This design comes from an exercise in tuning for small area on the open sky130 flow, not from production work.
RTL that was checked went through simulation tests only; none was proved equivalent to the original.
The series may have gaps, and a smaller design here may also do less where the tests do not look.
No functional check of the RTL was part of runs 2 and 3.
Power and IR drop assume default switching activity.

Fig. 1: run 1, the clock tree on the layout
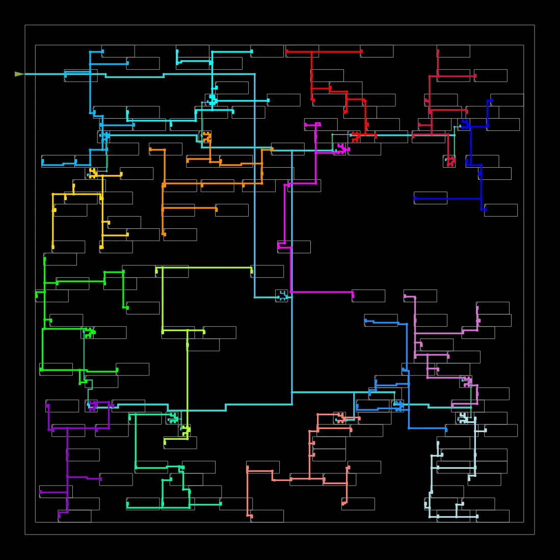
Fig. 2: run 1, the metal 3 layer
Scale: 3 px per µm.
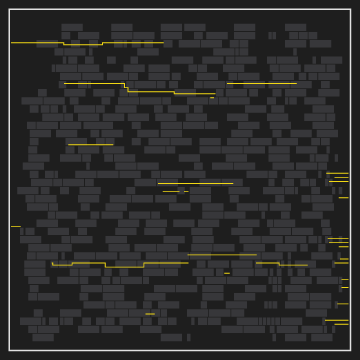
Fig. 3: run 1, zoomed window
Window x 75 to 95, y 18 to 38 µm. Cells in gray, sequential cells in the stronger gray; small squares are vias.
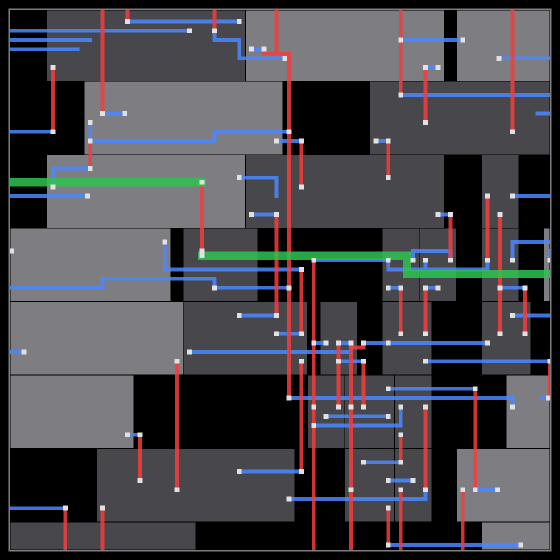
--- flow/flow/run.sh ---
#!/bin/bash
# Layout flow: the standard flow (standard.sh, unchanged synthesis), with two
# changes to how the layout is built:
#  - clock tree synthesis without dummy loads (clock buffers clkbuf_2/clkbuf_4),
#  - port buffers of the smallest buffer cell.
# Each tool's output goes to standard.log here (ORFS's own logs are under orfs/logs).
set -euo pipefail
bash standard.sh \
  CTS_ARGS="-sink_clustering_enable -repair_clock_nets -dont_use_dummy_load -sink_clustering_size 30 -sink_clustering_max_diameter 100 -buf_list {sky130_fd_sc_hd__clkbuf_2 sky130_fd_sc_hd__clkbuf_4}" \
  BUFFER_PORTS_ARGS="-buffer_cell sky130_fd_sc_hd__buf_1" \
  finish > standard.log 2>&1
--- flow/standard.sh ---
#!/bin/bash
# synth_recipe.tcl (not shown) runs the flow's synth.tcl, then flattens the netlist and writes it again
# the make line also repeats each setting of config.mk as NAME=value (left out here)
make -C /OpenROAD-flow-scripts/flow DESIGN_CONFIG=/design/flow/config.mk WORK_HOME=/design/flow/orfs CLKGATE_MAP_FILE= SYNTH_SCRIPT=/design/flow/synth_recipe.tcl "${@:-finish}"
--- flow/config.mk ---
export PLATFORM = sky130hd
export DESIGN_NAME = filtro_fir
export DESIGN_NICKNAME = filtro_fir
export VERILOG_FILES = /design/flow/design.v
export SDC_FILE = /design/flow/constraint.sdc
export NUM_CORES = 4
export LEC_CHECK = 0
export CAP_MARGIN = 20
export CORE_MARGIN = 2
export CORE_UTILIZATION = 55
export CTS_BUF_LIST = sky130_fd_sc_hd__clkbuf_2 sky130_fd_sc_hd__clkbuf_4
export CTS_CLUSTER_DIAMETER = 60
export CTS_CLUSTER_SIZE = 20
export SLEW_MARGIN = 20
export SYNTH_HIERARCHICAL = 1
export SYNTH_MINIMUM_KEEP_SIZE = 0
--- flow/constraint.sdc ---
create_clock -name core_clock -period 5.5 [get_ports {clk}]
set_input_delay 1.1000 -clock core_clock [delete_from_list [all_inputs] [get_ports {clk}]]
set_output_delay 1.1000 -clock core_clock [all_outputs]
set_load 0.01 [all_outputs]
--- flow/design.v ---
module SatTruncFP
  #(
    parameter	NB_XI  	= 20,
    parameter	NBF_XI	= 12,
    parameter	NB_XO	= 8,
    parameter	NBF_XO	= 6
    )
   (
    input [(NB_XI)-1:0]  i_data,
    output [(NB_XO)-1:0] o_data
    );
   localparam	NBI_XI	=	NB_XI	-	NBF_XI;
   localparam	NBI_XO	=	NB_XO	-	NBF_XO;
   wire [NB_XO-1:0] 	 aux_Sat;
   wire [NBF_XO-1:0] 	 aux_trunc;
   wire 		 condicion;
   wire [NB_XO-1:0] 	 resultado1;
   wire [NB_XO-1:0] 	 resultado2;
	generate
	   if (NBF_XI >= NBF_XO)
	     begin
		assign	aux_trunc = i_data[(NBF_XI-1):(NBF_XI - NBF_XO)];
	     end
	   else
	     begin
		assign	aux_trunc = {i_data[NBF_XI-1:0],{(NBF_XO - NBF_XI){1'b0}}};
	     end
	   if (NBI_XI > NBI_XO)
	     begin
		assign	condicion		=	(i_data[(NB_XI-2)-:(NBI_XI-NBI_XO)] == {(NBI_XI-NBI_XO){i_data[NB_XI-1]}});
		assign	resultado1		=	{i_data[(NB_XI-1)],{(NB_XO-1){~i_data[(NB_XI-1)]}}};
		assign	resultado2		=	{i_data[(NB_XI-1)],i_data[NBF_XI +:NBI_XO-1],aux_trunc};
		assign	aux_Sat			=	condicion	?	resultado2	:	resultado1;
	     end
	   else
	     begin
		if (NBI_XO == NBI_XI)
                  assign  aux_Sat = {i_data[(NB_XI-1)-:NBI_XI],aux_trunc};
		else
		  assign  aux_Sat	= {{(NBI_XO - NBI_XI){i_data[NB_XI-1]}},i_data[(NB_XI-1)-:NBI_XI],aux_trunc};
	     end
	endgenerate
   assign	o_data=aux_Sat;
endmodule
module filtro_fir
  #(
    parameter WW_INPUT  = 8,
    parameter WW_OUTPUT = 8
    )
   (
    input                         clk,
    input                         i_en,
    input                         i_srst,
    input  signed [ WW_INPUT-1:0] i_data,
    output signed [WW_OUTPUT-1:0] o_data
    );
  reg  [7:0] d1;  wire [7:0] dn1;
  reg  [7:0] d2;  wire [7:0] dn2;
  reg  [7:0] d3;  wire [7:0] dn3;
  reg  [7:0] d4;  wire [7:0] dn4;
  reg  [7:0] d5;  wire [7:0] dn5;
  reg  [7:0] d6;  wire [7:0] dn6;
  reg  [7:0] d7;  wire [7:0] dn7;
  reg  [7:0] d8;  wire [7:0] dn8;
  reg  [7:0] d9;  wire [7:0] dn9;
  reg  [7:0] d10;  wire [7:0] dn10;
  reg  [7:0] d11;  wire [7:0] dn11;
  reg  [7:0] d12;  wire [7:0] dn12;
  reg  [7:0] d13;  wire [7:0] dn13;
  reg  [7:0] d14;  wire [7:0] dn14;
  wire ld = i_en & ~i_srst;     
  wire hd = ~i_en & ~i_srst;    
  wire hs = ~ld;                
  wire ls = ~hd;                
  wire f266 = ~i_data[0];
  fir_dl_k1 u_dl1_0 (.hs(hs), .ls(ls), .a(f266), .q(d1[0]), .n(dn1[0]));
  wire f267 = ~i_data[1];
  fir_dl_k1 u_dl1_1 (.hs(hs), .ls(ls), .a(f267), .q(d1[1]), .n(dn1[1]));
  wire f268 = ~i_data[2];
  fir_dl_k1 u_dl1_2 (.hs(hs), .ls(ls), .a(f268), .q(d1[2]), .n(dn1[2]));
  wire f269 = ~i_data[3];
  fir_dl_k1 u_dl1_3 (.hs(hs), .ls(ls), .a(f269), .q(d1[3]), .n(dn1[3]));
  wire f270 = ~i_data[4];
  fir_dl_k1 u_dl1_4 (.hs(hs), .ls(ls), .a(f270), .q(d1[4]), .n(dn1[4]));
  wire f271 = ~i_data[5];
  fir_dl_k1 u_dl1_5 (.hs(hs), .ls(ls), .a(f271), .q(d1[5]), .n(dn1[5]));
  wire f272 = ~i_data[6];
  fir_dl_k1 u_dl1_6 (.hs(hs), .ls(ls), .a(f272), .q(d1[6]), .n(dn1[6]));
  fir_dl_k0 u_dl1_7 (.ld(ld), .hd(hd), .a(i_data[7]), .q(d1[7]), .n(dn1[7]));
  fir_dl_k1 u_dl2_0 (.hs(hs), .ls(ls), .a(d1[0]), .q(d2[0]), .n(dn2[0]));
  fir_dl_k1 u_dl2_1 (.hs(hs), .ls(ls), .a(d1[1]), .q(d2[1]), .n(dn2[1]));
  fir_dl_k1 u_dl2_2 (.hs(hs), .ls(ls), .a(d1[2]), .q(d2[2]), .n(dn2[2]));
  fir_dl_k1 u_dl2_3 (.hs(hs), .ls(ls), .a(d1[3]), .q(d2[3]), .n(dn2[3]));
  fir_dl_k1 u_dl2_4 (.hs(hs), .ls(ls), .a(d1[4]), .q(d2[4]), .n(dn2[4]));
  fir_dl_k1 u_dl2_5 (.hs(hs), .ls(ls), .a(d1[5]), .q(d2[5]), .n(dn2[5]));
  fir_dl_k1 u_dl2_6 (.hs(hs), .ls(ls), .a(d1[6]), .q(d2[6]), .n(dn2[6]));
  fir_dl_k0 u_dl2_7 (.ld(ld), .hd(hd), .a(d1[7]), .q(d2[7]), .n(dn2[7]));
  fir_dl_k1 u_dl3_0 (.hs(hs), .ls(ls), .a(d2[0]), .q(d3[0]), .n(dn3[0]));
  fir_dl_k1 u_dl3_1 (.hs(hs), .ls(ls), .a(d2[1]), .q(d3[1]), .n(dn3[1]));
  fir_dl_k1 u_dl3_2 (.hs(hs), .ls(ls), .a(d2[2]), .q(d3[2]), .n(dn3[2]));
  fir_dl_k1 u_dl3_3 (.hs(hs), .ls(ls), .a(d2[3]), .q(d3[3]), .n(dn3[3]));
  fir_dl_k1 u_dl3_4 (.hs(hs), .ls(ls), .a(d2[4]), .q(d3[4]), .n(dn3[4]));
  fir_dl_k1 u_dl3_5 (.hs(hs), .ls(ls), .a(d2[5]), .q(d3[5]), .n(dn3[5]));
  fir_dl_k1 u_dl3_6 (.hs(hs), .ls(ls), .a(d2[6]), .q(d3[6]), .n(dn3[6]));
  fir_dl_k0 u_dl3_7 (.ld(ld), .hd(hd), .a(d2[7]), .q(d3[7]), .n(dn3[7]));
  wire f273 = ~d3[0];
  fir_dl_k0 u_dl4_0 (.ld(ld), .hd(hd), .a(f273), .q(d4[0]), .n(dn4[0]));
  wire f274 = ~d3[1];
  fir_dl_k0 u_dl4_1 (.ld(ld), .hd(hd), .a(f274), .q(d4[1]), .n(dn4[1]));
  wire f275 = ~d3[2];
  fir_dl_k0 u_dl4_2 (.ld(ld), .hd(hd), .a(f275), .q(d4[2]), .n(dn4[2]));
  wire f276 = ~d3[3];
  fir_dl_k0 u_dl4_3 (.ld(ld), .hd(hd), .a(f276), .q(d4[3]), .n(dn4[3]));
  wire f277 = ~d3[4];
  fir_dl_k0 u_dl4_4 (.ld(ld), .hd(hd), .a(f277), .q(d4[4]), .n(dn4[4]));
  wire f278 = ~d3[5];
  fir_dl_k0 u_dl4_5 (.ld(ld), .hd(hd), .a(f278), .q(d4[5]), .n(dn4[5]));
  wire f279 = ~d3[6];
  fir_dl_k0 u_dl4_6 (.ld(ld), .hd(hd), .a(f279), .q(d4[6]), .n(dn4[6]));
  wire f280 = ~d3[7];
  fir_dl_k1 u_dl4_7 (.hs(hs), .ls(ls), .a(f280), .q(d4[7]), .n(dn4[7]));
  fir_dl_k0 u_dl5_0 (.ld(ld), .hd(hd), .a(d4[0]), .q(d5[0]), .n(dn5[0]));
  fir_dl_k0 u_dl5_1 (.ld(ld), .hd(hd), .a(d4[1]), .q(d5[1]), .n(dn5[1]));
  fir_dl_k0 u_dl5_2 (.ld(ld), .hd(hd), .a(d4[2]), .q(d5[2]), .n(dn5[2]));
  fir_dl_k0 u_dl5_3 (.ld(ld), .hd(hd), .a(d4[3]), .q(d5[3]), .n(dn5[3]));
  fir_dl_k0 u_dl5_4 (.ld(ld), .hd(hd), .a(d4[4]), .q(d5[4]), .n(dn5[4]));
  fir_dl_k0 u_dl5_5 (.ld(ld), .hd(hd), .a(d4[5]), .q(d5[5]), .n(dn5[5]));
  fir_dl_k0 u_dl5_6 (.ld(ld), .hd(hd), .a(d4[6]), .q(d5[6]), .n(dn5[6]));
  fir_dl_k1 u_dl5_7 (.hs(hs), .ls(ls), .a(d4[7]), .q(d5[7]), .n(dn5[7]));
  fir_dl_k0 u_dl6_0 (.ld(ld), .hd(hd), .a(d5[0]), .q(d6[0]), .n(dn6[0]));
  fir_dl_k0 u_dl6_1 (.ld(ld), .hd(hd), .a(d5[1]), .q(d6[1]), .n(dn6[1]));
  fir_dl_k0 u_dl6_2 (.ld(ld), .hd(hd), .a(d5[2]), .q(d6[2]), .n(dn6[2]));
  fir_dl_k0 u_dl6_3 (.ld(ld), .hd(hd), .a(d5[3]), .q(d6[3]), .n(dn6[3]));
  fir_dl_k0 u_dl6_4 (.ld(ld), .hd(hd), .a(d5[4]), .q(d6[4]), .n(dn6[4]));
  fir_dl_k0 u_dl6_5 (.ld(ld), .hd(hd), .a(d5[5]), .q(d6[5]), .n(dn6[5]));
  fir_dl_k0 u_dl6_6 (.ld(ld), .hd(hd), .a(d5[6]), .q(d6[6]), .n(dn6[6]));
  fir_dl_k1 u_dl6_7 (.hs(hs), .ls(ls), .a(d5[7]), .q(d6[7]), .n(dn6[7]));
  fir_dl_k0 u_dl7_0 (.ld(ld), .hd(hd), .a(d6[0]), .q(d7[0]), .n(dn7[0]));
  fir_dl_k0 u_dl7_1 (.ld(ld), .hd(hd), .a(d6[1]), .q(d7[1]), .n(dn7[1]));
  fir_dl_k0 u_dl7_2 (.ld(ld), .hd(hd), .a(d6[2]), .q(d7[2]), .n(dn7[2]));
  fir_dl_k0 u_dl7_3 (.ld(ld), .hd(hd), .a(d6[3]), .q(d7[3]), .n(dn7[3]));
  fir_dl_k0 u_dl7_4 (.ld(ld), .hd(hd), .a(d6[4]), .q(d7[4]), .n(dn7[4]));
  fir_dl_k0 u_dl7_5 (.ld(ld), .hd(hd), .a(d6[5]), .q(d7[5]), .n(dn7[5]));
  fir_dl_k0 u_dl7_6 (.ld(ld), .hd(hd), .a(d6[6]), .q(d7[6]), .n(dn7[6]));
  fir_dl_k1 u_dl7_7 (.hs(hs), .ls(ls), .a(d6[7]), .q(d7[7]), .n(dn7[7]));
  fir_dl_k0 u_dl8_0 (.ld(ld), .hd(hd), .a(d7[0]), .q(d8[0]), .n(dn8[0]));
  fir_dl_k0 u_dl8_1 (.ld(ld), .hd(hd), .a(d7[1]), .q(d8[1]), .n(dn8[1]));
  fir_dl_k0 u_dl8_2 (.ld(ld), .hd(hd), .a(d7[2]), .q(d8[2]), .n(dn8[2]));
  fir_dl_k0 u_dl8_3 (.ld(ld), .hd(hd), .a(d7[3]), .q(d8[3]), .n(dn8[3]));
  fir_dl_k0 u_dl8_4 (.ld(ld), .hd(hd), .a(d7[4]), .q(d8[4]), .n(dn8[4]));
  fir_dl_k0 u_dl8_5 (.ld(ld), .hd(hd), .a(d7[5]), .q(d8[5]), .n(dn8[5]));
  fir_dl_k0 u_dl8_6 (.ld(ld), .hd(hd), .a(d7[6]), .q(d8[6]), .n(dn8[6]));
  fir_dl_k1 u_dl8_7 (.hs(hs), .ls(ls), .a(d7[7]), .q(d8[7]), .n(dn8[7]));
  fir_dl_k0 u_dl9_0 (.ld(ld), .hd(hd), .a(d8[0]), .q(d9[0]), .n(dn9[0]));
  fir_dl_k0 u_dl9_1 (.ld(ld), .hd(hd), .a(d8[1]), .q(d9[1]), .n(dn9[1]));
  fir_dl_k0 u_dl9_2 (.ld(ld), .hd(hd), .a(d8[2]), .q(d9[2]), .n(dn9[2]));
  fir_dl_k0 u_dl9_3 (.ld(ld), .hd(hd), .a(d8[3]), .q(d9[3]), .n(dn9[3]));
  fir_dl_k0 u_dl9_4 (.ld(ld), .hd(hd), .a(d8[4]), .q(d9[4]), .n(dn9[4]));
  fir_dl_k0 u_dl9_5 (.ld(ld), .hd(hd), .a(d8[5]), .q(d9[5]), .n(dn9[5]));
  fir_dl_k0 u_dl9_6 (.ld(ld), .hd(hd), .a(d8[6]), .q(d9[6]), .n(dn9[6]));
  fir_dl_k1 u_dl9_7 (.hs(hs), .ls(ls), .a(d8[7]), .q(d9[7]), .n(dn9[7]));
  fir_dl_k0 u_dl10_0 (.ld(ld), .hd(hd), .a(d9[0]), .q(d10[0]), .n(dn10[0]));
  fir_dl_k0 u_dl10_1 (.ld(ld), .hd(hd), .a(d9[1]), .q(d10[1]), .n(dn10[1]));
  fir_dl_k0 u_dl10_2 (.ld(ld), .hd(hd), .a(d9[2]), .q(d10[2]), .n(dn10[2]));
  fir_dl_k0 u_dl10_3 (.ld(ld), .hd(hd), .a(d9[3]), .q(d10[3]), .n(dn10[3]));
  fir_dl_k0 u_dl10_4 (.ld(ld), .hd(hd), .a(d9[4]), .q(d10[4]), .n(dn10[4]));
  fir_dl_k0 u_dl10_5 (.ld(ld), .hd(hd), .a(d9[5]), .q(d10[5]), .n(dn10[5]));
  fir_dl_k0 u_dl10_6 (.ld(ld), .hd(hd), .a(d9[6]), .q(d10[6]), .n(dn10[6]));
  fir_dl_k1 u_dl10_7 (.hs(hs), .ls(ls), .a(d9[7]), .q(d10[7]), .n(dn10[7]));
  fir_dl_k0 u_dl11_0 (.ld(ld), .hd(hd), .a(d10[0]), .q(d11[0]), .n(dn11[0]));
  fir_dl_k0 u_dl11_1 (.ld(ld), .hd(hd), .a(d10[1]), .q(d11[1]), .n(dn11[1]));
  fir_dl_k0 u_dl11_2 (.ld(ld), .hd(hd), .a(d10[2]), .q(d11[2]), .n(dn11[2]));
  fir_dl_k0 u_dl11_3 (.ld(ld), .hd(hd), .a(d10[3]), .q(d11[3]), .n(dn11[3]));
  fir_dl_k0 u_dl11_4 (.ld(ld), .hd(hd), .a(d10[4]), .q(d11[4]), .n(dn11[4]));
  fir_dl_k0 u_dl11_5 (.ld(ld), .hd(hd), .a(d10[5]), .q(d11[5]), .n(dn11[5]));
  fir_dl_k0 u_dl11_6 (.ld(ld), .hd(hd), .a(d10[6]), .q(d11[6]), .n(dn11[6]));
  fir_dl_k1 u_dl11_7 (.hs(hs), .ls(ls), .a(d10[7]), .q(d11[7]), .n(dn11[7]));
  wire f281 = ~d11[0];
  fir_dl_k1 u_dl12_0 (.hs(hs), .ls(ls), .a(f281), .q(d12[0]), .n(dn12[0]));
  wire f282 = ~d11[1];
  fir_dl_k1 u_dl12_1 (.hs(hs), .ls(ls), .a(f282), .q(d12[1]), .n(dn12[1]));
  wire f283 = ~d11[2];
  fir_dl_k1 u_dl12_2 (.hs(hs), .ls(ls), .a(f283), .q(d12[2]), .n(dn12[2]));
  wire f284 = ~d11[3];
  fir_dl_k1 u_dl12_3 (.hs(hs), .ls(ls), .a(f284), .q(d12[3]), .n(dn12[3]));
  wire f285 = ~d11[4];
  fir_dl_k1 u_dl12_4 (.hs(hs), .ls(ls), .a(f285), .q(d12[4]), .n(dn12[4]));
  wire f286 = ~d11[5];
  fir_dl_k1 u_dl12_5 (.hs(hs), .ls(ls), .a(f286), .q(d12[5]), .n(dn12[5]));
  wire f287 = ~d11[6];
  fir_dl_k1 u_dl12_6 (.hs(hs), .ls(ls), .a(f287), .q(d12[6]), .n(dn12[6]));
  wire f288 = ~d11[7];
  fir_dl_k0 u_dl12_7 (.ld(ld), .hd(hd), .a(f288), .q(d12[7]), .n(dn12[7]));
  fir_dl_k1 u_dl13_0 (.hs(hs), .ls(ls), .a(d12[0]), .q(d13[0]), .n(dn13[0]));
  fir_dl_k1 u_dl13_1 (.hs(hs), .ls(ls), .a(d12[1]), .q(d13[1]), .n(dn13[1]));
  fir_dl_k1 u_dl13_2 (.hs(hs), .ls(ls), .a(d12[2]), .q(d13[2]), .n(dn13[2]));
  fir_dl_k1 u_dl13_3 (.hs(hs), .ls(ls), .a(d12[3]), .q(d13[3]), .n(dn13[3]));
  fir_dl_k1 u_dl13_4 (.hs(hs), .ls(ls), .a(d12[4]), .q(d13[4]), .n(dn13[4]));
  fir_dl_k1 u_dl13_5 (.hs(hs), .ls(ls), .a(d12[5]), .q(d13[5]), .n(dn13[5]));
  fir_dl_k1 u_dl13_6 (.hs(hs), .ls(ls), .a(d12[6]), .q(d13[6]), .n(dn13[6]));
  fir_dl_k0 u_dl13_7 (.ld(ld), .hd(hd), .a(d12[7]), .q(d13[7]), .n(dn13[7]));
  fir_dl_k1 u_dl14_0 (.hs(hs), .ls(ls), .a(d13[0]), .q(d14[0]), .n(dn14[0]));
  fir_dl_k1 u_dl14_1 (.hs(hs), .ls(ls), .a(d13[1]), .q(d14[1]), .n(dn14[1]));
  fir_dl_k1 u_dl14_2 (.hs(hs), .ls(ls), .a(d13[2]), .q(d14[2]), .n(dn14[2]));
  fir_dl_k1 u_dl14_3 (.hs(hs), .ls(ls), .a(d13[3]), .q(d14[3]), .n(dn14[3]));
  fir_dl_k1 u_dl14_4 (.hs(hs), .ls(ls), .a(d13[4]), .q(d14[4]), .n(dn14[4]));
  fir_dl_k1 u_dl14_5 (.hs(hs), .ls(ls), .a(d13[5]), .q(d14[5]), .n(dn14[5]));
  fir_dl_k1 u_dl14_6 (.hs(hs), .ls(ls), .a(d13[6]), .q(d14[6]), .n(dn14[6]));
  fir_dl_k0 u_dl14_7 (.ld(ld), .hd(hd), .a(d13[7]), .q(d14[7]), .n(dn14[7]));
  always @(posedge clk) begin
    d1 <= dn1;
    d2 <= dn2;
    d3 <= dn3;
    d4 <= dn4;
    d5 <= dn5;
    d6 <= dn6;
    d7 <= dn7;
    d8 <= dn8;
    d9 <= dn9;
    d10 <= dn10;
    d11 <= dn11;
    d12 <= dn12;
    d13 <= dn13;
    d14 <= dn14;
  end
  wire s1, c2;
  fir_ha u_s1 (.a(d4[0]), .b(d10[0]), .s(s1), .co(c2));
  wire s3, c4;
  fir_fa u_s3 (.a(d4[1]), .b(d10[1]), .c(c2), .s(s3), .co(c4));
  wire s5, c6;
  fir_fa u_s5 (.a(d4[2]), .b(d10[2]), .c(c4), .s(s5), .co(c6));
  wire s7, c8;
  fir_fa u_s7 (.a(d4[3]), .b(d10[3]), .c(c6), .s(s7), .co(c8));
  wire s9, c10;
  fir_fa u_s9 (.a(d4[4]), .b(d10[4]), .c(c8), .s(s9), .co(c10));
  wire s11, c12;
  fir_fa u_s11 (.a(d4[5]), .b(d10[5]), .c(c10), .s(s11), .co(c12));
  wire s13, c14;
  fir_fa u_s13 (.a(d4[6]), .b(d10[6]), .c(c12), .s(s13), .co(c14));
  wire s15, c16;
  fir_fa u_s15 (.a(d4[7]), .b(d10[7]), .c(c14), .s(s15), .co(c16));
  wire s17, c18;
  fir_ha u_s17 (.a(d6[0]), .b(d8[0]), .s(s17), .co(c18));
  wire s19, c20;
  fir_fa u_s19 (.a(d6[1]), .b(d8[1]), .c(c18), .s(s19), .co(c20));
  wire s21, c22;
  fir_fa u_s21 (.a(d6[2]), .b(d8[2]), .c(c20), .s(s21), .co(c22));
  wire s23, c24;
  fir_fa u_s23 (.a(d6[3]), .b(d8[3]), .c(c22), .s(s23), .co(c24));
  wire s25, c26;
  fir_fa u_s25 (.a(d6[4]), .b(d8[4]), .c(c24), .s(s25), .co(c26));
  wire s27, c28;
  fir_fa u_s27 (.a(d6[5]), .b(d8[5]), .c(c26), .s(s27), .co(c28));
  wire s29, c30;
  fir_fa u_s29 (.a(d6[6]), .b(d8[6]), .c(c28), .s(s29), .co(c30));
  wire s31, c32;
  fir_fa u_s31 (.a(d6[7]), .b(d8[7]), .c(c30), .s(s31), .co(c32));
  wire s33, c34;
  fir_fa u_s33 (.a(d12[0]), .b(d13[0]), .c(d14[0]), .s(s33), .co(c34));
  wire s35, c36;
  fir_fa u_s35 (.a(d1[0]), .b(d2[0]), .c(s1), .s(s35), .co(c36));
  wire s37, c38;
  fir_fa u_s37 (.a(s17), .b(s33), .c(s35), .s(s37), .co(c38));
  wire s39, c40;
  fir_fa u_s39 (.a(d12[1]), .b(d13[1]), .c(d14[1]), .s(s39), .co(c40));
  wire s41, c42;
  fir_xnor u_s41 (.a(d1[1]), .b(d2[1]), .y(s41));
  fir_or u_c42 (.a(d1[1]), .b(d2[1]), .y(c42));
  wire s43, c44;
  fir_fa u_s43 (.a(s1), .b(s41), .c(c34), .s(s43), .co(c44));
  wire s45, c46;
  fir_fa u_s45 (.a(s39), .b(c36), .c(s19), .s(s45), .co(c46));
  wire s47, c48;
  fir_fa u_s47 (.a(s3), .b(s43), .c(c38), .s(s47), .co(c48));
  wire i49 = ~i_data[1];
  wire s50, c51;
  fir_fa u_s50 (.a(i49), .b(s45), .c(s47), .s(s50), .co(c51));
  wire s52, c53;
  fir_fa u_s52 (.a(d12[2]), .b(d13[2]), .c(d14[2]), .s(s52), .co(c53));
  wire s54, c55;
  fir_xnor u_s54 (.a(d1[2]), .b(d2[2]), .y(s54));
  fir_or u_c55 (.a(d1[2]), .b(d2[2]), .y(c55));
  wire s56, c57;
  fir_fa u_s56 (.a(c42), .b(s17), .c(s54), .s(s56), .co(c57));
  wire s58, c59;
  fir_fa u_s58 (.a(c40), .b(s52), .c(c44), .s(s58), .co(c59));
  wire s60, c61;
  fir_fa u_s60 (.a(s3), .b(s56), .c(c46), .s(s60), .co(c61));
  wire s62, c63;
  fir_fa u_s62 (.a(s21), .b(s5), .c(s58), .s(s62), .co(c63));
  wire s64, c65;
  fir_fa u_s64 (.a(c48), .b(s60), .c(s62), .s(s64), .co(c65));
  wire i66 = ~i_data[2];
  wire s67, c68;
  fir_fa u_s67 (.a(i66), .b(c51), .c(s64), .s(s67), .co(c68));
  wire s69, c70;
  fir_fa u_s69 (.a(d12[3]), .b(d13[3]), .c(d14[3]), .s(s69), .co(c70));
  wire s71, c72;
  fir_fa u_s71 (.a(d1[3]), .b(d2[3]), .c(d5[0]), .s(s71), .co(c72));
  wire s73, c74;
  fir_fa u_s73 (.a(d9[0]), .b(c55), .c(s17), .s(s73), .co(c74));
  wire s75, c76;
  fir_fa u_s75 (.a(c53), .b(s69), .c(s71), .s(s75), .co(c76));
  wire s77, c78;
  fir_fa u_s77 (.a(c57), .b(s19), .c(s73), .s(s77), .co(c78));
  wire s79, c80;
  fir_fa u_s79 (.a(s75), .b(c59), .c(s5), .s(s79), .co(c80));
  wire s81, c82;
  fir_fa u_s81 (.a(s77), .b(c61), .c(s23), .s(s81), .co(c82));
  wire s83, c84;
  fir_fa u_s83 (.a(s7), .b(c63), .c(s79), .s(s83), .co(c84));
  wire s85, c86;
  fir_fa u_s85 (.a(s81), .b(c65), .c(s83), .s(s85), .co(c86));
  wire i87 = ~i_data[3];
  wire s88, c89;
  fir_fa u_s88 (.a(i87), .b(c68), .c(s85), .s(s88), .co(c89));
  wire s90, c91;
  fir_fa u_s90 (.a(d12[4]), .b(d13[4]), .c(d14[4]), .s(s90), .co(c91));
  wire s92, c93;
  fir_fa u_s92 (.a(d1[4]), .b(d2[4]), .c(d5[1]), .s(s92), .co(c93));
  wire s94, c95;
  fir_fa u_s94 (.a(d7[0]), .b(d9[1]), .c(c70), .s(s94), .co(c95));
  wire s96, c97;
  fir_fa u_s96 (.a(c72), .b(s90), .c(s92), .s(s96), .co(c97));
  wire s98, c99;
  fir_fa u_s98 (.a(c74), .b(s19), .c(c76), .s(s98), .co(c99));
  wire s100, c101;
  fir_fa u_s100 (.a(s94), .b(s96), .c(c78), .s(s100), .co(c101));
  wire s102, c103;
  fir_fa u_s102 (.a(s21), .b(s98), .c(c80), .s(s102), .co(c103));
  wire s104, c105;
  fir_fa u_s104 (.a(s7), .b(s100), .c(c82), .s(s104), .co(c105));
  wire s106, c107;
  fir_fa u_s106 (.a(s25), .b(s9), .c(c84), .s(s106), .co(c107));
  wire s108, c109;
  fir_fa u_s108 (.a(s102), .b(s104), .c(c86), .s(s108), .co(c109));
  wire s110, c111;
  fir_fa u_s110 (.a(s106), .b(c89), .c(s108), .s(s110), .co(c111));
  wire s112, c113;
  fir_fa u_s112 (.a(d12[5]), .b(d13[5]), .c(d14[5]), .s(s112), .co(c113));
  wire s114, c115;
  fir_fa u_s114 (.a(d1[5]), .b(d2[5]), .c(d5[2]), .s(s114), .co(c115));
  wire s116, c117;
  fir_fa u_s116 (.a(d7[1]), .b(d9[2]), .c(c91), .s(s116), .co(c117));
  wire s118, c119;
  fir_fa u_s118 (.a(c93), .b(s112), .c(s114), .s(s118), .co(c119));
  wire s120, c121;
  fir_fa u_s120 (.a(c95), .b(c97), .c(s116), .s(s120), .co(c121));
  wire s122, c123;
  fir_fa u_s122 (.a(s118), .b(s21), .c(c99), .s(s122), .co(c123));
  wire s124, c125;
  fir_fa u_s124 (.a(s120), .b(c101), .c(s23), .s(s124), .co(c125));
  wire s126, c127;
  fir_fa u_s126 (.a(s122), .b(c103), .c(s9), .s(s126), .co(c127));
  wire s128, c129;
  fir_fa u_s128 (.a(s124), .b(c105), .c(s11), .s(s128), .co(c129));
  wire s130, c131;
  fir_fa u_s130 (.a(s27), .b(c107), .c(s126), .s(s130), .co(c131));
  wire s132, c133;
  fir_fa u_s132 (.a(s128), .b(c109), .c(s130), .s(s132), .co(c133));
  wire i134 = ~i_data[5];
  wire s135, c136;
  fir_fa u_s135 (.a(i134), .b(s132), .c(c111), .s(s135), .co(c136));
  wire s137, c138;
  fir_fa u_s137 (.a(d12[6]), .b(d13[6]), .c(d14[6]), .s(s137), .co(c138));
  wire s139, c140;
  fir_fa u_s139 (.a(d1[6]), .b(d2[6]), .c(d5[3]), .s(s139), .co(c140));
  wire s141, c142;
  fir_fa u_s141 (.a(d7[2]), .b(d9[3]), .c(c113), .s(s141), .co(c142));
  wire s143, c144;
  fir_fa u_s143 (.a(c115), .b(s137), .c(s139), .s(s143), .co(c144));
  wire s145, c146;
  fir_fa u_s145 (.a(c117), .b(c119), .c(s141), .s(s145), .co(c146));
  wire s147, c148;
  fir_fa u_s147 (.a(s143), .b(c121), .c(s145), .s(s147), .co(c148));
  wire s149, c150;
  fir_fa u_s149 (.a(s23), .b(c123), .c(s147), .s(s149), .co(c150));
  wire s151, c152;
  fir_fa u_s151 (.a(c125), .b(s25), .c(s149), .s(s151), .co(c152));
  wire s153, c154;
  fir_fa u_s153 (.a(c127), .b(s11), .c(s151), .s(s153), .co(c154));
  wire s155, c156;
  fir_fa u_s155 (.a(c129), .b(s13), .c(s29), .s(s155), .co(c156));
  wire s157, c158;
  fir_fa u_s157 (.a(c131), .b(s153), .c(s155), .s(s157), .co(c158));
  wire s159, c160;
  fir_fa u_s159 (.a(c133), .b(s157), .c(c136), .s(s159), .co(c160));
  wire s161, c162;
  fir_fa u_s161 (.a(d12[7]), .b(d13[7]), .c(d14[7]), .s(s161), .co(c162));
  wire s163, c164;
  fir_fa u_s163 (.a(d1[7]), .b(d2[7]), .c(d5[4]), .s(s163), .co(c164));
  wire s165, c166;
  fir_fa u_s165 (.a(d7[3]), .b(d9[4]), .c(c138), .s(s165), .co(c166));
  wire s167, c168;
  fir_fa u_s167 (.a(c140), .b(s161), .c(s163), .s(s167), .co(c168));
  wire s169, c170;
  fir_fa u_s169 (.a(c142), .b(c144), .c(s165), .s(s169), .co(c170));
  wire s171, c172;
  fir_fa u_s171 (.a(s167), .b(i_data[7]), .c(c146), .s(s171), .co(c172));
  wire s173, c174;
  fir_fa u_s173 (.a(s169), .b(c148), .c(s171), .s(s173), .co(c174));
  wire s175, c176;
  fir_fa u_s175 (.a(s25), .b(c150), .c(s173), .s(s175), .co(c176));
  wire s177, c178;
  fir_fa u_s177 (.a(s27), .b(c152), .c(s175), .s(s177), .co(c178));
  wire s179, c180;
  fir_fa u_s179 (.a(s13), .b(c154), .c(s177), .s(s179), .co(c180));
  wire s181, c182;
  fir_fa u_s181 (.a(c156), .b(s15), .c(s31), .s(s181), .co(c182));
  wire s183, c184;
  fir_fa u_s183 (.a(s179), .b(s181), .c(c158), .s(s183), .co(c184));
  wire s185, c186;
  fir_fa u_s185 (.a(d5[5]), .b(d7[4]), .c(d9[5]), .s(s185), .co(c186));
  wire s187, c188;
  fir_fa u_s187 (.a(c162), .b(c164), .c(s185), .s(s187), .co(c188));
  wire s189, c190;
  fir_fa u_s189 (.a(c166), .b(c168), .c(s187), .s(s189), .co(c190));
  wire s191, c192;
  fir_fa u_s191 (.a(c170), .b(s189), .c(c172), .s(s191), .co(c192));
  wire s193, c194;
  fir_fa u_s193 (.a(c174), .b(s191), .c(s27), .s(s193), .co(c194));
  wire s195, c196;
  fir_fa u_s195 (.a(c176), .b(s29), .c(s193), .s(s195), .co(c196));
  wire s197, c198;
  fir_fa u_s197 (.a(c178), .b(c16), .c(c32), .s(s197), .co(c198));
  wire s199, c200;
  fir_fa u_s199 (.a(s15), .b(s195), .c(c180), .s(s199), .co(c200));
  wire s201, c202;
  fir_xnor u_s201 (.a(s197), .b(c182), .y(s201));
  fir_or u_c202 (.a(s197), .b(c182), .y(c202));
  wire s203, c204;
  fir_fa u_s203 (.a(s201), .b(s199), .c(c184), .s(s203), .co(c204));
  wire s205, c206;
  fir_fa u_s205 (.a(d5[6]), .b(d7[5]), .c(d9[6]), .s(s205), .co(c206));
  wire s207, c208;
  fir_fa u_s207 (.a(c186), .b(s205), .c(c188), .s(s207), .co(c208));
  wire s209, c210;
  fir_fa u_s209 (.a(c190), .b(s207), .c(c192), .s(s209), .co(c210));
  wire s211, c212;
  fir_fa u_s211 (.a(s209), .b(c194), .c(s29), .s(s211), .co(c212));
  wire s213, c214;
  fir_fa u_s213 (.a(c16), .b(s31), .c(c196), .s(s213), .co(c214));
  wire s215, c216;
  fir_fa u_s215 (.a(s211), .b(c198), .c(s213), .s(s215), .co(c216));
  wire s217, c218;
  fir_fa u_s217 (.a(c202), .b(c200), .c(s215), .s(s217), .co(c218));
  wire s219, c220;
  fir_fa u_s219 (.a(d5[7]), .b(d7[6]), .c(d9[7]), .s(s219), .co(c220));
  wire s221, c222;
  fir_xnor u_s221 (.a(c206), .b(s219), .y(s221));
  fir_or u_c222 (.a(c206), .b(s219), .y(c222));
  wire s223, c224;
  fir_fa u_s223 (.a(s221), .b(c208), .c(c210), .s(s223), .co(c224));
  wire s225, c226;
  fir_fa u_s225 (.a(s223), .b(c32), .c(c212), .s(s225), .co(c226));
  wire s227, c228;
  fir_fa u_s227 (.a(s31), .b(s225), .c(c214), .s(s227), .co(c228));
  wire s229, c230;
  fir_ha u_s229 (.a(c216), .b(s227), .s(s229), .co(c230));
  wire s231, c232;
  fir_xnor u_s231 (.a(d7[7]), .b(c220), .y(s231));
  fir_or u_c232 (.a(d7[7]), .b(c220), .y(c232));
  wire s233, c234;
  fir_fa u_s233 (.a(s231), .b(c222), .c(c224), .s(s233), .co(c234));
  wire s235, c236;
  fir_fa u_s235 (.a(c32), .b(s233), .c(c226), .s(s235), .co(c236));
  wire s237, c238;
  fir_fa u_s237 (.a(c228), .b(s235), .c(c230), .s(s237), .co(c238));
  wire s239, c240;
  fir_xnor u_s239 (.a(c232), .b(c234), .y(s239));
  fir_or u_c240 (.a(c232), .b(c234), .y(c240));
  wire s241, c242;
  fir_ha u_s241 (.a(s239), .b(c236), .s(s241), .co(c242));
  wire c243 = ~i_data[0] & s37;
  wire c244 = s50 & c243;
  wire c245 = s67 & c244;
  wire c246 = s88 & c245;
  wire c247;
  fir_maj u_c247 (.a(~i_data[4]), .b(s110), .c(c246), .y(c247));
  wire c248 = s135 & c247;
  reg  r1r0_6;
  reg  r1r1_6;
  reg  r1r0_7;
  reg  r1r1_7;
  reg  r1r0_8;
  reg  r1r0_9;
  reg  r1r1_9;
  reg  r1r0_10;
  reg  r1r1_10;
  reg  r1r0_11;
  reg  r1r0_12;
  reg  r1r1_12;
  reg  r1r0_13;
  reg  r1r1_13;
  reg  r1c;
  always @(posedge clk) begin
    r1r0_6 <= ~i_data[6];
    r1r1_6 <= s159;
    r1r0_7 <= s183;
    r1r1_7 <= c160;
    r1r0_8 <= s203;
    r1r0_9 <= c204;
    r1r1_9 <= s217;
    r1r0_10 <= s229;
    r1r1_10 <= c218;
    r1r0_11 <= s237;
    r1r0_12 <= s241;
    r1r1_12 <= c238;
    r1r0_13 <= c240;
    r1r1_13 <= c242;
    r1c <= c248;
  end
  wire s249, c250;
  fir_fa u_s249 (.a(r1r0_6), .b(r1r1_6), .c(r1c), .s(s249), .co(c250));
  wire s251, c252;
  fir_fa u_s251 (.a(r1r0_7), .b(r1r1_7), .c(c250), .s(s251), .co(c252));
  wire s253, c254;
  fir_ha u_s253 (.a(r1r0_8), .b(c252), .s(s253), .co(c254));
  wire s255, c256;
  fir_fa u_s255 (.a(r1r0_9), .b(r1r1_9), .c(c254), .s(s255), .co(c256));
  wire s257, c258;
  fir_fa u_s257 (.a(r1r0_10), .b(r1r1_10), .c(c256), .s(s257), .co(c258));
  wire s259, c260;
  fir_ha u_s259 (.a(r1r0_11), .b(c258), .s(s259), .co(c260));
  wire s261, c262;
  fir_fa u_s261 (.a(r1r0_12), .b(r1r1_12), .c(c260), .s(s261), .co(c262));
  wire s263, c264;
  fir_fa u_s263 (.a(r1r0_13), .b(r1r1_13), .c(c262), .s(s263), .co(c264));
  wire i265 = ~c264;
  wire [8:0] q = {i265, s263, s261, s259, s257, s255, s253, s251, s249};
  wire [7:0] sat;
  SatTruncFP #(.NB_XI(9), .NBF_XI(6), .NB_XO(8), .NBF_XO(6))
    u_sat (.i_data(q), .o_data(sat));
  reg  [7:0] r2, r3;
  always @(posedge clk) begin
    r2 <= sat;
    r3 <= r2;
  end
  assign o_data = r3;
endmodule
module fir_fa (input a, input b, input c, output s, output co);
  assign s  = a ^ b ^ c;
  assign co = (a & b) | (c & (a ^ b));
endmodule
module fir_ha (input a, input b, output s, output co);
  assign s  = a ^ b;
  assign co = a & b;
endmodule
module fir_maj (input a, input b, input c, output y);
  assign y = (a & b) | (c & (a | b));
endmodule
module fir_xnor (input a, input b, output y);
  assign y = ~(a ^ b);
endmodule
module fir_or (input a, input b, output y);
  assign y = a | b;
endmodule
module fir_dl_k0 (input ld, input hd, input a, input q, output n);   
  assign n = (ld & a) | (hd & q);
endmodule
module fir_dl_k1 (input hs, input ls, input a, input q, output n);   
  assign n = (a | hs) & (q | ls);
endmodule
==> summary.md, run 1 <==
| Metric | Value |
|---|---|
| Status | finished clean |
| Reg2reg setup slack | 0.33 ns |
| Iter 0 DRT Violations | ~150 |
| Initial Utilization | a little under three fifths |
| Tot Pwr | 2.17 mW |
| Total CTS buffers | 17 |
| Via density per instance | 5.61 |
| Critical path cell sequence | fa_1 -> fa_1 -> fa_1 -> fa_1 -> fa_1 -> fa_1 -> fa_1 -> fa_1 -> fa_1 -> ha_1 -> fa_1 |
| Core area | 0.0115 mm² |
| Worst Hold Depth | 0 |
| Post-CTS Setup Bufs | 0 |
| First-pass GRT wire length | 19200 µm |
| Main combinational cell family by area after synthesis | adder cells |
| Net Sw Power | around 0.64 mW |
| Post-synthesis mux area share | 0% |
| Most frequent cell after synthesis | dfxtp_1 |
| I/O pin count | 19 |
| Cells after Synth | 443 |
| GP Congestion | 0.741 |
| Nets@finish | 612 |
| Crit Path Category | reg -> reg |
| Sequential area share after synthesis | a little over two fifths |
| Setup Total Neg Slack | 0 ns |
| F_max | 194 MHz |
| Simple logic cell fraction of the synthesized area | 1.96% |
| Vias post-DR | 3485 |
| Die width | roughly 110 µm |
| Post-synth top flop | dfxtp_1 |
| Switching share of power | between 20% and 30% |
| Crit path required time | 5.91 ns |
| Share of cells above drive strength 1 | 5.23% |
| Vias in the first global route | 3758 |
| RSZ-0062 raised after global routing | no |
| Register-to-Register Path Depth | 11 |
| Synthesized Nets | between 500 and 600 |
| Clk slew on worst S/H paths | 0.12 ns |
| Synth area leaders | dfxtp_1 (44%), fa_1 (35%), a22o_1 (8.3%) |
| Tmin final | just over 5 ns |
| Area leader, netlist | dfxtp_1 |
| Yosys top cell area share | 43.6% |
| Final core utilization | just over 60% |
| HP Start | r2[1] |
| DRC viols | 0 |
Notes on Fig. 1 above:
CTS H-tree depth: 4
number of sequential cells: 143
# clock sinks: 143

Notes on Fig. 2 above:
wire length on this layer: 336 µm
share of all routed wire: 3.0%
nets with wire on the layer: 21

Notes on Fig. 3 above:
[blue] met1
[green] met3
[red] met2
sequential cells in the window: 6
most frequent: dfxtp_1 (6)
cells with their middle in the window: 24

## run 1: metrics by stage
stage,area (µm²),instances,setup slack (ns)
after CTS,6930,620,0.297
final,6960,621,0.332
after global placement,6800,603,0.334
after detailed placement,6800,603,0.285
after floorplan,6570,443,0.464
after global routing,6960,621,0.137
## run 1: cells in the final DEF (no fill, tap or decap), types with 7 or more instances in the layout
cell type / count
clkbuf_4: 17
dfxtp_1: 143
fa_1: 115
inv_1: 24
nor2_1: 7
a22o_1: 62
buf_1: 18
nand2_1: 7
o22a_1: 50
## run 1: area by class of cell
cell class                 instances  area [µm²]  area share (%)
timing repair buffer              20         103            1.47
tap                              143         179            2.57
inverter                          26        97.6            1.40
multi-input combinational        272        3590            51.6
sequential                       143        2860            41.1
clock buffer                      17         128            1.83
## run 1: kinds of logic after synthesis
| kind of cell | Yosys count |
|---|---|
| xor gates and xnor gates | 6 |
| AOI/OAI and AO/OA | 119 |
| DFF | 143 |
| buffers and inverters | 28 |
| adders and majority gates | 122 |
| and+or+nand+nor | 25 |
## run 1: per-layer routing
layer  vias to the layer above  global-route usage (%)  part of all wire (%)  wire length [µm]
met3                         8                    5.46                   3.0               335
met5                         -                       0                     0                 0
met1                      1809                    27.7                    48              5380
li1                       1631                       -                     -                 -
met2                        37                    30.8                    48              5360
met4                         0                    5.61                   1.0               112
## run 1: Yosys stat by module, one instance, submodules excluded, excerpt
module	area (µm²)	cells	copies in the design	flops+latches
fir_fa	20.0	1	115	0
fir_ha	12.5	1	6	0
fir_xnor	8.76	1	6	0
fir_or	6.26	1	6	0
fir_maj	11.3	1	1	0
filtro_fir	3000	174	1	143
fir_dl_k1	8.76	1	50	0
fir_dl_k0	8.76	1	62	0
## run 1: how the worst max path moves through the flow
stage | end | startpoint | cells past startpoint | slack, ns
floorplan | r1r0_11 | d12[5] | 11 | 0.46
global placement | r1r0_11 | d6[0] | 12 | 0.33
detailed placement | r1r0_11 | d6[0] | 12 | 0.29
CTS | r1r0_8 | d6[0] | 11 | 0.30
global route | r1r0_8 | d4[0] | 11 | 0.14
finish | r1r0_11 | d13[5] | 11 | 0.33
## run 1: critical path, delay by kind of cell, from the launching register on
family | cells | cell delay, ns
adders and majority gates | 11 | 4.65
DFF | 1 | 0.40
## run 1: power by group through the flow
stage / registers [mW] / clock network, mW / logic [mW]
detailed placement: 1.20 / 0 / 0.561
global placement: 1.20 / 0 / 0.546
floorplan: 1.22 / 0 / 0.441
CTS: 1.18 / 0.465 / 0.563
finish: 1.18 / 0.444 / 0.550
global route: 1.19 / 0.506 / 0.658
Fig. 4: run 1, clock distribution
Scale: 3 px per µm.
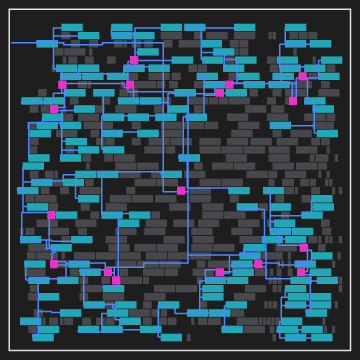

## Run 2: what changed since run 1
--- a/flow/design.v
+++ b/flow/design.v
@@ -456,7 +456,7 @@
   wire s227, c228;
   fir_fa u_s227 (.a(s31), .b(s225), .c(c214), .s(s227), .co(c228));
   wire s229, c230;
-  fir_ha u_s229 (.a(c216), .b(s227), .s(s229), .co(c230));
+  fir_fa u_s229 (.a(c216), .b(s227), .c(c218), .s(s229), .co(c230));
   wire s231, c232;
   fir_xnor u_s231 (.a(d7[7]), .b(c220), .y(s231));
   fir_or u_c232 (.a(d7[7]), .b(c220), .y(c232));
@@ -465,12 +465,12 @@
   wire s235, c236;
   fir_fa u_s235 (.a(c32), .b(s233), .c(c226), .s(s235), .co(c236));
   wire s237, c238;
-  fir_fa u_s237 (.a(c228), .b(s235), .c(c230), .s(s237), .co(c238));
+  fir_ha u_s237 (.a(c228), .b(s235), .s(s237), .co(c238));
   wire s239, c240;
   fir_xnor u_s239 (.a(c232), .b(c234), .y(s239));
   fir_or u_c240 (.a(c232), .b(c234), .y(c240));
   wire s241, c242;
-  fir_ha u_s241 (.a(s239), .b(c236), .s(s241), .co(c242));
+  fir_fa u_s241 (.a(s239), .b(c236), .c(c238), .s(s241), .co(c242));
   wire c243 = ~i_data[0] & s37;
   wire c244 = s50 & c243;
   wire c245 = s67 & c244;
@@ -486,10 +486,9 @@
   reg  r1r0_9;
   reg  r1r1_9;
   reg  r1r0_10;
-  reg  r1r1_10;
   reg  r1r0_11;
+  reg  r1r1_11;
   reg  r1r0_12;
-  reg  r1r1_12;
   reg  r1r0_13;
   reg  r1r1_13;
   reg  r1c;
@@ -502,10 +501,9 @@
     r1r0_9 <= c204;
     r1r1_9 <= s217;
     r1r0_10 <= s229;
-    r1r1_10 <= c218;
     r1r0_11 <= s237;
+    r1r1_11 <= c230;
     r1r0_12 <= s241;
-    r1r1_12 <= c238;
     r1r0_13 <= c240;
     r1r1_13 <= c242;
     r1c <= c248;
@@ -519,11 +517,11 @@
   wire s255, c256;
   fir_fa u_s255 (.a(r1r0_9), .b(r1r1_9), .c(c254), .s(s255), .co(c256));
   wire s257, c258;
-  fir_fa u_s257 (.a(r1r0_10), .b(r1r1_10), .c(c256), .s(s257), .co(c258));
+  fir_ha u_s257 (.a(r1r0_10), .b(c256), .s(s257), .co(c258));
   wire s259, c260;
-  fir_ha u_s259 (.a(r1r0_11), .b(c258), .s(s259), .co(c260));
+  fir_fa u_s259 (.a(r1r0_11), .b(r1r1_11), .c(c258), .s(s259), .co(c260));
   wire s261, c262;
-  fir_fa u_s261 (.a(r1r0_12), .b(r1r1_12), .c(c260), .s(s261), .co(c262));
+  fir_ha u_s261 (.a(r1r0_12), .b(c260), .s(s261), .co(c262));
   wire s263, c264;
   fir_fa u_s263 (.a(r1r0_13), .b(r1r1_13), .c(c262), .s(s263), .co(c264));
   wire i265 = ~c264;
==> flow/flow/run.sh (replaced) <==
#!/bin/bash
# Layout flow: the standard flow (standard.sh, unchanged synthesis), with two
# changes to how the layout is built:
#  - clock tree synthesis without dummy loads (clock buffers clkbuf_2/clkbuf_4),
#  - port buffers of the smallest buffer cell.
# Each tool's output goes to standard.log here (ORFS's own logs are under orfs/logs).
set -euo pipefail
bash standard.sh \
  CTS_ARGS="-sink_clustering_enable -repair_clock_nets -dont_use_dummy_load -sink_clustering_size 20 -sink_clustering_max_diameter 60 -buf_list {sky130_fd_sc_hd__clkbuf_2 sky130_fd_sc_hd__clkbuf_4}" \
  BUFFER_PORTS_ARGS="-buffer_cell sky130_fd_sc_hd__buf_1" \
  finish > standard.log 2>&1
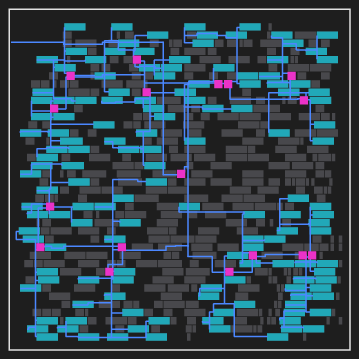
Fig. 5. Clock distribution (run 2).
Scale: 3 px per µm.
[cyan] flip-flops | count: 142
[blue] clock wires | length: 1480 µm
[magenta] cells driving clock nets | count: 17
routed clock nets: 18

==> summary.md, run 2 <==
| Metric | Value |
|---|---|
| Most frequent cells in the layout | dfxtp_1 (140), fa_1 (102), a22o_1 (62) |
| Reg area | 0.00285 mm² (-0.61%) |
| Die width | 113 µm (-0.15%) |
| Share of cells above drive strength 1 | 9.36% (+4.1 points) |
| Crit path required time | 5.89 ns (-0.02 ns) |
| Worst Hold Depth | 0 (unchanged) |
| First-pass GRT wire length | 19500 µm (+1.2%) |
| Cell area after layout | 0.00700 mm² (+0.63%) |
| Largest net degree at the start of global routing | between 60 and 70 |
| Sequential share of power | approximately 54% |
| Tot Pwr | 2.17 mW (-0.22%) |
| Placement Cell Area | 0.00682 mm² (+0.26%) |
| Iter 0 DRT Violations | 180 (+19%) |
| CTS H-tree depth | 4 (unchanged) |
| Reg2reg setup slack | 0.13 ns (-0.20 ns) |
| Net Sw Power | 0.636 mW (-0.32%) |
| Commonest non-fill, non-tap cell in the layout | dfxtp_1 |
| # hold bufs at CTS | 0 |
| Area leader, netlist | dfxtp_1 |
| Most frequent cell after synthesis | dfxtp_1 |
| Initial Utilization | 56.8% (-0.17 points) |
| DRT Pass-1 Iters | 4 |
| Post-synth top flop | dfxtp_1 |
| Nets@finish | 615 (+0.49%) |
| Sequential area share after synthesis | 43.4% (-0.17 points) |
| Crit end category | flip-flop |
| Tmin final | 5.37 ns (+0.202 ns) |
| I/O pin count | 19 (unchanged) |
| Synth area leaders | dfxtp_1 (43%), fa_1 (35%), a22o_1 (8.3%) |
| GRT overflow | 0 |
| HP Start | r2[6] |
| Via density per instance | 5.56 (-0.88%) |
| Synthesized Nets | 574 (-0.17%) |
| Status | finished clean |
| # clock sinks | 142 (-0.70%) |
| Cells after Synth | 442 (-0.23%) |
| Switching share of power | 29.4% (about the same) |
| Yosys top cell area share | 43.4% (-0.17 points) |
| F_max | 186 MHz (-3.8%) |
| Crit Path Category | reg -> reg |
| Register-to-Register Path Depth | 11 (unchanged) |
| RSZ-0062 raised after global routing | yes |
| GP Congestion | 0.820 (+11%) |
| Core area | 0.0115 mm² (unchanged) |
| Total CTS buffers | 17 (unchanged) |
| Vias in the first global route | 3757 (-0.027%) |
| Clk slew on worst S/H paths | 0.11 ns (about the same) |
| Vias post-DR | 3471 (-0.40%) |
| Footprint of the multi-input gates | 0.00364 mm² (+1.4%) |
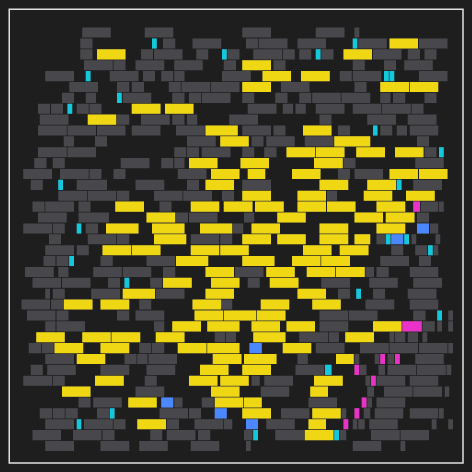
Fig. 6. Logic cells by family (run 2).
Scale: 4 px per µm.
[blue] XOR/XNOR gates | cells: 6
[yellow] adder and majority cells | cells: 122
[cyan] inverters | cells: 26 | where: spread over the die
[magenta] NAND gates | cells: 9 | where: bottom right

[run 2: changes by cell type after synthesis]
| cell | before | now |
|---|---|---|
| dfxtp_1 | 143 | 142 |
[run 2: what timing repair did]
action,4_1_cts,5_1_grt
buffers inserted,0,0
setup endpoints to repair,0,2
resized for setup,0,16
[run 2: worst max-delay path, stage by stage, from the launching register on]
cell	delay, ns
dfxtp_2	0.36
fa_2	0.40
fa_1	0.51
fa_2	0.39
fa_2	0.59
fa_2	0.45
fa_2	0.57
fa_2	0.44
fa_1	0.40
fa_2	0.36
fa_2	0.36
fa_1	0.42
[run 2: layout make-up]
type                       count  share of cell area (%)
sequential                   142                    40.6
timing repair buffer          24                    1.61
tap                          143                    2.56
multi-input combinational    272                    52.0
clock buffer                  17                    1.82
inverter                      26                    1.41
[run 2: worst max path at each step]
stage,slack [ns],cells past startpoint,end,start
3_5_place_dp,0.04,11,r1r0_10,d12[5]
6_report,0.13,11,r1r0_10,d12[5]
3_3_place_gp,0.08,11,r1r0_10,d12[4]
2_1_floorplan,0.21,11,r1r0_10,d12[5]
4_1_cts,0.03,11,r1r0_10,d12[5]
5_1_grt,-0.01,11,r1r0_10,d12[5]
[run 2: cell families after synthesis]
group | after synthesis | synth area share, %
AOI/OAI and AO/OA | 119 | 15.5
adders and majority gates | 122 | 36.5
and+or+nand+nor | 25 | 1.97
xor gates and xnor gates | 6 | 0.803
DFF | 142 | 43.4
buffers and inverters | 28 | 1.78
[run 2: metal layers]
| metal | GRT usage [%] | wire length (µm) |
|---|---|---|
| met1 | 28.0 | 5470 |
| met2 | 31.9 | 5600 |
| met3 | 5.41 | 351 |
| met4 | 5.37 | 132 |
| met5 | 0 | 0 |
[run 2: power by group through the flow]
stage / clock [mW] / combinational, mW / sequential, mW
floorplan: 0 / 0.441 / 1.21
global placement: 0 / 0.550 / 1.20
detailed placement: 0 / 0.563 / 1.20
CTS: 0.457 / 0.565 / 1.17
global route: 0.496 / 0.675 / 1.18
finish: 0.436 / 0.561 / 1.17
[run 2: Yosys stat by module, one instance, submodules excluded, a selection]
module / flip-flops and latches / cells / copies in the design / area, µm²
fir_maj: 0 / 1 / 1 / 11.3
fir_or: 0 / 1 / 6 / 6.26
fir_ha: 0 / 1 / 6 / 12.5
fir_fa: 0 / 1 / 115 / 20.0
filtro_fir: 142 / 173 / 1 / 2980
fir_dl_k0: 0 / 1 / 62 / 8.76
fir_xnor: 0 / 1 / 6 / 8.76
fir_dl_k1: 0 / 1 / 50 / 8.76
[run 2: stage by stage]
step           setup TNS, ns  hold slack, ns  worst slack, ns  utilization [%]  instances
6_report                   0           0.316            0.131             60.8        624
2_1_floorplan              0           0.310            0.212                -        442
3_5_place_dp               0           0.312           0.0437             59.2        607
5_1_grt              -0.0124           0.330          -0.0124             60.8        624
3_3_place_gp               0           0.310           0.0764             59.2        607
4_1_cts                    0           0.332           0.0290             60.3        624
Fig. 7: run 2, the metal 3 layer
Scale: 3 px per µm.
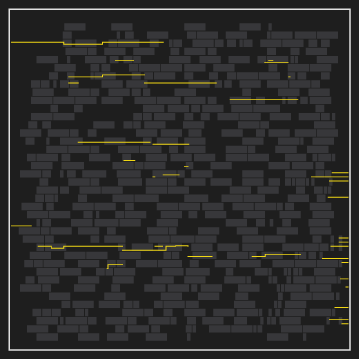

## Run 3: large edit since run 2, in outline
flow/design.v: 561 -> 566 lines; modules unchanged: 8
  filtro_fir: edited, 494 -> 499 lines
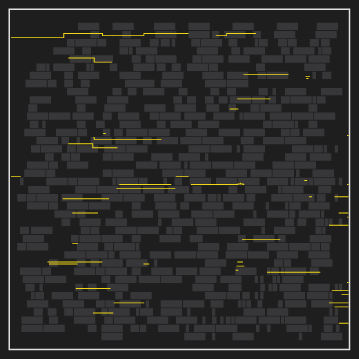
Fig. 8. The metal 3 layer (run 3).
Scale: 3 px per µm.
nets with wire on the layer: 25
wire length on this layer: 375 µm
main direction: horizontal
share of all routed wire: 3.4%
longest straight run: 22.3 µm
vias post-DR: 3550
Routed Wire Length: 11000 µm

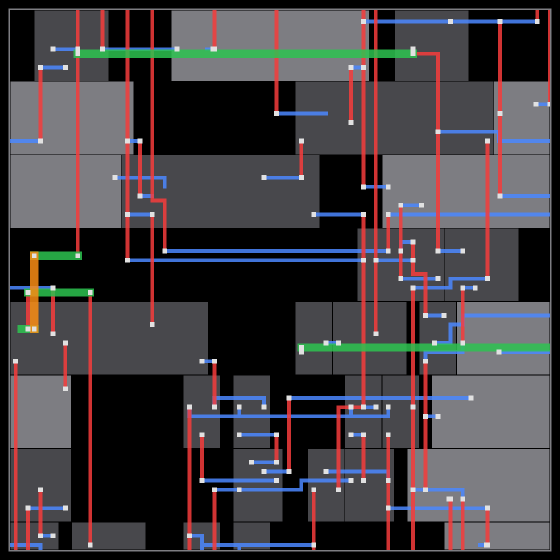
Fig. 9. Zoomed window (run 3).
Window x 75 to 95, y 18 to 38 µm. Cells in gray, sequential cells in the stronger gray; small squares are vias.
[red] met2
[green] met3
[orange] met4
[blue] met1
most frequent: dfxtp_1 (6)
sequential cells in the window: 6
cells with their middle in the window: 23

==> summary.md, run 3 <==
| Metric | Value |
|---|---|
| Status | finished clean |
| Largest net degree at the start of global routing | 63 (unchanged) |
| First-pass GRT wire length | 19100 µm (-2.0%) |
| # hold bufs at CTS | 0 (unchanged) |
| Yosys top cell area share | 44.5% (+1.1 points) |
| Most frequent cells in the layout | dfxtp_1 (145), fa_1 (107), a22o_1 (62) |
| Vias in the first global route | 3878 (+3.2%) |
| Die width | 113 µm (-0.15%) |
| Nets@finish | 617 (+0.33%) |
| Reg2reg setup slack | 0.25 ns (+0.12 ns) |
| RSZ-0062 raised after global routing | no |
| I/O pin count | 19 (unchanged) |
| Setup Total Neg Slack | 0 ns (unchanged) |
| Worst hold margin | 0.321 ns (+0.00526 ns) |
| Tmin final | 5.25 ns (-0.122 ns) |
| Dpl ws | 0.231 ns (+0.187 ns) |
| Post-synth top flop | dfxtp_1 |
| Setup slack after layout | 0.253 ns (+0.122 ns) |
| Sequential area share after synthesis | 44.5% (+1.1 points) |
| DRT Pass-1 Iters | 15 (+11) |
| Share of cells above drive strength 1 | 4.92% (-4.4 points) |
| Via density per instance | 5.63 (+1.1%) |
| # clock sinks | 145 (+2.1%) |
| GRT overflow | 0 (unchanged) |
| Core area | 0.0115 mm² (unchanged) |
## run 3: cell types whose count changed after synthesis, sizes merged
| cell | previous run | this run |
|---|---|---|
| dfxtp | 142 | 145 |
| or2 | 7 | 6 |
| and2 | 1 | 0 |
| nor2b | 0 | 1 |
| xnor2 | 6 | 5 |
| ha | 6 | 9 |
| inv | 26 | 41 |
| fa | 115 | 107 |
## run 3: per-stage QoR
stage                     utilization (%)  cell area [µm²]
after floorplan                         -             6520
after global placement               58.7             6760
after detailed placement             58.7             6760
after CTS                            59.8             6890
after global routing                 60.1             6920
final                                60.1             6920
## run 3: report_power, final
| group | switching [mW] | internal (mW) | leakage [nW] |
|---|---|---|---|
| logic | 0.283 | 0.224 | 1.40 |
| clock network | 0.303 | 0.141 | 0.0782 |
| registers | 0.0394 | 1.16 | 1.18 |
| total | 0.625 | 1.53 | 2.66 |
## run 3: layout make-up
cell class	instances	area, µm²
well taps	143	179
multi-input cells	265	3460
fillers	966	4590
clock buffers	17	128
inverters	41	154
repair buffers	20	103
flip-flops and latches	145	2900
## run 3: kinds of logic (layout without fill, tap and decap cells)
logic type	Yosys count	in the layout	synth area share, %
AO/OA/AOI/OAI	119	119	15.6
buffers and inverters	43	78	2.65
flip-flops	145	145	44.5
XOR/XNOR	5	5	0.671
AND/OR/NAND/NOR	24	24	1.88
adder cells (fa/ha/maj)	117	117	34.7
## run 3: final timing paths
path / cells after the start / end / start
hold reg to reg: 0 / r3[3] / r2[3]
setup / recovery: 11 / r1r2_9 / d12[1]
hold / removal: 0 / r3[3] / r2[3]
setup reg to reg: 11 / r1r2_9 / d12[1]
## run 3: per-module statistics from Yosys, one instance, submodules excluded, a selection
module,times used,cell area (µm²),flip-flops and latches,cells
filtro_fir,1,3100,145,191
fir_xnor,5,8.76,0,1
fir_ha,9,12.5,0,1
fir_or,5,6.26,0,1
fir_dl_k0,62,8.76,0,1
fir_maj,1,11.3,0,1
fir_dl_k1,50,8.76,0,1
fir_fa,107,20.0,0,1
## run 3: per-layer routing
layer	global-route usage [%]	wire (µm)	share of wire, %
met1	26.5	5000	46
met4	9.19	231	2.1
met2	30.9	5350	49
met3	4.77	374	3.4
met5	0	0	0
## run 3: worst max-delay path, stage by stage, from the launching register on
cell	delay [ns]
dfxtp_1	0.35
fa_1	0.43
fa_1	0.52
fa_1	0.45
fa_1	0.43
fa_1	0.42
fa_1	0.43
fa_1	0.43
fa_1	0.41
fa_1	0.40
fa_1	0.42
fa_1	0.44
Fig. 10: run 3, logic cells by family
Scale: 4 px per µm.
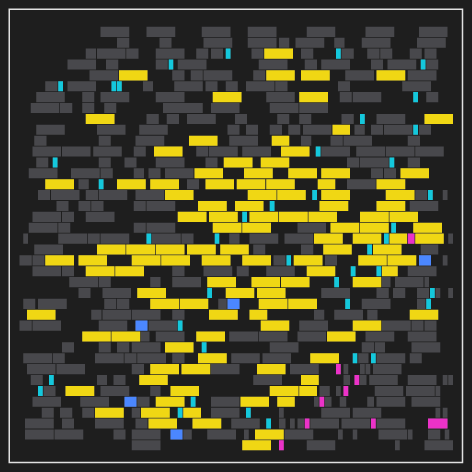

## Run 4: what changed since run 3
--- a/flow/design.v
+++ b/flow/design.v
@@ -428,7 +428,7 @@
   wire s201, c202;
   fir_fa u_s201 (.a(s199), .b(c186), .c(s55), .s(s201), .co(c202));
   wire s203, c204;
-  fir_ha u_s203 (.a(s58), .b(c188), .s(s203), .co(c204));
+  fir_fa u_s203 (.a(s58), .b(c188), .c(s201), .s(s203), .co(c204));
   wire s205, c206;
   fir_fa u_s205 (.a(d5[6]), .b(d7[5]), .c(d9[6]), .s(s205), .co(c206));
   wire s207, c208;
@@ -476,7 +476,6 @@
   reg  r1r0_7;
   reg  r1r1_7;
   reg  r1r0_8;
-  reg  r1r1_8;
   reg  r1r0_9;
   reg  r1r1_9;
   reg  r1r2_9;
@@ -493,8 +492,7 @@
     r1r1_6 <= ~c147;
     r1r0_7 <= s185;
     r1r1_7 <= s187;
-    r1r0_8 <= s201;
-    r1r1_8 <= s203;
+    r1r0_8 <= s203;
     r1r0_9 <= s58;
     r1r1_9 <= c204;
     r1r2_9 <= s215;
@@ -512,7 +510,7 @@
   wire s245, c246;
   fir_fa u_s245 (.a(r1r0_7), .b(r1r1_7), .c(c244), .s(s245), .co(c246));
   wire s247, c248;
-  fir_fa u_s247 (.a(r1r0_8), .b(r1r1_8), .c(c246), .s(s247), .co(c248));
+  fir_ha u_s247 (.a(r1r0_8), .b(c246), .s(s247), .co(c248));
   wire s249, c250;
   fir_fa u_s249 (.a(r1r0_9), .b(r1r1_9), .c(r1r2_9), .s(s249), .co(c250));
   wire s251, c252;
--- a/flow/config.mk
+++ b/flow/config.mk
@@ -7,7 +7,7 @@
 export LEC_CHECK = 0
 export CAP_MARGIN = 20
 export CORE_MARGIN = 2
-export CORE_UTILIZATION = 55
+export CORE_UTILIZATION = 70
 export CTS_BUF_LIST = sky130_fd_sc_hd__clkbuf_2 sky130_fd_sc_hd__clkbuf_4
 export CTS_CLUSTER_DIAMETER = 60
 export CTS_CLUSTER_SIZE = 20
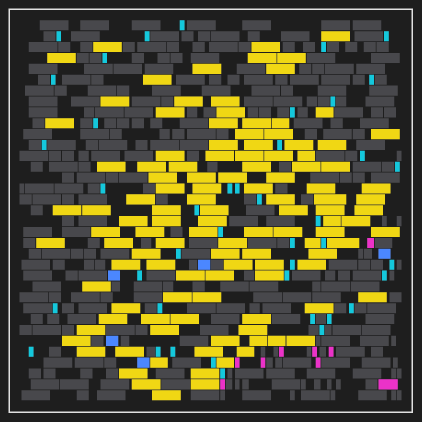
Fig. 11. Logic cells by family (run 4).
Scale: 4 px per µm.
[magenta] NAND gates | cells: 9
[blue] XOR/XNOR gates | cells: 5
[yellow] adder and majority cells | cells: 117
[cyan] inverters | cells: 41 | where: spread over the die
commonest non-fill, non-tap cell in the layout: dfxtp_1
Non-Filler Instances: 597
fraction of area in multi-input gates: 50.6%

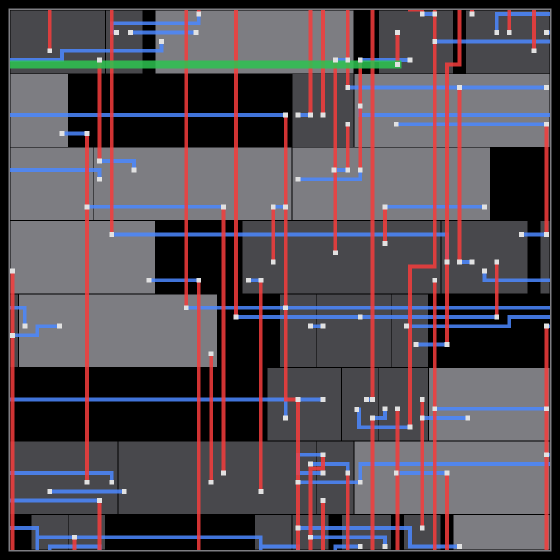
Fig. 12. Zoomed window (run 4).
Window x 65 to 85, y 15 to 35 µm. Cells in gray, sequential cells in the stronger gray; small squares are vias.
[blue] met1
[red] met2
[green] met3
netlist names of flops here include: r2 (2)
cells with their middle in the window: 23
sequential cells in the window: 8
most frequent: dfxtp_1 (8), inv_1 (3)

==> summary.md, run 4 <==
| Metric | Value |
|---|---|
| Die width | 100 µm (-11%) |
| First-pass GRT wire length | 18900 µm (-0.94%) |
| Reg2reg start | d12[1] |
| Yosys top cell area share | 44.3% (-0.17 points) |
| # clock sinks | 144 (-0.69%) |
| Placement Cell Area | 0.00670 mm² (-0.89%) |
| Slowest cell on the critical path | fa_1 |
| Simple logic cell fraction of the synthesized area | 1.89% (+0.0058 points) |
| Critical path's most frequent cell | fa_1 |
| Nets@finish | 615 (-0.32%) |
| Cell area after layout | 0.00684 mm² (-1.2%) |
| Setup Total Neg Slack | 0 ns (unchanged) |
| Routed Wire Length | 11100 µm (+1.6%) |
| HP Start | r2[3] |
| Sequential area share after synthesis | 44.3% (-0.17 points) |
| Beginning of the critical path | d12[1] |
| DRT Pass-1 Iters | 4 (-11) |
| Status | finished clean |
| Dpl ws | 0.110 ns (-0.121 ns) |
| Via density per instance | 5.87 (+4.4%) |
| Top delay family on crit path | adder cells |
| Register-to-Register Path Depth | 11 (unchanged) |
| Setup slack after layout | 0.201 ns (-0.0525 ns) |
| Adder-cell share of the synthesized area | 34.8% (+0.11 points) |
| RSZ-0062 raised after global routing | no |
| I/O pin count | 19 (unchanged) |
[run 4: cell count changes in the layout (fill, tap and decap cells not counted)]
cell / before / now
buf_16: 1 / 0
dfxtp_1: 145 / 144
fa_1: 107 / 105
fa_2: 0 / 2
[run 4: power breakdown]
part	internal, mW	total, mW	switching (mW)
Sequential	1.15	1.19	0.0394
Combinational	0.222	0.507	0.286
Clock	0.142	0.446	0.304
[run 4: final cells by class]
class                      count  area [µm²]
clock buffer                  17         128
fill                         632        2270
sequential                   144        2880
timing repair buffer          19        75.1
tap                          111         139
multi-input combinational    265        3460
inverter                      41         154
[run 4: logic make-up after synthesis]
logic type / Yosys count
flip-flops: 144
AO/OA/AOI/OAI: 119
adder cells (fa/ha/maj): 117
buffers and inverters: 43
AND/OR/NAND/NOR: 24
XOR/XNOR: 5
[run 4: worst register-to-register path, delay by kind of cell, from the launching register on]
family                     cells  cell delay [ns]
DFF                            1             0.35
adders and majority gates     11             4.86
[run 4: how the worst max path moves through the flow]
stage,end,slack [ns],depth (start not counted)
global route,r1r0_8,0.05,11
CTS,r1r0_8,0.10,11
floorplan,r1r0_8,0.31,11
global placement,r1r0_8,0.24,11
finish,r1r0_8,0.20,11
detailed placement,r1r0_8,0.11,11
[run 4: layer usage]
layer / up-vias / GRT usage [%] / part of all wire [%]
li1: 1649 / - / -
met1: 1784 / 33.2 / 45
met2: 65 / 42.3 / 51
met3: 8 / 5.50 / 3.8
met4: 0 / 5.80 / 0.82
met5: - / 0 / 0
[run 4: per-stage QoR]
stage,cells,utilization (%),hold slack [ns]
2_1_floorplan,452,-,0.310
3_3_place_gp,580,73.6,0.311
3_5_place_dp,580,73.6,0.316
4_1_cts,597,75.0,0.318
5_1_grt,597,75.1,0.320
6_report,597,75.1,0.319
[run 4: modules after synthesis (local to each module, per instance), excerpt]
module | cells inside | cell area, µm² | times used
fir_dl_k0 | 1 | 8.76 | 62
fir_ha | 1 | 12.5 | 9
filtro_fir | 190 | 3080 | 1
fir_or | 1 | 6.26 | 5
fir_maj | 1 | 11.3 | 1
fir_dl_k1 | 1 | 8.76 | 50
fir_xnor | 1 | 8.76 | 5
fir_fa | 1 | 20.0 | 107
Fig. 13: run 4, the clock tree on the layout
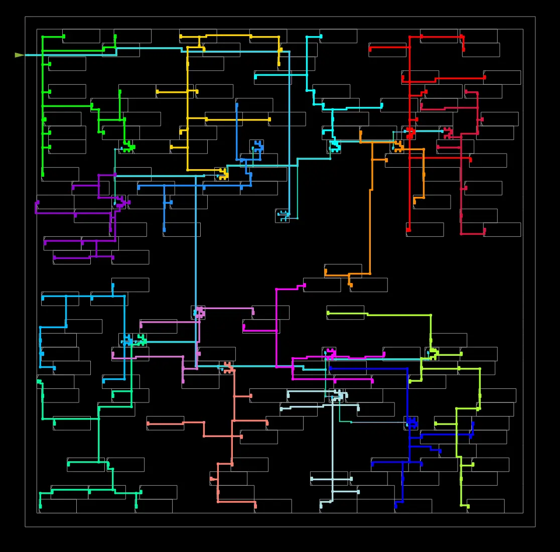

## Run 5: what changed since run 4
--- a/flow/config.mk
+++ b/flow/config.mk
@@ -7,7 +7,7 @@
 export LEC_CHECK = 0
 export CAP_MARGIN = 20
 export CORE_MARGIN = 2
-export CORE_UTILIZATION = 70
+export CORE_UTILIZATION = 45
 export CTS_BUF_LIST = sky130_fd_sc_hd__clkbuf_2 sky130_fd_sc_hd__clkbuf_4
 export CTS_CLUSTER_DIAMETER = 60
 export CTS_CLUSTER_SIZE = 20
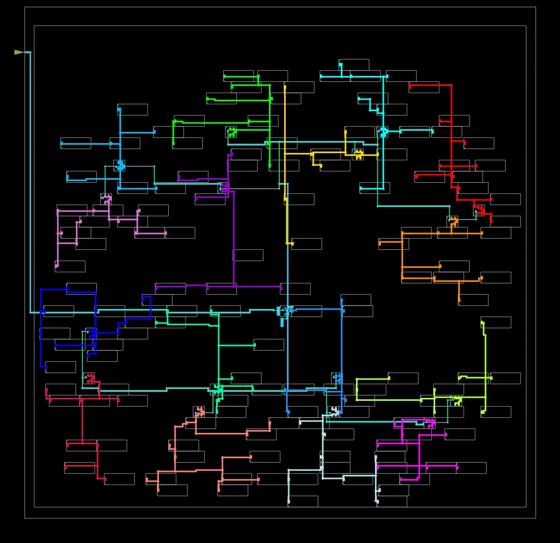
Fig. 14. The clock tree on the layout (run 5).
number of sequential cells: 144
# clock sinks: 144
total CTS buffers: 17
Root Buffer: clkbuf_4

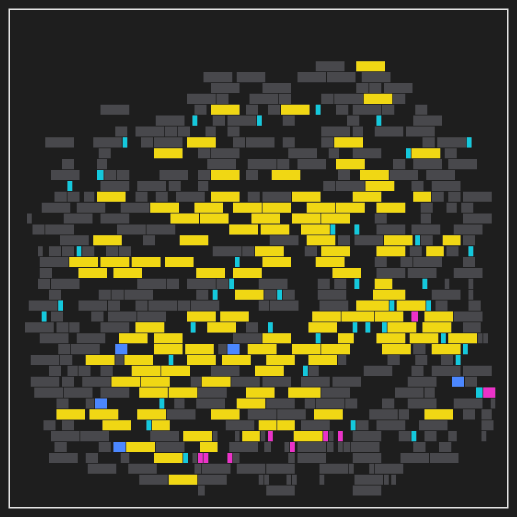
Fig. 15. Logic cells by family (run 5).
Scale: 4 px per µm.
[yellow] adder and majority cells | cells: 117
[blue] XOR/XNOR gates | cells: 5
[cyan] inverters | cells: 41
[magenta] NAND gates | cells: 9
Non-Filler Instances: 668
fraction of area in multi-input gates: 49.9%

==> summary.md, run 5 <==
| Metric | Value |
|---|---|
| Status | finished clean |
| Die width | 124 µm (+24%) |
| Commonest non-fill, non-tap cell in the layout | dfxtp_1 |
| Adder-cell share of the synthesized area | 34.8% (unchanged) |
| Layout fillers | 1227 (+94%) |
| Final setup violation count | 0 |
| Critical Path AT | 5.68 ns |
| Iter 0 DRT Violations | 199 |
| Initial antenna violation count | 1 |
| Largest net degree at the start of global routing | 63 |
| Footprint of the multi-input gates | 0.00346 mm² (unchanged) |
| Buffers on Ports | 18 |
| Worst Path Max Fanout | 3 |
| DRT Pass-1 Iters | 4 (unchanged) |
| Via density per instance | 5.25 (-11%) |
| Tmin final | 5.28 ns |
| Sequential area share after synthesis | 44.3% (unchanged) |
| Simple logic cell fraction of the synthesized area | 1.89% (unchanged) |
| CTS H-tree depth | 4 |
| Pwr dens | 311 mW/mm² |
| Yosys top cell area share | 44.3% (unchanged) |
| Nets@finish | 615 (unchanged) |
| Slowest cell on the critical path | fa_1 |
| Slew Viols, Final | 0 |
| Critical path's most frequent cell | fa_1 |
| Routed Wire Length | 11400 µm (+2.8%) |
| Setup Total Neg Slack | 0 ns (unchanged) |
| Final core utilization | 49.6% (-26 points) |
| RSZ-0062 raised after global routing | no |
| GP Congestion | 0.800 |
| I/O pin count | 19 (unchanged) |
| First-pass GRT wire length | 19700 µm (+4.5%) |
| Synthesis-stage register bit count | 144 |
| Site row count | between 40 and 50 |
| Reg2reg setup slack | 0.22 ns |
| Reg area | 0.00288 mm² (unchanged) |
## run 5: cell families after synthesis
family | Yosys count
AO/OA/AOI/OAI | 119
XOR/XNOR | 5
adder cells (fa/ha/maj) | 117
buffers and inverters | 43
flip-flops | 144
AND/OR/NAND/NOR | 24
## run 5: worst max-delay path: cells and delay by family (launching register included)
| kind | cells | cell delay [ns] |
|---|---|---|
| fa+ha+maj | 11 | 4.81 |
| flops | 1 | 0.36 |
## run 5: power breakdown
part | total (mW) | internal [mW] | leakage [nW] | switching (mW)
combinational | 0.511 | 0.221 | 1.38 | 0.290
sequential | 1.19 | 1.15 | 1.17 | 0.0397
clock | 0.454 | 0.141 | 0.0782 | 0.313
## run 5: path summary, 6_finish.rpt
| kind | start | endpoint | cells after the start |
|---|---|---|---|
| worst min-delay path | r2[2] | r3[2] | 0 |
| worst min register to register | r2[2] | r3[2] | 0 |
| worst max register to register | d12[1] | r1r0_8 | 11 |
| worst max-delay path | d12[1] | r1r0_8 | 11 |
## run 5: timing repair
item / CTS / global route
gates resized for setup: 0 / 4
setup buffers: 0 / 0
endpoints found under the setup margin: 0 / 1
## run 5: per-layer routing
metal / GRT usage, % / up-vias / wire length (µm) / share of wire (%)
met1: 21.4 / 1811 / 5110 / 45
li1: - / 1642 / - / -
met5: 0 / - / 0 / 0
met3: 5.25 / 7 / 391 / 3.4
met4: 4.96 / 0 / 151 / 1.3
met2: 26.9 / 47 / 5800 / 51
## run 5: stage by stage
stage               hold slack, ns  setup WS (ns)  instance area, µm²  cells  total power, mW
floorplan                    0.310          0.310                6500    452             1.62
global placement             0.311          0.220                6790    649             1.72
detailed placement           0.312          0.121                6790    649             1.74
CTS                          0.339         0.0861                6920    666             2.20
global route                 0.344         0.0358                6930    668             2.33
finish                       0.335          0.217                6930    668             2.16
## run 5: per-module statistics from Yosys, one instance, submodules excluded, a selection
| module | cells inside | flip-flops and latches |
|---|---|---|
| filtro_fir | 190 | 144 |
| fir_dl_k0 | 1 | 0 |
| fir_dl_k1 | 1 | 0 |
| fir_fa | 1 | 0 |
| fir_ha | 1 | 0 |
| fir_maj | 1 | 0 |
| fir_or | 1 | 0 |
| fir_xnor | 1 | 0 |
## run 5: area by class of cell
cell class / instances / share of cell area (%)
clock buffers: 17 / 1.84
inverters: 41 / 2.26
flip-flops and latches: 144 / 41.6
repair buffers: 19 / 1.08
diodes: 2 / 0.0722
multi-input cells: 265 / 49.9
well taps: 180 / 3.25
Fig. 16: run 5, clock distribution
Scale: 3 px per µm.
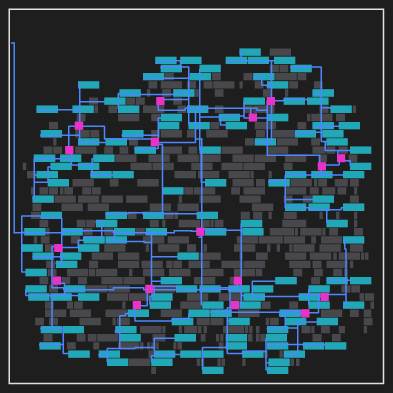

## Run 6: what changed since run 5
--- a/flow/config.mk
+++ b/flow/config.mk
@@ -7,7 +7,7 @@
 export LEC_CHECK = 0
 export CAP_MARGIN = 20
 export CORE_MARGIN = 2
-export CORE_UTILIZATION = 45
+export CORE_UTILIZATION = 55
 export CTS_BUF_LIST = sky130_fd_sc_hd__clkbuf_2 sky130_fd_sc_hd__clkbuf_4
 export CTS_CLUSTER_DIAMETER = 60
 export CTS_CLUSTER_SIZE = 20
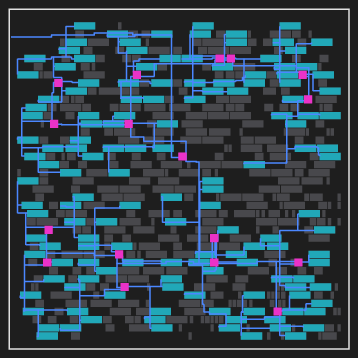
Fig. 17. Clock distribution (run 6).
Scale: 3 px per µm.
[blue] clock wires | length: 1570 µm
[cyan] flip-flops | count: 144
[magenta] cells driving clock nets | count: 17
routed clock nets: 18
flops lie: spread over the die
clk_skew: 0.0243 ns
Clock Power Share: 21.0%
Clk Latency, worst-skew pair: 0.54 ns
clk pwr: 0.449 mW

==> summary.md, run 6 <==
| Metric | Value |
|---|---|
| Status | finished clean |
| N_diodes | 0 (-2) |
| Switching share of power | 29.1% (-0.62 points) |
| Sequential area share after synthesis | 44.3% (unchanged) |
| CTS H-tree depth | 4 (unchanged) |
| Commonest non-fill, non-tap cell in the layout | dfxtp_1 |
| Via density per instance | 5.59 (+6.4%) |
| Nets@finish | 615 (unchanged) |
| Synthesis-stage register bit count | 144 (unchanged) |
| Internal power | 1.51 mW (-0.30%) |
| Pwr dens | 310 mW/mm² (-0.34%) |
| Post-CTS Setup Bufs | 0 (unchanged) |
| Die width | 113 µm (-9.2%) |
| Buffers on Ports | 18 (unchanged) |
| Routed Wire Length | 11100 µm (-3.3%) |
| Largest net degree at the start of global routing | 63 (unchanged) |
| Final setup violation count | 0 (unchanged) |
| Placement Cell Area | 0.00674 mm² (-0.68%) |
| Comb pwr share | 23.1% (-0.6 points) |
| Critical Path AT | 5.74 ns (+0.06 ns) |
| Site row count | 39 (-9.3%) |
| Setup Total Neg Slack | 0 ns (unchanged) |
| Slew Viols, Final | 0 (unchanged) |
| Total CTS buffers | 17 (unchanged) |
| Root Buffer | clkbuf_4 |
| Cell area after layout | 0.00688 mm² (-0.83%) |
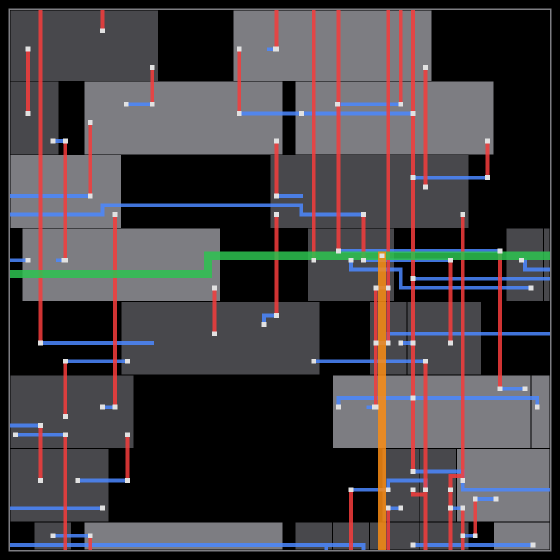
Fig. 18. Zoomed window (run 6).
Window x 75 to 95, y 18 to 38 µm. Cells in gray, sequential cells in the stronger gray; small squares are vias.
[green] met3
[orange] met4
[red] met2
[blue] met1
most frequent: dfxtp_1 (6), fa_1 (3), ha_1 (2)
sequential cells in the window: 6
cells with their middle in the window: 17

run 6: logic make-up after synthesis:
| family | count (synthesis) | share of synthesized area, % |
|---|---|---|
| fa+ha+maj | 117 | 34.8 |
| xor+xnor | 5 | 0.673 |
| flops | 144 | 44.3 |
| simple gates | 24 | 1.89 |
| buf+inv | 43 | 2.65 |
| compound gates | 119 | 15.6 |
run 6: path summary, 6_finish.rpt:
check                           startpoint  endpoint  slack, ns  depth (start not counted)
worst min-delay path                 r2[6]     r3[6]       0.32                          0
worst max-delay path                d12[1]    r1r0_8       0.16                         11
worst max register to register      d12[1]    r1r0_8       0.16                         11
worst min register to register       r2[6]     r3[6]       0.32                          0
run 6: modules after synthesis (local to each module, per instance), excerpt:
module,flip-flops and latches,cells
filtro_fir,144,190
fir_dl_k0,0,1
fir_dl_k1,0,1
fir_fa,0,1
fir_maj,0,1
fir_or,0,1
fir_xnor,0,1
run 6: power by group through the flow:
stage / sequential, mW / clock, mW / combinational, mW
6_report: 1.19 / 0.449 / 0.493
2_1_floorplan: 1.23 / 0 / 0.388
5_1_grt: 1.20 / 0.514 / 0.583
3_5_place_dp: 1.22 / 0 / 0.510
4_1_cts: 1.19 / 0.472 / 0.512
3_3_place_gp: 1.22 / 0 / 0.503
run 6: per-stage QoR:
| step | hold slack (ns) | total power, mW | util, % | instances | worst slack [ns] |
|---|---|---|---|---|---|
| finish | 0.320 | 2.13 | 60.0 | 629 | 0.164 |
| CTS | 0.327 | 2.18 | 59.9 | 629 | 0.139 |
| global placement | 0.310 | 1.72 | 58.8 | 612 | 0.225 |
| detailed placement | 0.312 | 1.73 | 58.8 | 612 | 0.162 |
| floorplan | 0.310 | 1.62 | - | 452 | 0.310 |
| global route | 0.320 | 2.30 | 60.0 | 629 | 0.00901 |
run 6: area by class of cell:
| cell class | count | area [µm²] |
|---|---|---|
| Inverter | 41 | 155 |
| Timing Repair Buffer | 19 | 75.1 |
| Clock buffer | 17 | 128 |
| Fill cell | 910 | 4590 |
| Sequential cell | 144 | 2880 |
| Multi-Input combinational cell | 265 | 3460 |
| Tap cell | 143 | 179 |
run 6: critical path: stages (launching register included):
cell and delay, ns:
dfxtp_1 0.35, fa_1 0.44, fa_1 0.52, fa_1 0.45
fa_1 0.43, fa_1 0.43, fa_1 0.42, fa_1 0.43
fa_1 0.42, fa_1 0.39, fa_1 0.53, fa_1 0.41
run 6: routing by layer:
layer  vias up  part of all wire, %  GRT usage, %
met4         0                 0.83          6.10
met3         6                  3.7          5.62
met5         -                    0             0
met1      1804                   47          26.8
met2        57                   48          30.6
li1       1648                    -             -
Fig. 19: run 6, logic cells by family
Scale: 4 px per µm.
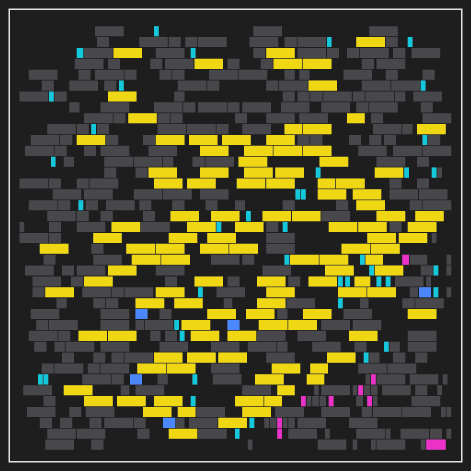

## Run 7: what changed since run 6
==> flow/flow/run.sh (replaced) <==
#!/bin/bash
# Layout flow: the standard flow (standard.sh) with three changes to how the
# layout is built; the standard synthesis itself runs unchanged.
#  1. After synthesis, remap_flips.py folds each inverter that feeds only a delay-line
#     bit cell into that cell (inv_1 + a22o_1 -> a2bb2o_1, inv_1 + o22a_1 -> o2bb2a_1).
#     Registers are not touched.
#  2. Clock tree synthesis without dummy loads (clock buffers clkbuf_2/clkbuf_4).
#  3. Port buffers of the smallest buffer cell.
# Logs: synth.log (synthesis), remap.log, standard.log (the rest of the flow); ORFS's
# per-step logs are under orfs/logs.
set -euo pipefail
RES=$PWD/orfs/results/$FLOW_PLATFORM/filtro_fir/base
bash standard.sh synth > synth.log 2>&1
cp "$RES/1_2_yosys.v" "$RES/1_2_yosys.std.v"
python3 flow/remap_flips.py "$RES/1_2_yosys.std.v" "$RES/1_2_yosys.v" > remap.log 2>&1
rm -f "$RES/1_synth.odb" "$RES/1_synth.sdc"
bash standard.sh \
  CTS_ARGS="-sink_clustering_enable -repair_clock_nets -dont_use_dummy_load -sink_clustering_size 20 -sink_clustering_max_diameter 60 -buf_list {sky130_fd_sc_hd__clkbuf_2 sky130_fd_sc_hd__clkbuf_4}" \
  BUFFER_PORTS_ARGS="-buffer_cell sky130_fd_sc_hd__buf_1" \
  finish > standard.log 2>&1
==> flow/flow/remap_flips.py (new file) <==
#!/usr/bin/env python3
"""Fold the inverter in front of a delay-line bit cell into the cell.

A delay-line bit that loads the inverse of the previous entry is synthesized as
inv_1 + a22o_1 (n = ld&~a | hd&q) or inv_1 + o22a_1 (n = (~a|hs) & (q|ls)).
sky130 has these functions as single cells: a2bb2o_1 (~A1_N&~A2_N | B1&B2) with
A2_N = hs = ~ld, and o2bb2a_1 ((~A1_N|~A2_N) & (B1|B2)) with A2_N = ld = ~hs.
Only combinational cells change; every register keeps its name and cell.
usage: remap_flips.py IN.v OUT.v
"""
import re, sys

src = open(sys.argv[1]).read()
inst_re = re.compile(r'(\n  (sky130_fd_sc_hd__\w+) (\S+) \((.*?)\n  \);)', re.S)
pin_re = re.compile(r'\.(\w+)\(([^()]*?)\)')
insts = []
for m in inst_re.finditer(src):
    pins = {p: n.strip() for p, n in pin_re.findall(m.group(4))}
    insts.append({'text': m.group(1), 'cell': m.group(2), 'name': m.group(3), 'pins': pins})
OUTS = {'X', 'Y', 'Q', 'Q_N', 'SUM', 'COUT', 'HI', 'LO'}
loads = {}
driver = {}
for it in insts:
    for p, n in it['pins'].items():
        if p in OUTS: driver[n] = it
        else: loads.setdefault(n, []).append((it, p))
# nets ld and hs: ld = ~hs must be an inverter in the netlist
def inv_pair(a, y):
    d = driver.get(y)
    return d is not None and d['cell'].startswith('sky130_fd_sc_hd__inv_') and d['pins'].get('A') == a
if not (inv_pair('hs', 'ld') or inv_pair('ld', 'hs')):
    sys.stderr.write('remap_flips: no ld/hs inverter pair found; netlist left as is\n')
    open(sys.argv[2], 'w').write(src); sys.exit(0)

def esc(n):
    return n + ' ' if n.startswith('\\') else n

out = src
n_done = 0
for it in insts:
    if it['cell'] not in ('sky130_fd_sc_hd__a22o_1', 'sky130_fd_sc_hd__o22a_1'): continue
    p = it['pins']
    want = 'ld' if it['cell'].endswith('a22o_1') else 'hs'
    pairs = [('A1', 'A2'), ('B1', 'B2')]
    found = None
    for x, y in pairs:
        for dp, cp in ((x, y), (y, x)):
            f = p[dp]; dinv = driver.get(f)
            if p[cp] == want and dinv is not None and dinv['cell'] == 'sky130_fd_sc_hd__inv_1' \
               and len(loads.get(f, [])) == 1 and f not in ('ld', 'hs', 'hd', 'ls'):
                other = [q for q in pairs if q != (x, y)][0]
                found = (dinv, dinv['pins']['A'], p[other[0]], p[other[1]])
    if not found: continue
    dinv, a, o1, o2 = found
    if it['cell'].endswith('a22o_1'):
        new = (f"\n  sky130_fd_sc_hd__a2bb2o_1 {it['name']} (\n    .A1_N({esc(a)}),\n    .A2_N(hs),\n"
               f"    .B1({esc(o1)}),\n    .B2({esc(o2)}),\n    .X({esc(p['X'])})\n  );")
    else:
        new = (f"\n  sky130_fd_sc_hd__o2bb2a_1 {it['name']} (\n    .A1_N({esc(a)}),\n    .A2_N(ld),\n"
               f"    .B1({esc(o1)}),\n    .B2({esc(o2)}),\n    .X({esc(p['X'])})\n  );")
    out = out.replace(it['text'], new, 1)
    out = out.replace(dinv['text'], '', 1)
    n_done += 1
sys.stderr.write(f'remap_flips: folded {n_done} inverters\n')
open(sys.argv[2], 'w').write(out)
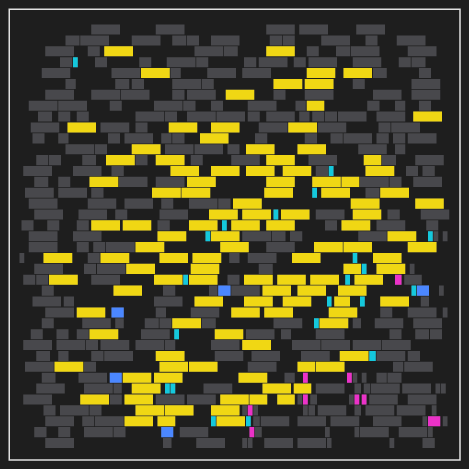
Fig. 20. Logic cells by family (run 7).
Scale: 4 px per µm.
[magenta] NAND gates | cells: 9
[blue] XOR/XNOR gates | cells: 5
[cyan] inverters | cells: 21
[yellow] adder and majority cells | cells: 117
fraction of area in multi-input gates: 50.9%
Non-Filler Instances: 610

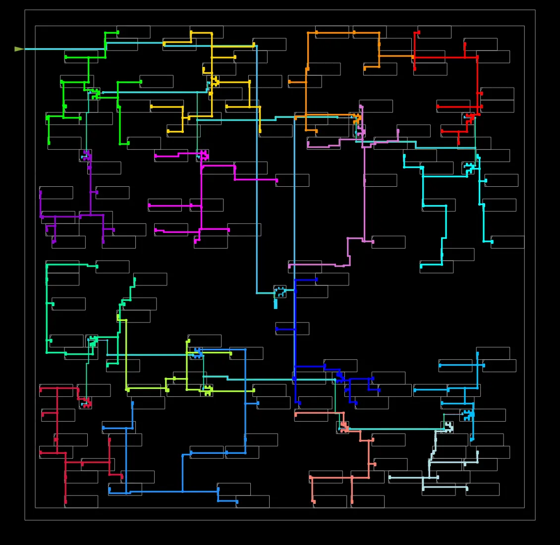
Fig. 21. The clock tree on the layout (run 7).

==> summary.md, run 7 <==
| Metric | Value |
|---|---|
| Commonest non-fill, non-tap cell in the layout | dfxtp_1 |
| Status | finished clean |
| Reg2reg setup slack | 0.18 ns (+0.02 ns) |
| Worst Path Max Fanout | 3 |
| Post-CTS Setup Bufs | 0 (unchanged) |
| Cell area after layout | 0.00684 mm² (-0.58%) |
| Rel. slew slack | 30.6% |
| Worst hold path class | reg -> reg |
| Root Buffer | clkbuf_4 |
| Final setup violation count | 0 (unchanged) |
| Slowest cell on the critical path | fa_1 |
| Site row count | 39 (unchanged) |
| Clk_skew | 0.0331 ns (+0.00875 ns) |
| Global routing usage on met1 | 26.7% (-0.15 points) |
| Pwr dens | 313 mW/mm² (+0.87%) |
| # hold bufs at CTS | 0 |
| First-pass GRT wire length | between 15000 and 20000 µm |
| Largest net degree at the start of global routing | 67 (+6.3%) |
| HP Start | r2[2] |
| Lkg Pwr | 2.56 nW |
| Met2 GRT Util | 31.2% (+0.63 points) |
| Initial Utilization | 56.5% |
| Setup Total Neg Slack | 0 ns (unchanged) |
| WP buf/inv | 0 (unchanged) |
| Slew Viols, Final | 0 (unchanged) |
| GP Congestion | around 0.77 |
| Critical path's most frequent cell | fa_1 |
| Via density per instance | 5.68 (+1.7%) |
| Buffers on Ports | 18 (unchanged) |
| CTS H-tree depth | 4 (unchanged) |
| Routed Wire Length | 11200 µm (+1.3%) |
| Critical Path AT | 5.72 ns (-0.02 ns) |
| Footprint of the multi-input gates | 0.00348 mm² (+0.58%) |
| # clock sinks | 144 |
| Tot Pwr | 2.14 mW (+0.29%) |
| Top delay family on crit path | adder cells |
| Reg2reg start | d12[1] |
| Beginning of the critical path | d12[1] |
| Overall routing resource usage | 20.0% |
| Cells after Synth | ~430 |
| GRT met3 Usage | 6.10% (+0.48 points) |
| Slowest cell delay on critical path | 0.51 ns (-0.02 ns) |
| F_max | 188 MHz |
| Nets@finish | 595 (-3.3%) |
| Vert. Die Dim | 112 µm |
| Clk Latency, worst-skew pair | 0.52 ns (-0.02 ns) |
| Syn Area/Cell | 14.9 µm² |
| ANT nets after route | 0 |
| Placement Cell Area | 0.00668 mm² (-0.85%) |
| Die width | 112 µm (-0.37%) |
| Reg area | 0.00288 mm² (unchanged) |
| Total CTS buffers | 17 (unchanged) |
| Tmin final | 5.32 ns |
| CTS resizes | 0 |
| Most used routing layer | met2 |
| Layout fillers | 945 (+3.8%) |
| Critical path cell sequence | fa_1 -> fa_1 -> fa_1 -> fa_1 -> fa_1 -> fa_1 -> fa_1 -> fa_1 -> fa_1 -> fa_1 -> fa_1 |
| Initial antenna violation count | 1 |
| Synth warn | 7 |
==> run 7: layer usage <==
metal  up-vias  part of all wire (%)  routed length, µm
li1       1606                     -                  -
met4         0                   1.9                210
met2        46                    51               5680
met5         -                     0                  0
met3        11                   2.8                314
met1      1804                    45               5010
==> run 7: path summary, 6_finish.rpt <==
kind	to	cells past startpoint
max	r1r0_8	11
min	r3[2]	0
max reg2reg	r1r0_8	11
min reg2reg	r3[2]	0
==> run 7: worst reg2reg max path: stages (launching register included) <==
cell and delay, ns:
dfxtp_1 0.35, fa_1 0.45, fa_1 0.51, fa_1 0.44, fa_1 0.49, fa_1 0.42, fa_1 0.43, fa_1 0.42
fa_1 0.42, fa_1 0.41, fa_1 0.40, fa_1 0.46
==> run 7: layout make-up <==
cell class	instances	share of cell area [%]
antenna	1	0.0366
clock buffer	17	1.87
inverter	21	1.17
multi-input combinational	265	50.9
sequential	144	42.2
tap	143	2.62
timing repair buffer	19	1.28
==> run 7: per-stage QoR <==
stage	hold WS (ns)	setup WS, ns	instances	util (%)
2_1_floorplan	0.310	0.313	432	-
3_3_place_gp	0.312	0.234	591	58.5
3_5_place_dp	0.313	0.152	591	58.5
4_1_cts	0.332	0.147	608	59.7
5_1_grt	0.336	0.0229	610	59.9
6_report	0.327	0.182	610	59.9
==> run 7: report_power, final <==
group | switching, mW | internal (mW)
combinational | 0.281 | 0.221
clock | 0.304 | 0.141
sequential | 0.0372 | 1.15
Fig. 22: run 7, the metal 3 layer
Scale: 3 px per µm.
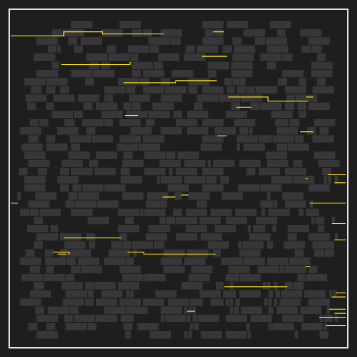

## Run 8: what changed since run 7
--- a/flow/design.v
+++ b/flow/design.v
@@ -283,16 +283,16 @@
   wire s58, c59;
   fir_fa u_s58 (.a(c16), .b(i57), .c(c56), .s(s58), .co(c59));
   wire s60, c61;
-  fir_fa u_s60 (.a(d12[0]), .b(d13[0]), .c(d14[0]), .s(s60), .co(c61));
+  fir_fa u_s60 (.a(d1[0]), .b(d2[0]), .c(d12[0]), .s(s60), .co(c61));
   wire s62, c63;
-  fir_xnor u_s62 (.a(d1[0]), .b(d2[0]), .y(s62));
-  fir_or u_c63 (.a(d1[0]), .b(d2[0]), .y(c63));
+  fir_xnor u_s62 (.a(d13[0]), .b(d14[0]), .y(s62));
+  fir_or u_c63 (.a(d13[0]), .b(d14[0]), .y(c63));
   wire s64, c65;
   fir_fa u_s64 (.a(s62), .b(s60), .c(s34), .s(s64), .co(c65));
   wire s66, c67;
-  fir_fa u_s66 (.a(d12[1]), .b(d13[1]), .c(d14[1]), .s(s66), .co(c67));
+  fir_fa u_s66 (.a(d1[1]), .b(d2[1]), .c(d12[1]), .s(s66), .co(c67));
   wire s68, c69;
-  fir_fa u_s68 (.a(d1[1]), .b(d2[1]), .c(c63), .s(s68), .co(c69));
+  fir_fa u_s68 (.a(d13[1]), .b(d14[1]), .c(c63), .s(s68), .co(c69));
   wire s70, c71;
   fir_fa u_s70 (.a(c61), .b(s66), .c(s34), .s(s70), .co(c71));
   wire s72, c73;
@@ -301,9 +301,9 @@
   wire s75, c76;
   fir_fa u_s75 (.a(i74), .b(s37), .c(s72), .s(s75), .co(c76));
   wire s77, c78;
-  fir_fa u_s77 (.a(d12[2]), .b(d13[2]), .c(d14[2]), .s(s77), .co(c78));
+  fir_fa u_s77 (.a(d1[2]), .b(d2[2]), .c(d12[2]), .s(s77), .co(c78));
   wire s79, c80;
-  fir_fa u_s79 (.a(d1[2]), .b(d2[2]), .c(c67), .s(s79), .co(c80));
+  fir_fa u_s79 (.a(d13[2]), .b(d14[2]), .c(c67), .s(s79), .co(c80));
   wire s81, c82;
   fir_fa u_s81 (.a(s77), .b(c69), .c(s79), .s(s81), .co(c82));
   wire s83, c84;
@@ -314,9 +314,9 @@
   wire s88, c89;
   fir_fa u_s88 (.a(i87), .b(c76), .c(s85), .s(s88), .co(c89));
   wire s90, c91;
-  fir_fa u_s90 (.a(d12[3]), .b(d13[3]), .c(d14[3]), .s(s90), .co(c91));
+  fir_fa u_s90 (.a(d1[3]), .b(d2[3]), .c(d12[3]), .s(s90), .co(c91));
   wire s92, c93;
-  fir_fa u_s92 (.a(d1[3]), .b(d2[3]), .c(d5[0]), .s(s92), .co(c93));
+  fir_fa u_s92 (.a(d13[3]), .b(d14[3]), .c(d5[0]), .s(s92), .co(c93));
   wire s94, c95;
   fir_fa u_s94 (.a(d9[0]), .b(c78), .c(s90), .s(s94), .co(c95));
   wire s96, c97;
@@ -325,18 +325,18 @@
   wire s99, c100;
   fir_ha u_s99 (.a(i_data[3]), .b(i98), .s(s99), .co(c100));
   wire s101, c102;
-  fir_fa u_s101 (.a(s96), .b(c84), .c(s40), .s(s101), .co(c102));
+  fir_fa u_s101 (.a(s96), .b(s40), .c(c84), .s(s101), .co(c102));
   wire s103, c104;
   fir_fa u_s103 (.a(s43), .b(c86), .c(s101), .s(s103), .co(c104));
   wire i105 = ~s99;
   wire s106, c107;
   fir_fa u_s106 (.a(i105), .b(c89), .c(s103), .s(s106), .co(c107));
   wire s108, c109;
-  fir_fa u_s108 (.a(d12[4]), .b(d13[4]), .c(d14[4]), .s(s108), .co(c109));
+  fir_fa u_s108 (.a(d1[4]), .b(d2[4]), .c(d12[4]), .s(s108), .co(c109));
   wire s110, c111;
-  fir_fa u_s110 (.a(d1[4]), .b(d2[4]), .c(d5[1]), .s(s110), .co(c111));
+  fir_fa u_s110 (.a(d13[4]), .b(d14[4]), .c(d5[1]), .s(s110), .co(c111));
   wire s112, c113;
-  fir_fa u_s112 (.a(d7[0]), .b(d9[1]), .c(s17), .s(s112), .co(c113));
+  fir_fa u_s112 (.a(d9[1]), .b(d7[0]), .c(s17), .s(s112), .co(c113));
   wire s114, c115;
   fir_fa u_s114 (.a(c91), .b(c93), .c(s108), .s(s114), .co(c115));
   wire s116, c117;
@@ -344,18 +344,18 @@
   wire s118, c119;
   fir_fa u_s118 (.a(s114), .b(c97), .c(s116), .s(s118), .co(c119));
   wire s120, c121;
-  fir_fa u_s120 (.a(s118), .b(c102), .c(s43), .s(s120), .co(c121));
+  fir_fa u_s120 (.a(s118), .b(s43), .c(c102), .s(s120), .co(c121));
   wire s122, c123;
   fir_fa u_s122 (.a(s46), .b(c104), .c(s120), .s(s122), .co(c123));
   wire i124 = ~c107;
   wire s125, c126;
   fir_fa u_s125 (.a(i_data[4]), .b(c100), .c(i124), .s(s125), .co(c126));
   wire s127, c128;
-  fir_fa u_s127 (.a(d12[5]), .b(d13[5]), .c(d14[5]), .s(s127), .co(c128));
+  fir_fa u_s127 (.a(d1[5]), .b(d2[5]), .c(d12[5]), .s(s127), .co(c128));
   wire s129, c130;
-  fir_fa u_s129 (.a(d1[5]), .b(d2[5]), .c(d5[2]), .s(s129), .co(c130));
+  fir_fa u_s129 (.a(d13[5]), .b(d14[5]), .c(d5[2]), .s(s129), .co(c130));
   wire s131, c132;
-  fir_fa u_s131 (.a(d7[1]), .b(d9[2]), .c(c109), .s(s131), .co(c132));
+  fir_fa u_s131 (.a(d9[2]), .b(d7[1]), .c(c109), .s(s131), .co(c132));
   wire s133, c134;
   fir_fa u_s133 (.a(c111), .b(s127), .c(s129), .s(s133), .co(c134));
   wire s135, c136;
@@ -365,18 +365,18 @@
   wire s139, c140;
   fir_fa u_s139 (.a(s135), .b(c119), .c(s137), .s(s139), .co(c140));
   wire s141, c142;
-  fir_fa u_s141 (.a(s139), .b(c121), .c(s46), .s(s141), .co(c142));
+  fir_fa u_s141 (.a(s139), .b(s46), .c(c121), .s(s141), .co(c142));
   wire s143, c144;
   fir_fa u_s143 (.a(s49), .b(c123), .c(s141), .s(s143), .co(c144));
   wire i145 = ~s143;
   wire s146, c147;
   fir_fa u_s146 (.a(i_data[5]), .b(i145), .c(c126), .s(s146), .co(c147));
   wire s148, c149;
-  fir_fa u_s148 (.a(d12[6]), .b(d13[6]), .c(d14[6]), .s(s148), .co(c149));
+  fir_fa u_s148 (.a(d1[6]), .b(d2[6]), .c(d12[6]), .s(s148), .co(c149));
   wire s150, c151;
-  fir_fa u_s150 (.a(d1[6]), .b(d2[6]), .c(d5[3]), .s(s150), .co(c151));
+  fir_fa u_s150 (.a(d13[6]), .b(d14[6]), .c(d5[3]), .s(s150), .co(c151));
   wire s152, c153;
-  fir_fa u_s152 (.a(d7[2]), .b(d9[3]), .c(c128), .s(s152), .co(c153));
+  fir_fa u_s152 (.a(d9[3]), .b(d7[2]), .c(c128), .s(s152), .co(c153));
   wire s154, c155;
   fir_fa u_s154 (.a(c130), .b(s148), .c(s150), .s(s154), .co(c155));
   wire s156, c157;
@@ -389,15 +389,15 @@
   wire s163, c164;
   fir_fa u_s163 (.a(i162), .b(c140), .c(s160), .s(s163), .co(c164));
   wire s165, c166;
-  fir_fa u_s165 (.a(s163), .b(c142), .c(s49), .s(s165), .co(c166));
+  fir_fa u_s165 (.a(s163), .b(s49), .c(c142), .s(s165), .co(c166));
   wire s167, c168;
   fir_fa u_s167 (.a(s52), .b(c144), .c(s165), .s(s167), .co(c168));
   wire s169, c170;
-  fir_fa u_s169 (.a(d12[7]), .b(d13[7]), .c(d14[7]), .s(s169), .co(c170));
+  fir_fa u_s169 (.a(d1[7]), .b(d2[7]), .c(d12[7]), .s(s169), .co(c170));
   wire s171, c172;
-  fir_fa u_s171 (.a(d1[7]), .b(d2[7]), .c(d5[4]), .s(s171), .co(c172));
+  fir_fa u_s171 (.a(d13[7]), .b(d14[7]), .c(d5[4]), .s(s171), .co(c172));
   wire s173, c174;
-  fir_fa u_s173 (.a(d7[3]), .b(d9[4]), .c(c149), .s(s173), .co(c174));
+  fir_fa u_s173 (.a(d9[4]), .b(d7[3]), .c(c149), .s(s173), .co(c174));
   wire s175, c176;
   fir_fa u_s175 (.a(c151), .b(s169), .c(s171), .s(s175), .co(c176));
   wire s177, c178;
@@ -409,11 +409,11 @@
   wire s183, c184;
   fir_fa u_s183 (.a(s179), .b(c161), .c(s181), .s(s183), .co(c184));
   wire s185, c186;
-  fir_fa u_s185 (.a(c164), .b(s183), .c(c166), .s(s185), .co(c186));
+  fir_fa u_s185 (.a(c164), .b(s183), .c(s52), .s(s185), .co(c186));
   wire s187, c188;
-  fir_fa u_s187 (.a(s52), .b(s55), .c(c168), .s(s187), .co(c188));
+  fir_fa u_s187 (.a(c166), .b(s55), .c(c168), .s(s187), .co(c188));
   wire s189, c190;
-  fir_fa u_s189 (.a(d5[5]), .b(d7[4]), .c(d9[5]), .s(s189), .co(c190));
+  fir_fa u_s189 (.a(d5[5]), .b(d9[5]), .c(d7[4]), .s(s189), .co(c190));
   wire s191, c192;
   fir_fa u_s191 (.a(c170), .b(c172), .c(s189), .s(s191), .co(c192));
   wire s193, c194;
@@ -426,11 +426,11 @@
   fir_xnor u_s199 (.a(c184), .b(s197), .y(s199));
   fir_or u_c200 (.a(c184), .b(s197), .y(c200));
   wire s201, c202;
-  fir_fa u_s201 (.a(s199), .b(c186), .c(s55), .s(s201), .co(c202));
+  fir_fa u_s201 (.a(s199), .b(s55), .c(c186), .s(s201), .co(c202));
   wire s203, c204;
   fir_fa u_s203 (.a(s58), .b(c188), .c(s201), .s(s203), .co(c204));
   wire s205, c206;
-  fir_fa u_s205 (.a(d5[6]), .b(d7[5]), .c(d9[6]), .s(s205), .co(c206));
+  fir_fa u_s205 (.a(d5[6]), .b(d9[6]), .c(d7[5]), .s(s205), .co(c206));
   wire s207, c208;
   fir_xnor u_s207 (.a(c190), .b(s205), .y(s207));
   fir_or u_c208 (.a(c190), .b(s205), .y(c208));
@@ -441,24 +441,24 @@
   wire s213, c214;
   fir_fa u_s213 (.a(c198), .b(s211), .c(c200), .s(s213), .co(c214));
   wire s215, c216;
-  fir_fa u_s215 (.a(s213), .b(c59), .c(c202), .s(s215), .co(c216));
+  fir_fa u_s215 (.a(s213), .b(c59), .c(s58), .s(s215), .co(c216));
   wire s217, c218;
-  fir_fa u_s217 (.a(d5[7]), .b(d7[6]), .c(d9[7]), .s(s217), .co(c218));
+  fir_fa u_s217 (.a(d5[7]), .b(d9[7]), .c(d7[6]), .s(s217), .co(c218));
   wire s219, c220;
   fir_xnor u_s219 (.a(c206), .b(s217), .y(s219));
   fir_or u_c220 (.a(c206), .b(s217), .y(c220));
   wire s221, c222;
   fir_fa u_s221 (.a(c208), .b(s219), .c(c210), .s(s221), .co(c222));
   wire s223, c224;
-  fir_fa u_s223 (.a(s221), .b(c212), .c(s29), .s(s223), .co(c224));
+  fir_fa u_s223 (.a(s221), .b(s29), .c(c212), .s(s223), .co(c224));
   wire s225, c226;
   fir_fa u_s225 (.a(s223), .b(c214), .c(c59), .s(s225), .co(c226));
   wire s227, c228;
   fir_fa u_s227 (.a(d7[7]), .b(c218), .c(c220), .s(s227), .co(c228));
   wire s229, c230;
-  fir_fa u_s229 (.a(s227), .b(c222), .c(c224), .s(s229), .co(c230));
+  fir_fa u_s229 (.a(s227), .b(c222), .c(s31), .s(s229), .co(c230));
   wire s231, c232;
-  fir_ha u_s231 (.a(s31), .b(s229), .s(s231), .co(c232));
+  fir_ha u_s231 (.a(c224), .b(s229), .s(s231), .co(c232));
   wire s233, c234;
   fir_xnor u_s233 (.a(c228), .b(c32), .y(s233));
   fir_or u_c234 (.a(c228), .b(c32), .y(c234));
@@ -493,7 +493,7 @@
     r1r0_7 <= s185;
     r1r1_7 <= s187;
     r1r0_8 <= s203;
-    r1r0_9 <= s58;
+    r1r0_9 <= c202;
     r1r1_9 <= c204;
     r1r2_9 <= s215;
     r1r0_10 <= c216;
@@ -529,9 +529,11 @@
   fir_fa u_s263 (.a(r1r0_13), .b(r1r1_13), .c(c262), .s(s263), .co(c264));
   wire i265 = ~c264;
   wire [8:0] q = {i265, s263, s261, s259, s255, s251, s247, s245, s243};
+  wire po  = q[7] & ~q[8];
+  wire nno = q[7] | ~q[8];      
   wire [7:0] sat;
-  SatTruncFP #(.NB_XI(9), .NBF_XI(6), .NB_XO(8), .NBF_XO(6))
-    u_sat (.i_data(q), .o_data(sat));
+  assign sat[7] = q[8];
+  fir_satbit u_sat [6:0] (.s(q[6:0]), .po(po), .nno(nno), .y(sat[6:0]));
   reg  [7:0] r2, r3;
   always @(posedge clk) begin
     r2 <= sat;
@@ -556,6 +558,9 @@
 module fir_or (input a, input b, output y);
   assign y = a | b;
 endmodule
+module fir_satbit (input s, input po, input nno, output y);
+  assign y = (s | po) & nno;
+endmodule
 module fir_dl_k0 (input ld, input hd, input a, input q, output n);   
   assign n = (ld & a) | (hd & q);
 endmodule
==> flow/flow/run.sh (replaced) <==
#!/bin/bash
# Layout flow: the standard flow (standard.sh) with three changes to how the
# layout is built; the standard synthesis itself runs unchanged.
#  1. After synthesis, remap_flips.py folds each inverter that feeds only a delay-line
#     bit cell into that cell (inv_1 + a22o_1 -> a2bb2o_1, inv_1 + o22a_1 -> o2bb2a_1).
#     Registers are not touched.  Yosys proves the new netlist equivalent to the
#     synthesized one; if it cannot, the synthesized netlist is used as is.
#  2. Clock tree synthesis without dummy loads (clock buffers clkbuf_2/clkbuf_4).
#  3. Port buffers of the smallest buffer cell.
# Logs: synth.log (synthesis), remap.log, equiv.log, standard.log (the rest of the
# flow); ORFS's per-step logs are under orfs/logs.
set -euo pipefail
RES=$PWD/orfs/results/$FLOW_PLATFORM/filtro_fir/base
LIB=$FLOW_HOME/platforms/$FLOW_PLATFORM/lib/sky130_fd_sc_hd__tt_025C_1v80.lib
bash standard.sh synth > synth.log 2>&1
cp "$RES/1_2_yosys.v" "$RES/1_2_yosys.std.v"
python3 flow/remap_flips.py "$RES/1_2_yosys.std.v" "$RES/1_2_yosys.remap.v" > remap.log 2>&1
if yosys -q -p "read_liberty -ignore_miss_func $LIB; read_verilog $RES/1_2_yosys.std.v; rename $FLOW_TOP gold; read_verilog $RES/1_2_yosys.remap.v; rename $FLOW_TOP gate; equiv_make gold gate equiv; equiv_simple -seq 2; equiv_status -assert" > equiv.log 2>&1; then
  echo "remapped netlist proven equivalent; using it" >> remap.log
  cp "$RES/1_2_yosys.remap.v" "$RES/1_2_yosys.v"
  rm -f "$RES/1_synth.odb" "$RES/1_synth.sdc"
else
  echo "equivalence not proven; keeping the synthesized netlist" >> remap.log
fi
bash standard.sh \
  CTS_ARGS="-sink_clustering_enable -repair_clock_nets -dont_use_dummy_load -sink_clustering_size 20 -sink_clustering_max_diameter 60 -buf_list {sky130_fd_sc_hd__clkbuf_2 sky130_fd_sc_hd__clkbuf_4}" \
  BUFFER_PORTS_ARGS="-buffer_cell sky130_fd_sc_hd__buf_1" \
  finish > standard.log 2>&1
--- a/flow/flow/remap_flips.py
+++ b/flow/flow/remap_flips.py
@@ -24,12 +24,10 @@
     for p, n in it['pins'].items():
         if p in OUTS: driver[n] = it
         else: loads.setdefault(n, []).append((it, p))
-# nets ld and hs: ld = ~hs must be an inverter in the netlist
-def inv_pair(a, y):
-    d = driver.get(y)
-    return d is not None and d['cell'].startswith('sky130_fd_sc_hd__inv_') and d['pins'].get('A') == a
-if not (inv_pair('hs', 'ld') or inv_pair('ld', 'hs')):
-    sys.stderr.write('remap_flips: no ld/hs inverter pair found; netlist left as is\n')
+# nets ld and hs (ld = i_en & ~i_srst, hs = ~ld) come from the RTL; the flow checks the
+# result for equivalence with the synthesized netlist afterwards.
+if not ('ld' in driver and 'hs' in driver):
+    sys.stderr.write('remap_flips: nets ld/hs not found; netlist left as is\n')
     open(sys.argv[2], 'w').write(src); sys.exit(0)
 
 def esc(n):
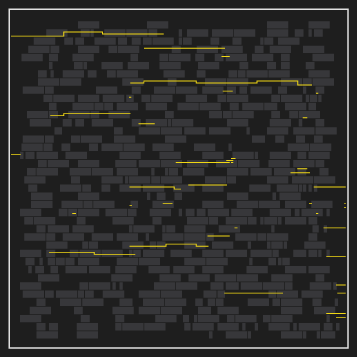
Fig. 23. The metal 3 layer (run 8).
Scale: 3 px per µm.
main direction: horizontal
nets with wire on the layer: 22
wire length on this layer: 373 µm
Routed Wire Length: 11100 µm
vias post-DR: 3412
GRT met3 Usage: 6.75%

==> summary.md, run 8 <==
| Metric | Value |
|---|---|
| Maximum VDD drop | 0.000299 V |
| Initial Utilization | 56.6% (+0.077 points) |
| Met3 WL | 373 µm (+19%) |
| Post-CTS Setup Bufs | 0 (unchanged) |
| Syn Area/Cell | 14.8 µm² (-1.2%) |
| Slowest cell delay on critical path | 0.51 ns (about the same) |
| HP Start | r2[2] |
| CTS H-tree depth | 4 (unchanged) |
| Pwr dens | 303 mW/mm² (-3.2%) |
| Dpl ws | 0.188 ns (+0.0359 ns) |
| Die width | 112 µm (about the same) |
| Reg2reg setup slack | 0.21 ns (+0.03 ns) |
| Reg2reg start | d1[1] |
| Tmin final | 5.29 ns (-0.0261 ns) |
| GP Congestion | 0.779 (+1.4%) |
| Final core utilization | 60.0% (+0.16 points) |
| Met1 wire length | 4790 µm (-4.4%) |
| # clock sinks | 144 (unchanged) |
| Cell area after layout | 0.00685 mm² (+0.27%) |
| Commonest non-fill, non-tap cell in the layout | dfxtp_1 |
| Most frequent cells in the layout | dfxtp_1 (144), fa_1 (107), a22o_1 (62) |
| Tot Pwr | 2.08 mW (-3.0%) |
| Worst R2R End | r1r0_8 |
| RSZ-0062 raised after global routing | no |
| Critical Path AT | 5.68 ns (-0.04 ns) |
| Via density per instance | 5.52 (-2.9%) |
| Initial antenna violation count | 1 (unchanged) |
| Setup Total Neg Slack | 0 ns (unchanged) |
| Placement Cell Area | 0.00672 mm² (+0.52%) |
| Rel. slew slack | 31.1% (+0.47 points) |
| ANT nets after route | 0 (unchanged) |
| First-pass GRT wire length | 19100 µm (+0.88%) |
| Synth warn | 7 (unchanged) |
| Nets@finish | 603 (+1.3%) |
| Register-to-Register Path Depth | 11 (unchanged) |
| Max layer used | met4 |
| Worst hold margin | 0.331 ns (+0.00392 ns) |
| Root Buffer | clkbuf_4 |
| Overall routing resource usage | 20.1% (+0.12 points) |
| Critical path cell sequence | fa_1 -> fa_1 -> fa_1 -> fa_1 -> fa_1 -> fa_1 -> fa_1 -> fa_1 -> fa_1 -> fa_1 -> fa_1 |
| Worst hold path class | reg -> reg |
| Worst Path Max Fanout | 3 (unchanged) |
| DP Cell Count | 600 (+1.5%) |
| Critical path's most frequent cell | fa_1 |
| Buffers on Ports | 18 (unchanged) |
| Cells after Synth | 438 (+1.4%) |
| Worst Hold Depth | 0 (unchanged) |
| Clk_skew | 0.0269 ns (-0.00620 ns) |
| Largest net degree at the start of global routing | 63 (-6.0%) |
| Clk Latency, worst-skew pair | 0.53 ns (about the same) |
| Routed met2 length | 5630 µm (-0.86%) |
| Setup slack after layout | 0.208 ns (+0.0261 ns) |
| # hold bufs at CTS | 0 (unchanged) |
| F_max | 189 MHz (+0.49%) |
| Final setup violation count | 0 (unchanged) |
| Status | finished clean |
| Crit end category | flip-flop |
| Total CTS buffers | 17 (unchanged) |
| Worst hold endpoint | r3[2] |
| Lkg Pwr | 2.63 nW (+2.6%) |
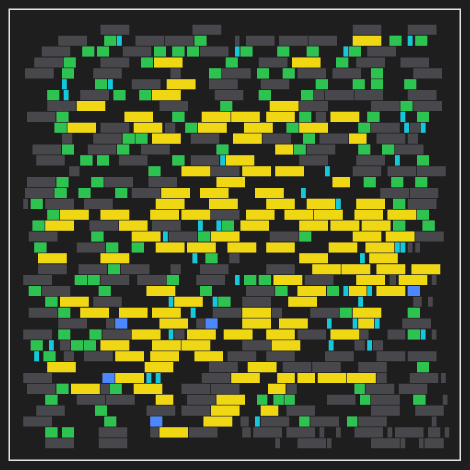
Fig. 24. Logic cells by family (run 8).
Scale: 4 px per µm.
[green] AND-OR and OR-AND gates | cells: 119 | where: spread over the die
[cyan] inverters | cells: 41
[yellow] adder and majority cells | cells: 117
[blue] XOR/XNOR gates | cells: 5
fraction of area in multi-input gates: 50.1%
Non-Filler Instances: 618

[run 8: changes by cell type in the layout (fill, tap and decap cells not counted), sizes merged]
cell    delta
a22o       +8
a2bb2o     -8
and2       +1
inv       +20
nand2      -7
nor2       -7
o21a       +7
o21ai      -7
o22a      +12
o2bb2a    -12
or2        +1
[run 8: final cells by class]
class                      instances  area [µm²]
antenna                            1        2.50
sequential                       144        2880
inverter                          41         154
fill                             953        4560
timing repair buffer              19        75.1
clock buffer                      17         128
tap                              143         179
multi-input combinational        253        3430
[run 8: critical path: cells and delay by family (launching register included)]
family     cells  cell delay, ns
fa+ha+maj     11            4.81
flops          1            0.35
[run 8: how the worst max path moves through the flow]
| stage | to | slack [ns] | cells past startpoint | startpoint |
|---|---|---|---|---|
| after floorplan | r1r0_8 | 0.34 | 11 | d1[1] |
| after global placement | r1r0_8 | 0.23 | 11 | d1[1] |
| after CTS | r1r0_8 | 0.17 | 11 | d1[1] |
| after detailed placement | r1r0_8 | 0.19 | 11 | d1[1] |
| final | r1r0_8 | 0.21 | 11 | d1[1] |
| after global routing | r1r0_8 | 0.01 | 11 | d1[1] |
[run 8: per-layer routing]
layer / global-route usage [%] / vias up
met4: 8.05 / 0
met5: 0 / -
met1: 25.2 / 1732
li1: - / 1612
met3: 6.75 / 24
met2: 32.6 / 44
[run 8: logic make-up after synthesis]
kind of cell / after synthesis
fa+ha+maj: 117
simple gates: 12
buf+inv: 41
compound gates: 119
flops: 144
xor+xnor: 5
[run 8: where the power goes]
group          internal, mW  leakage, nW  switching (mW)  total, mW
sequential             1.15         1.17          0.0372       1.19
combinational         0.208         1.38           0.236      0.444
clock                 0.141       0.0782           0.301      0.443
total                  1.50         2.63           0.574       2.08
[run 8: Yosys stat by module, one instance, submodules excluded]
module	times used	cells inside	cell area (µm²)	flops+latches
fir_or	5	1	6.26	0
filtro_fir	1	192	3090	144
fir_dl_k1	50	1	8.76	0
fir_xnor	5	1	8.76	0
fir_maj	1	1	11.3	0
fir_dl_k0	62	1	8.76	0
fir_fa	107	1	20.0	0
fir_satbit	7	1	7.51	0
fir_ha	9	1	12.5	0

==> gallery <==
The metal 3 layer.
picture 1
Scale: 3 px per µm.
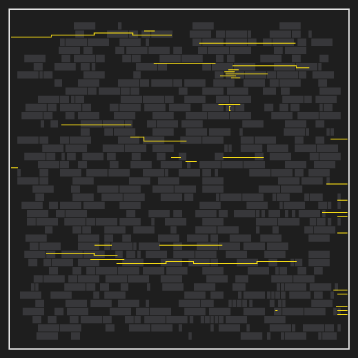
picture 2
Scale: 3 px per µm.
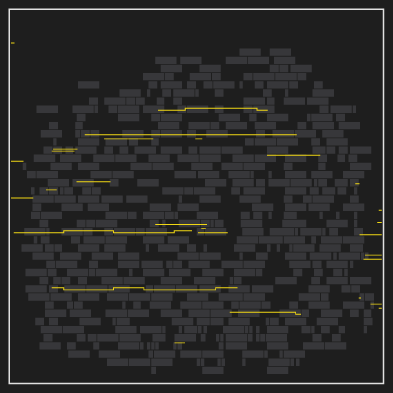
picture 3
Scale: 4 px per µm.
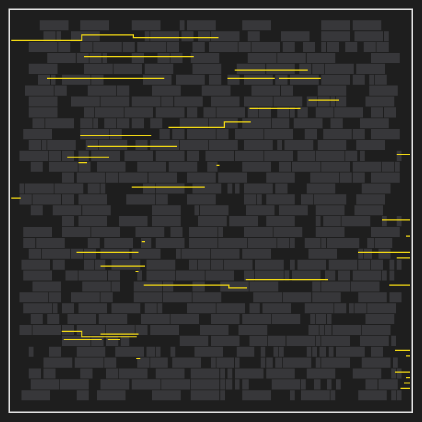
- picture 2 = run 5
- picture 1 = run 6
- picture 3 = run 4
The one with the smallest die is picture 3.
The one with the largest die is picture 2.

==> static timing again, ports no longer ideal <==
How much do the figures lean on ideal ports? The routed layouts below were timed once more, with nothing changed but the port constraints.
Step 1 sets driving cells, clkbuf_16 on the clock port and buf_2 on the other inputs (assumed; they add their load-dependent delay and slew).
Step 2, shift: input delay + t, output delay - t, t = (earliest + latest rising clock arrival at the registers) / 2. This alone moves slack from input paths to output paths.
Slacks: ideal / step 1 / step 2; pairs: ideal / step 1.
run | shift t [ns] | setup slack, ns | worst register clock-pin slew, ns
run 1 | 0.544 | 0.332 / 0.332 / 0.332 | 0.12 / 0.12
run 2 | 0.538 | 0.131 / 0.131 / 0.131 | 0.11 / 0.11
run 3 | 0.551 | 0.253 / 0.253 / 0.253 | 0.12 / 0.12
run 4 | 0.510 | 0.201 / 0.201 / 0.201 | 0.12 / 0.12
run 5 | 0.557 | 0.217 / 0.217 / 0.217 | 0.11 / 0.11
run 6 | 0.556 | 0.164 / 0.164 / 0.164 | 0.11 / 0.11
run 7 | 0.544 | 0.182 / 0.182 / 0.182 | 0.12 / 0.12
run 8 | 0.551 | 0.208 / 0.208 / 0.208 | 0.11 / 0.11
After both steps every run listed still meets setup and hold.
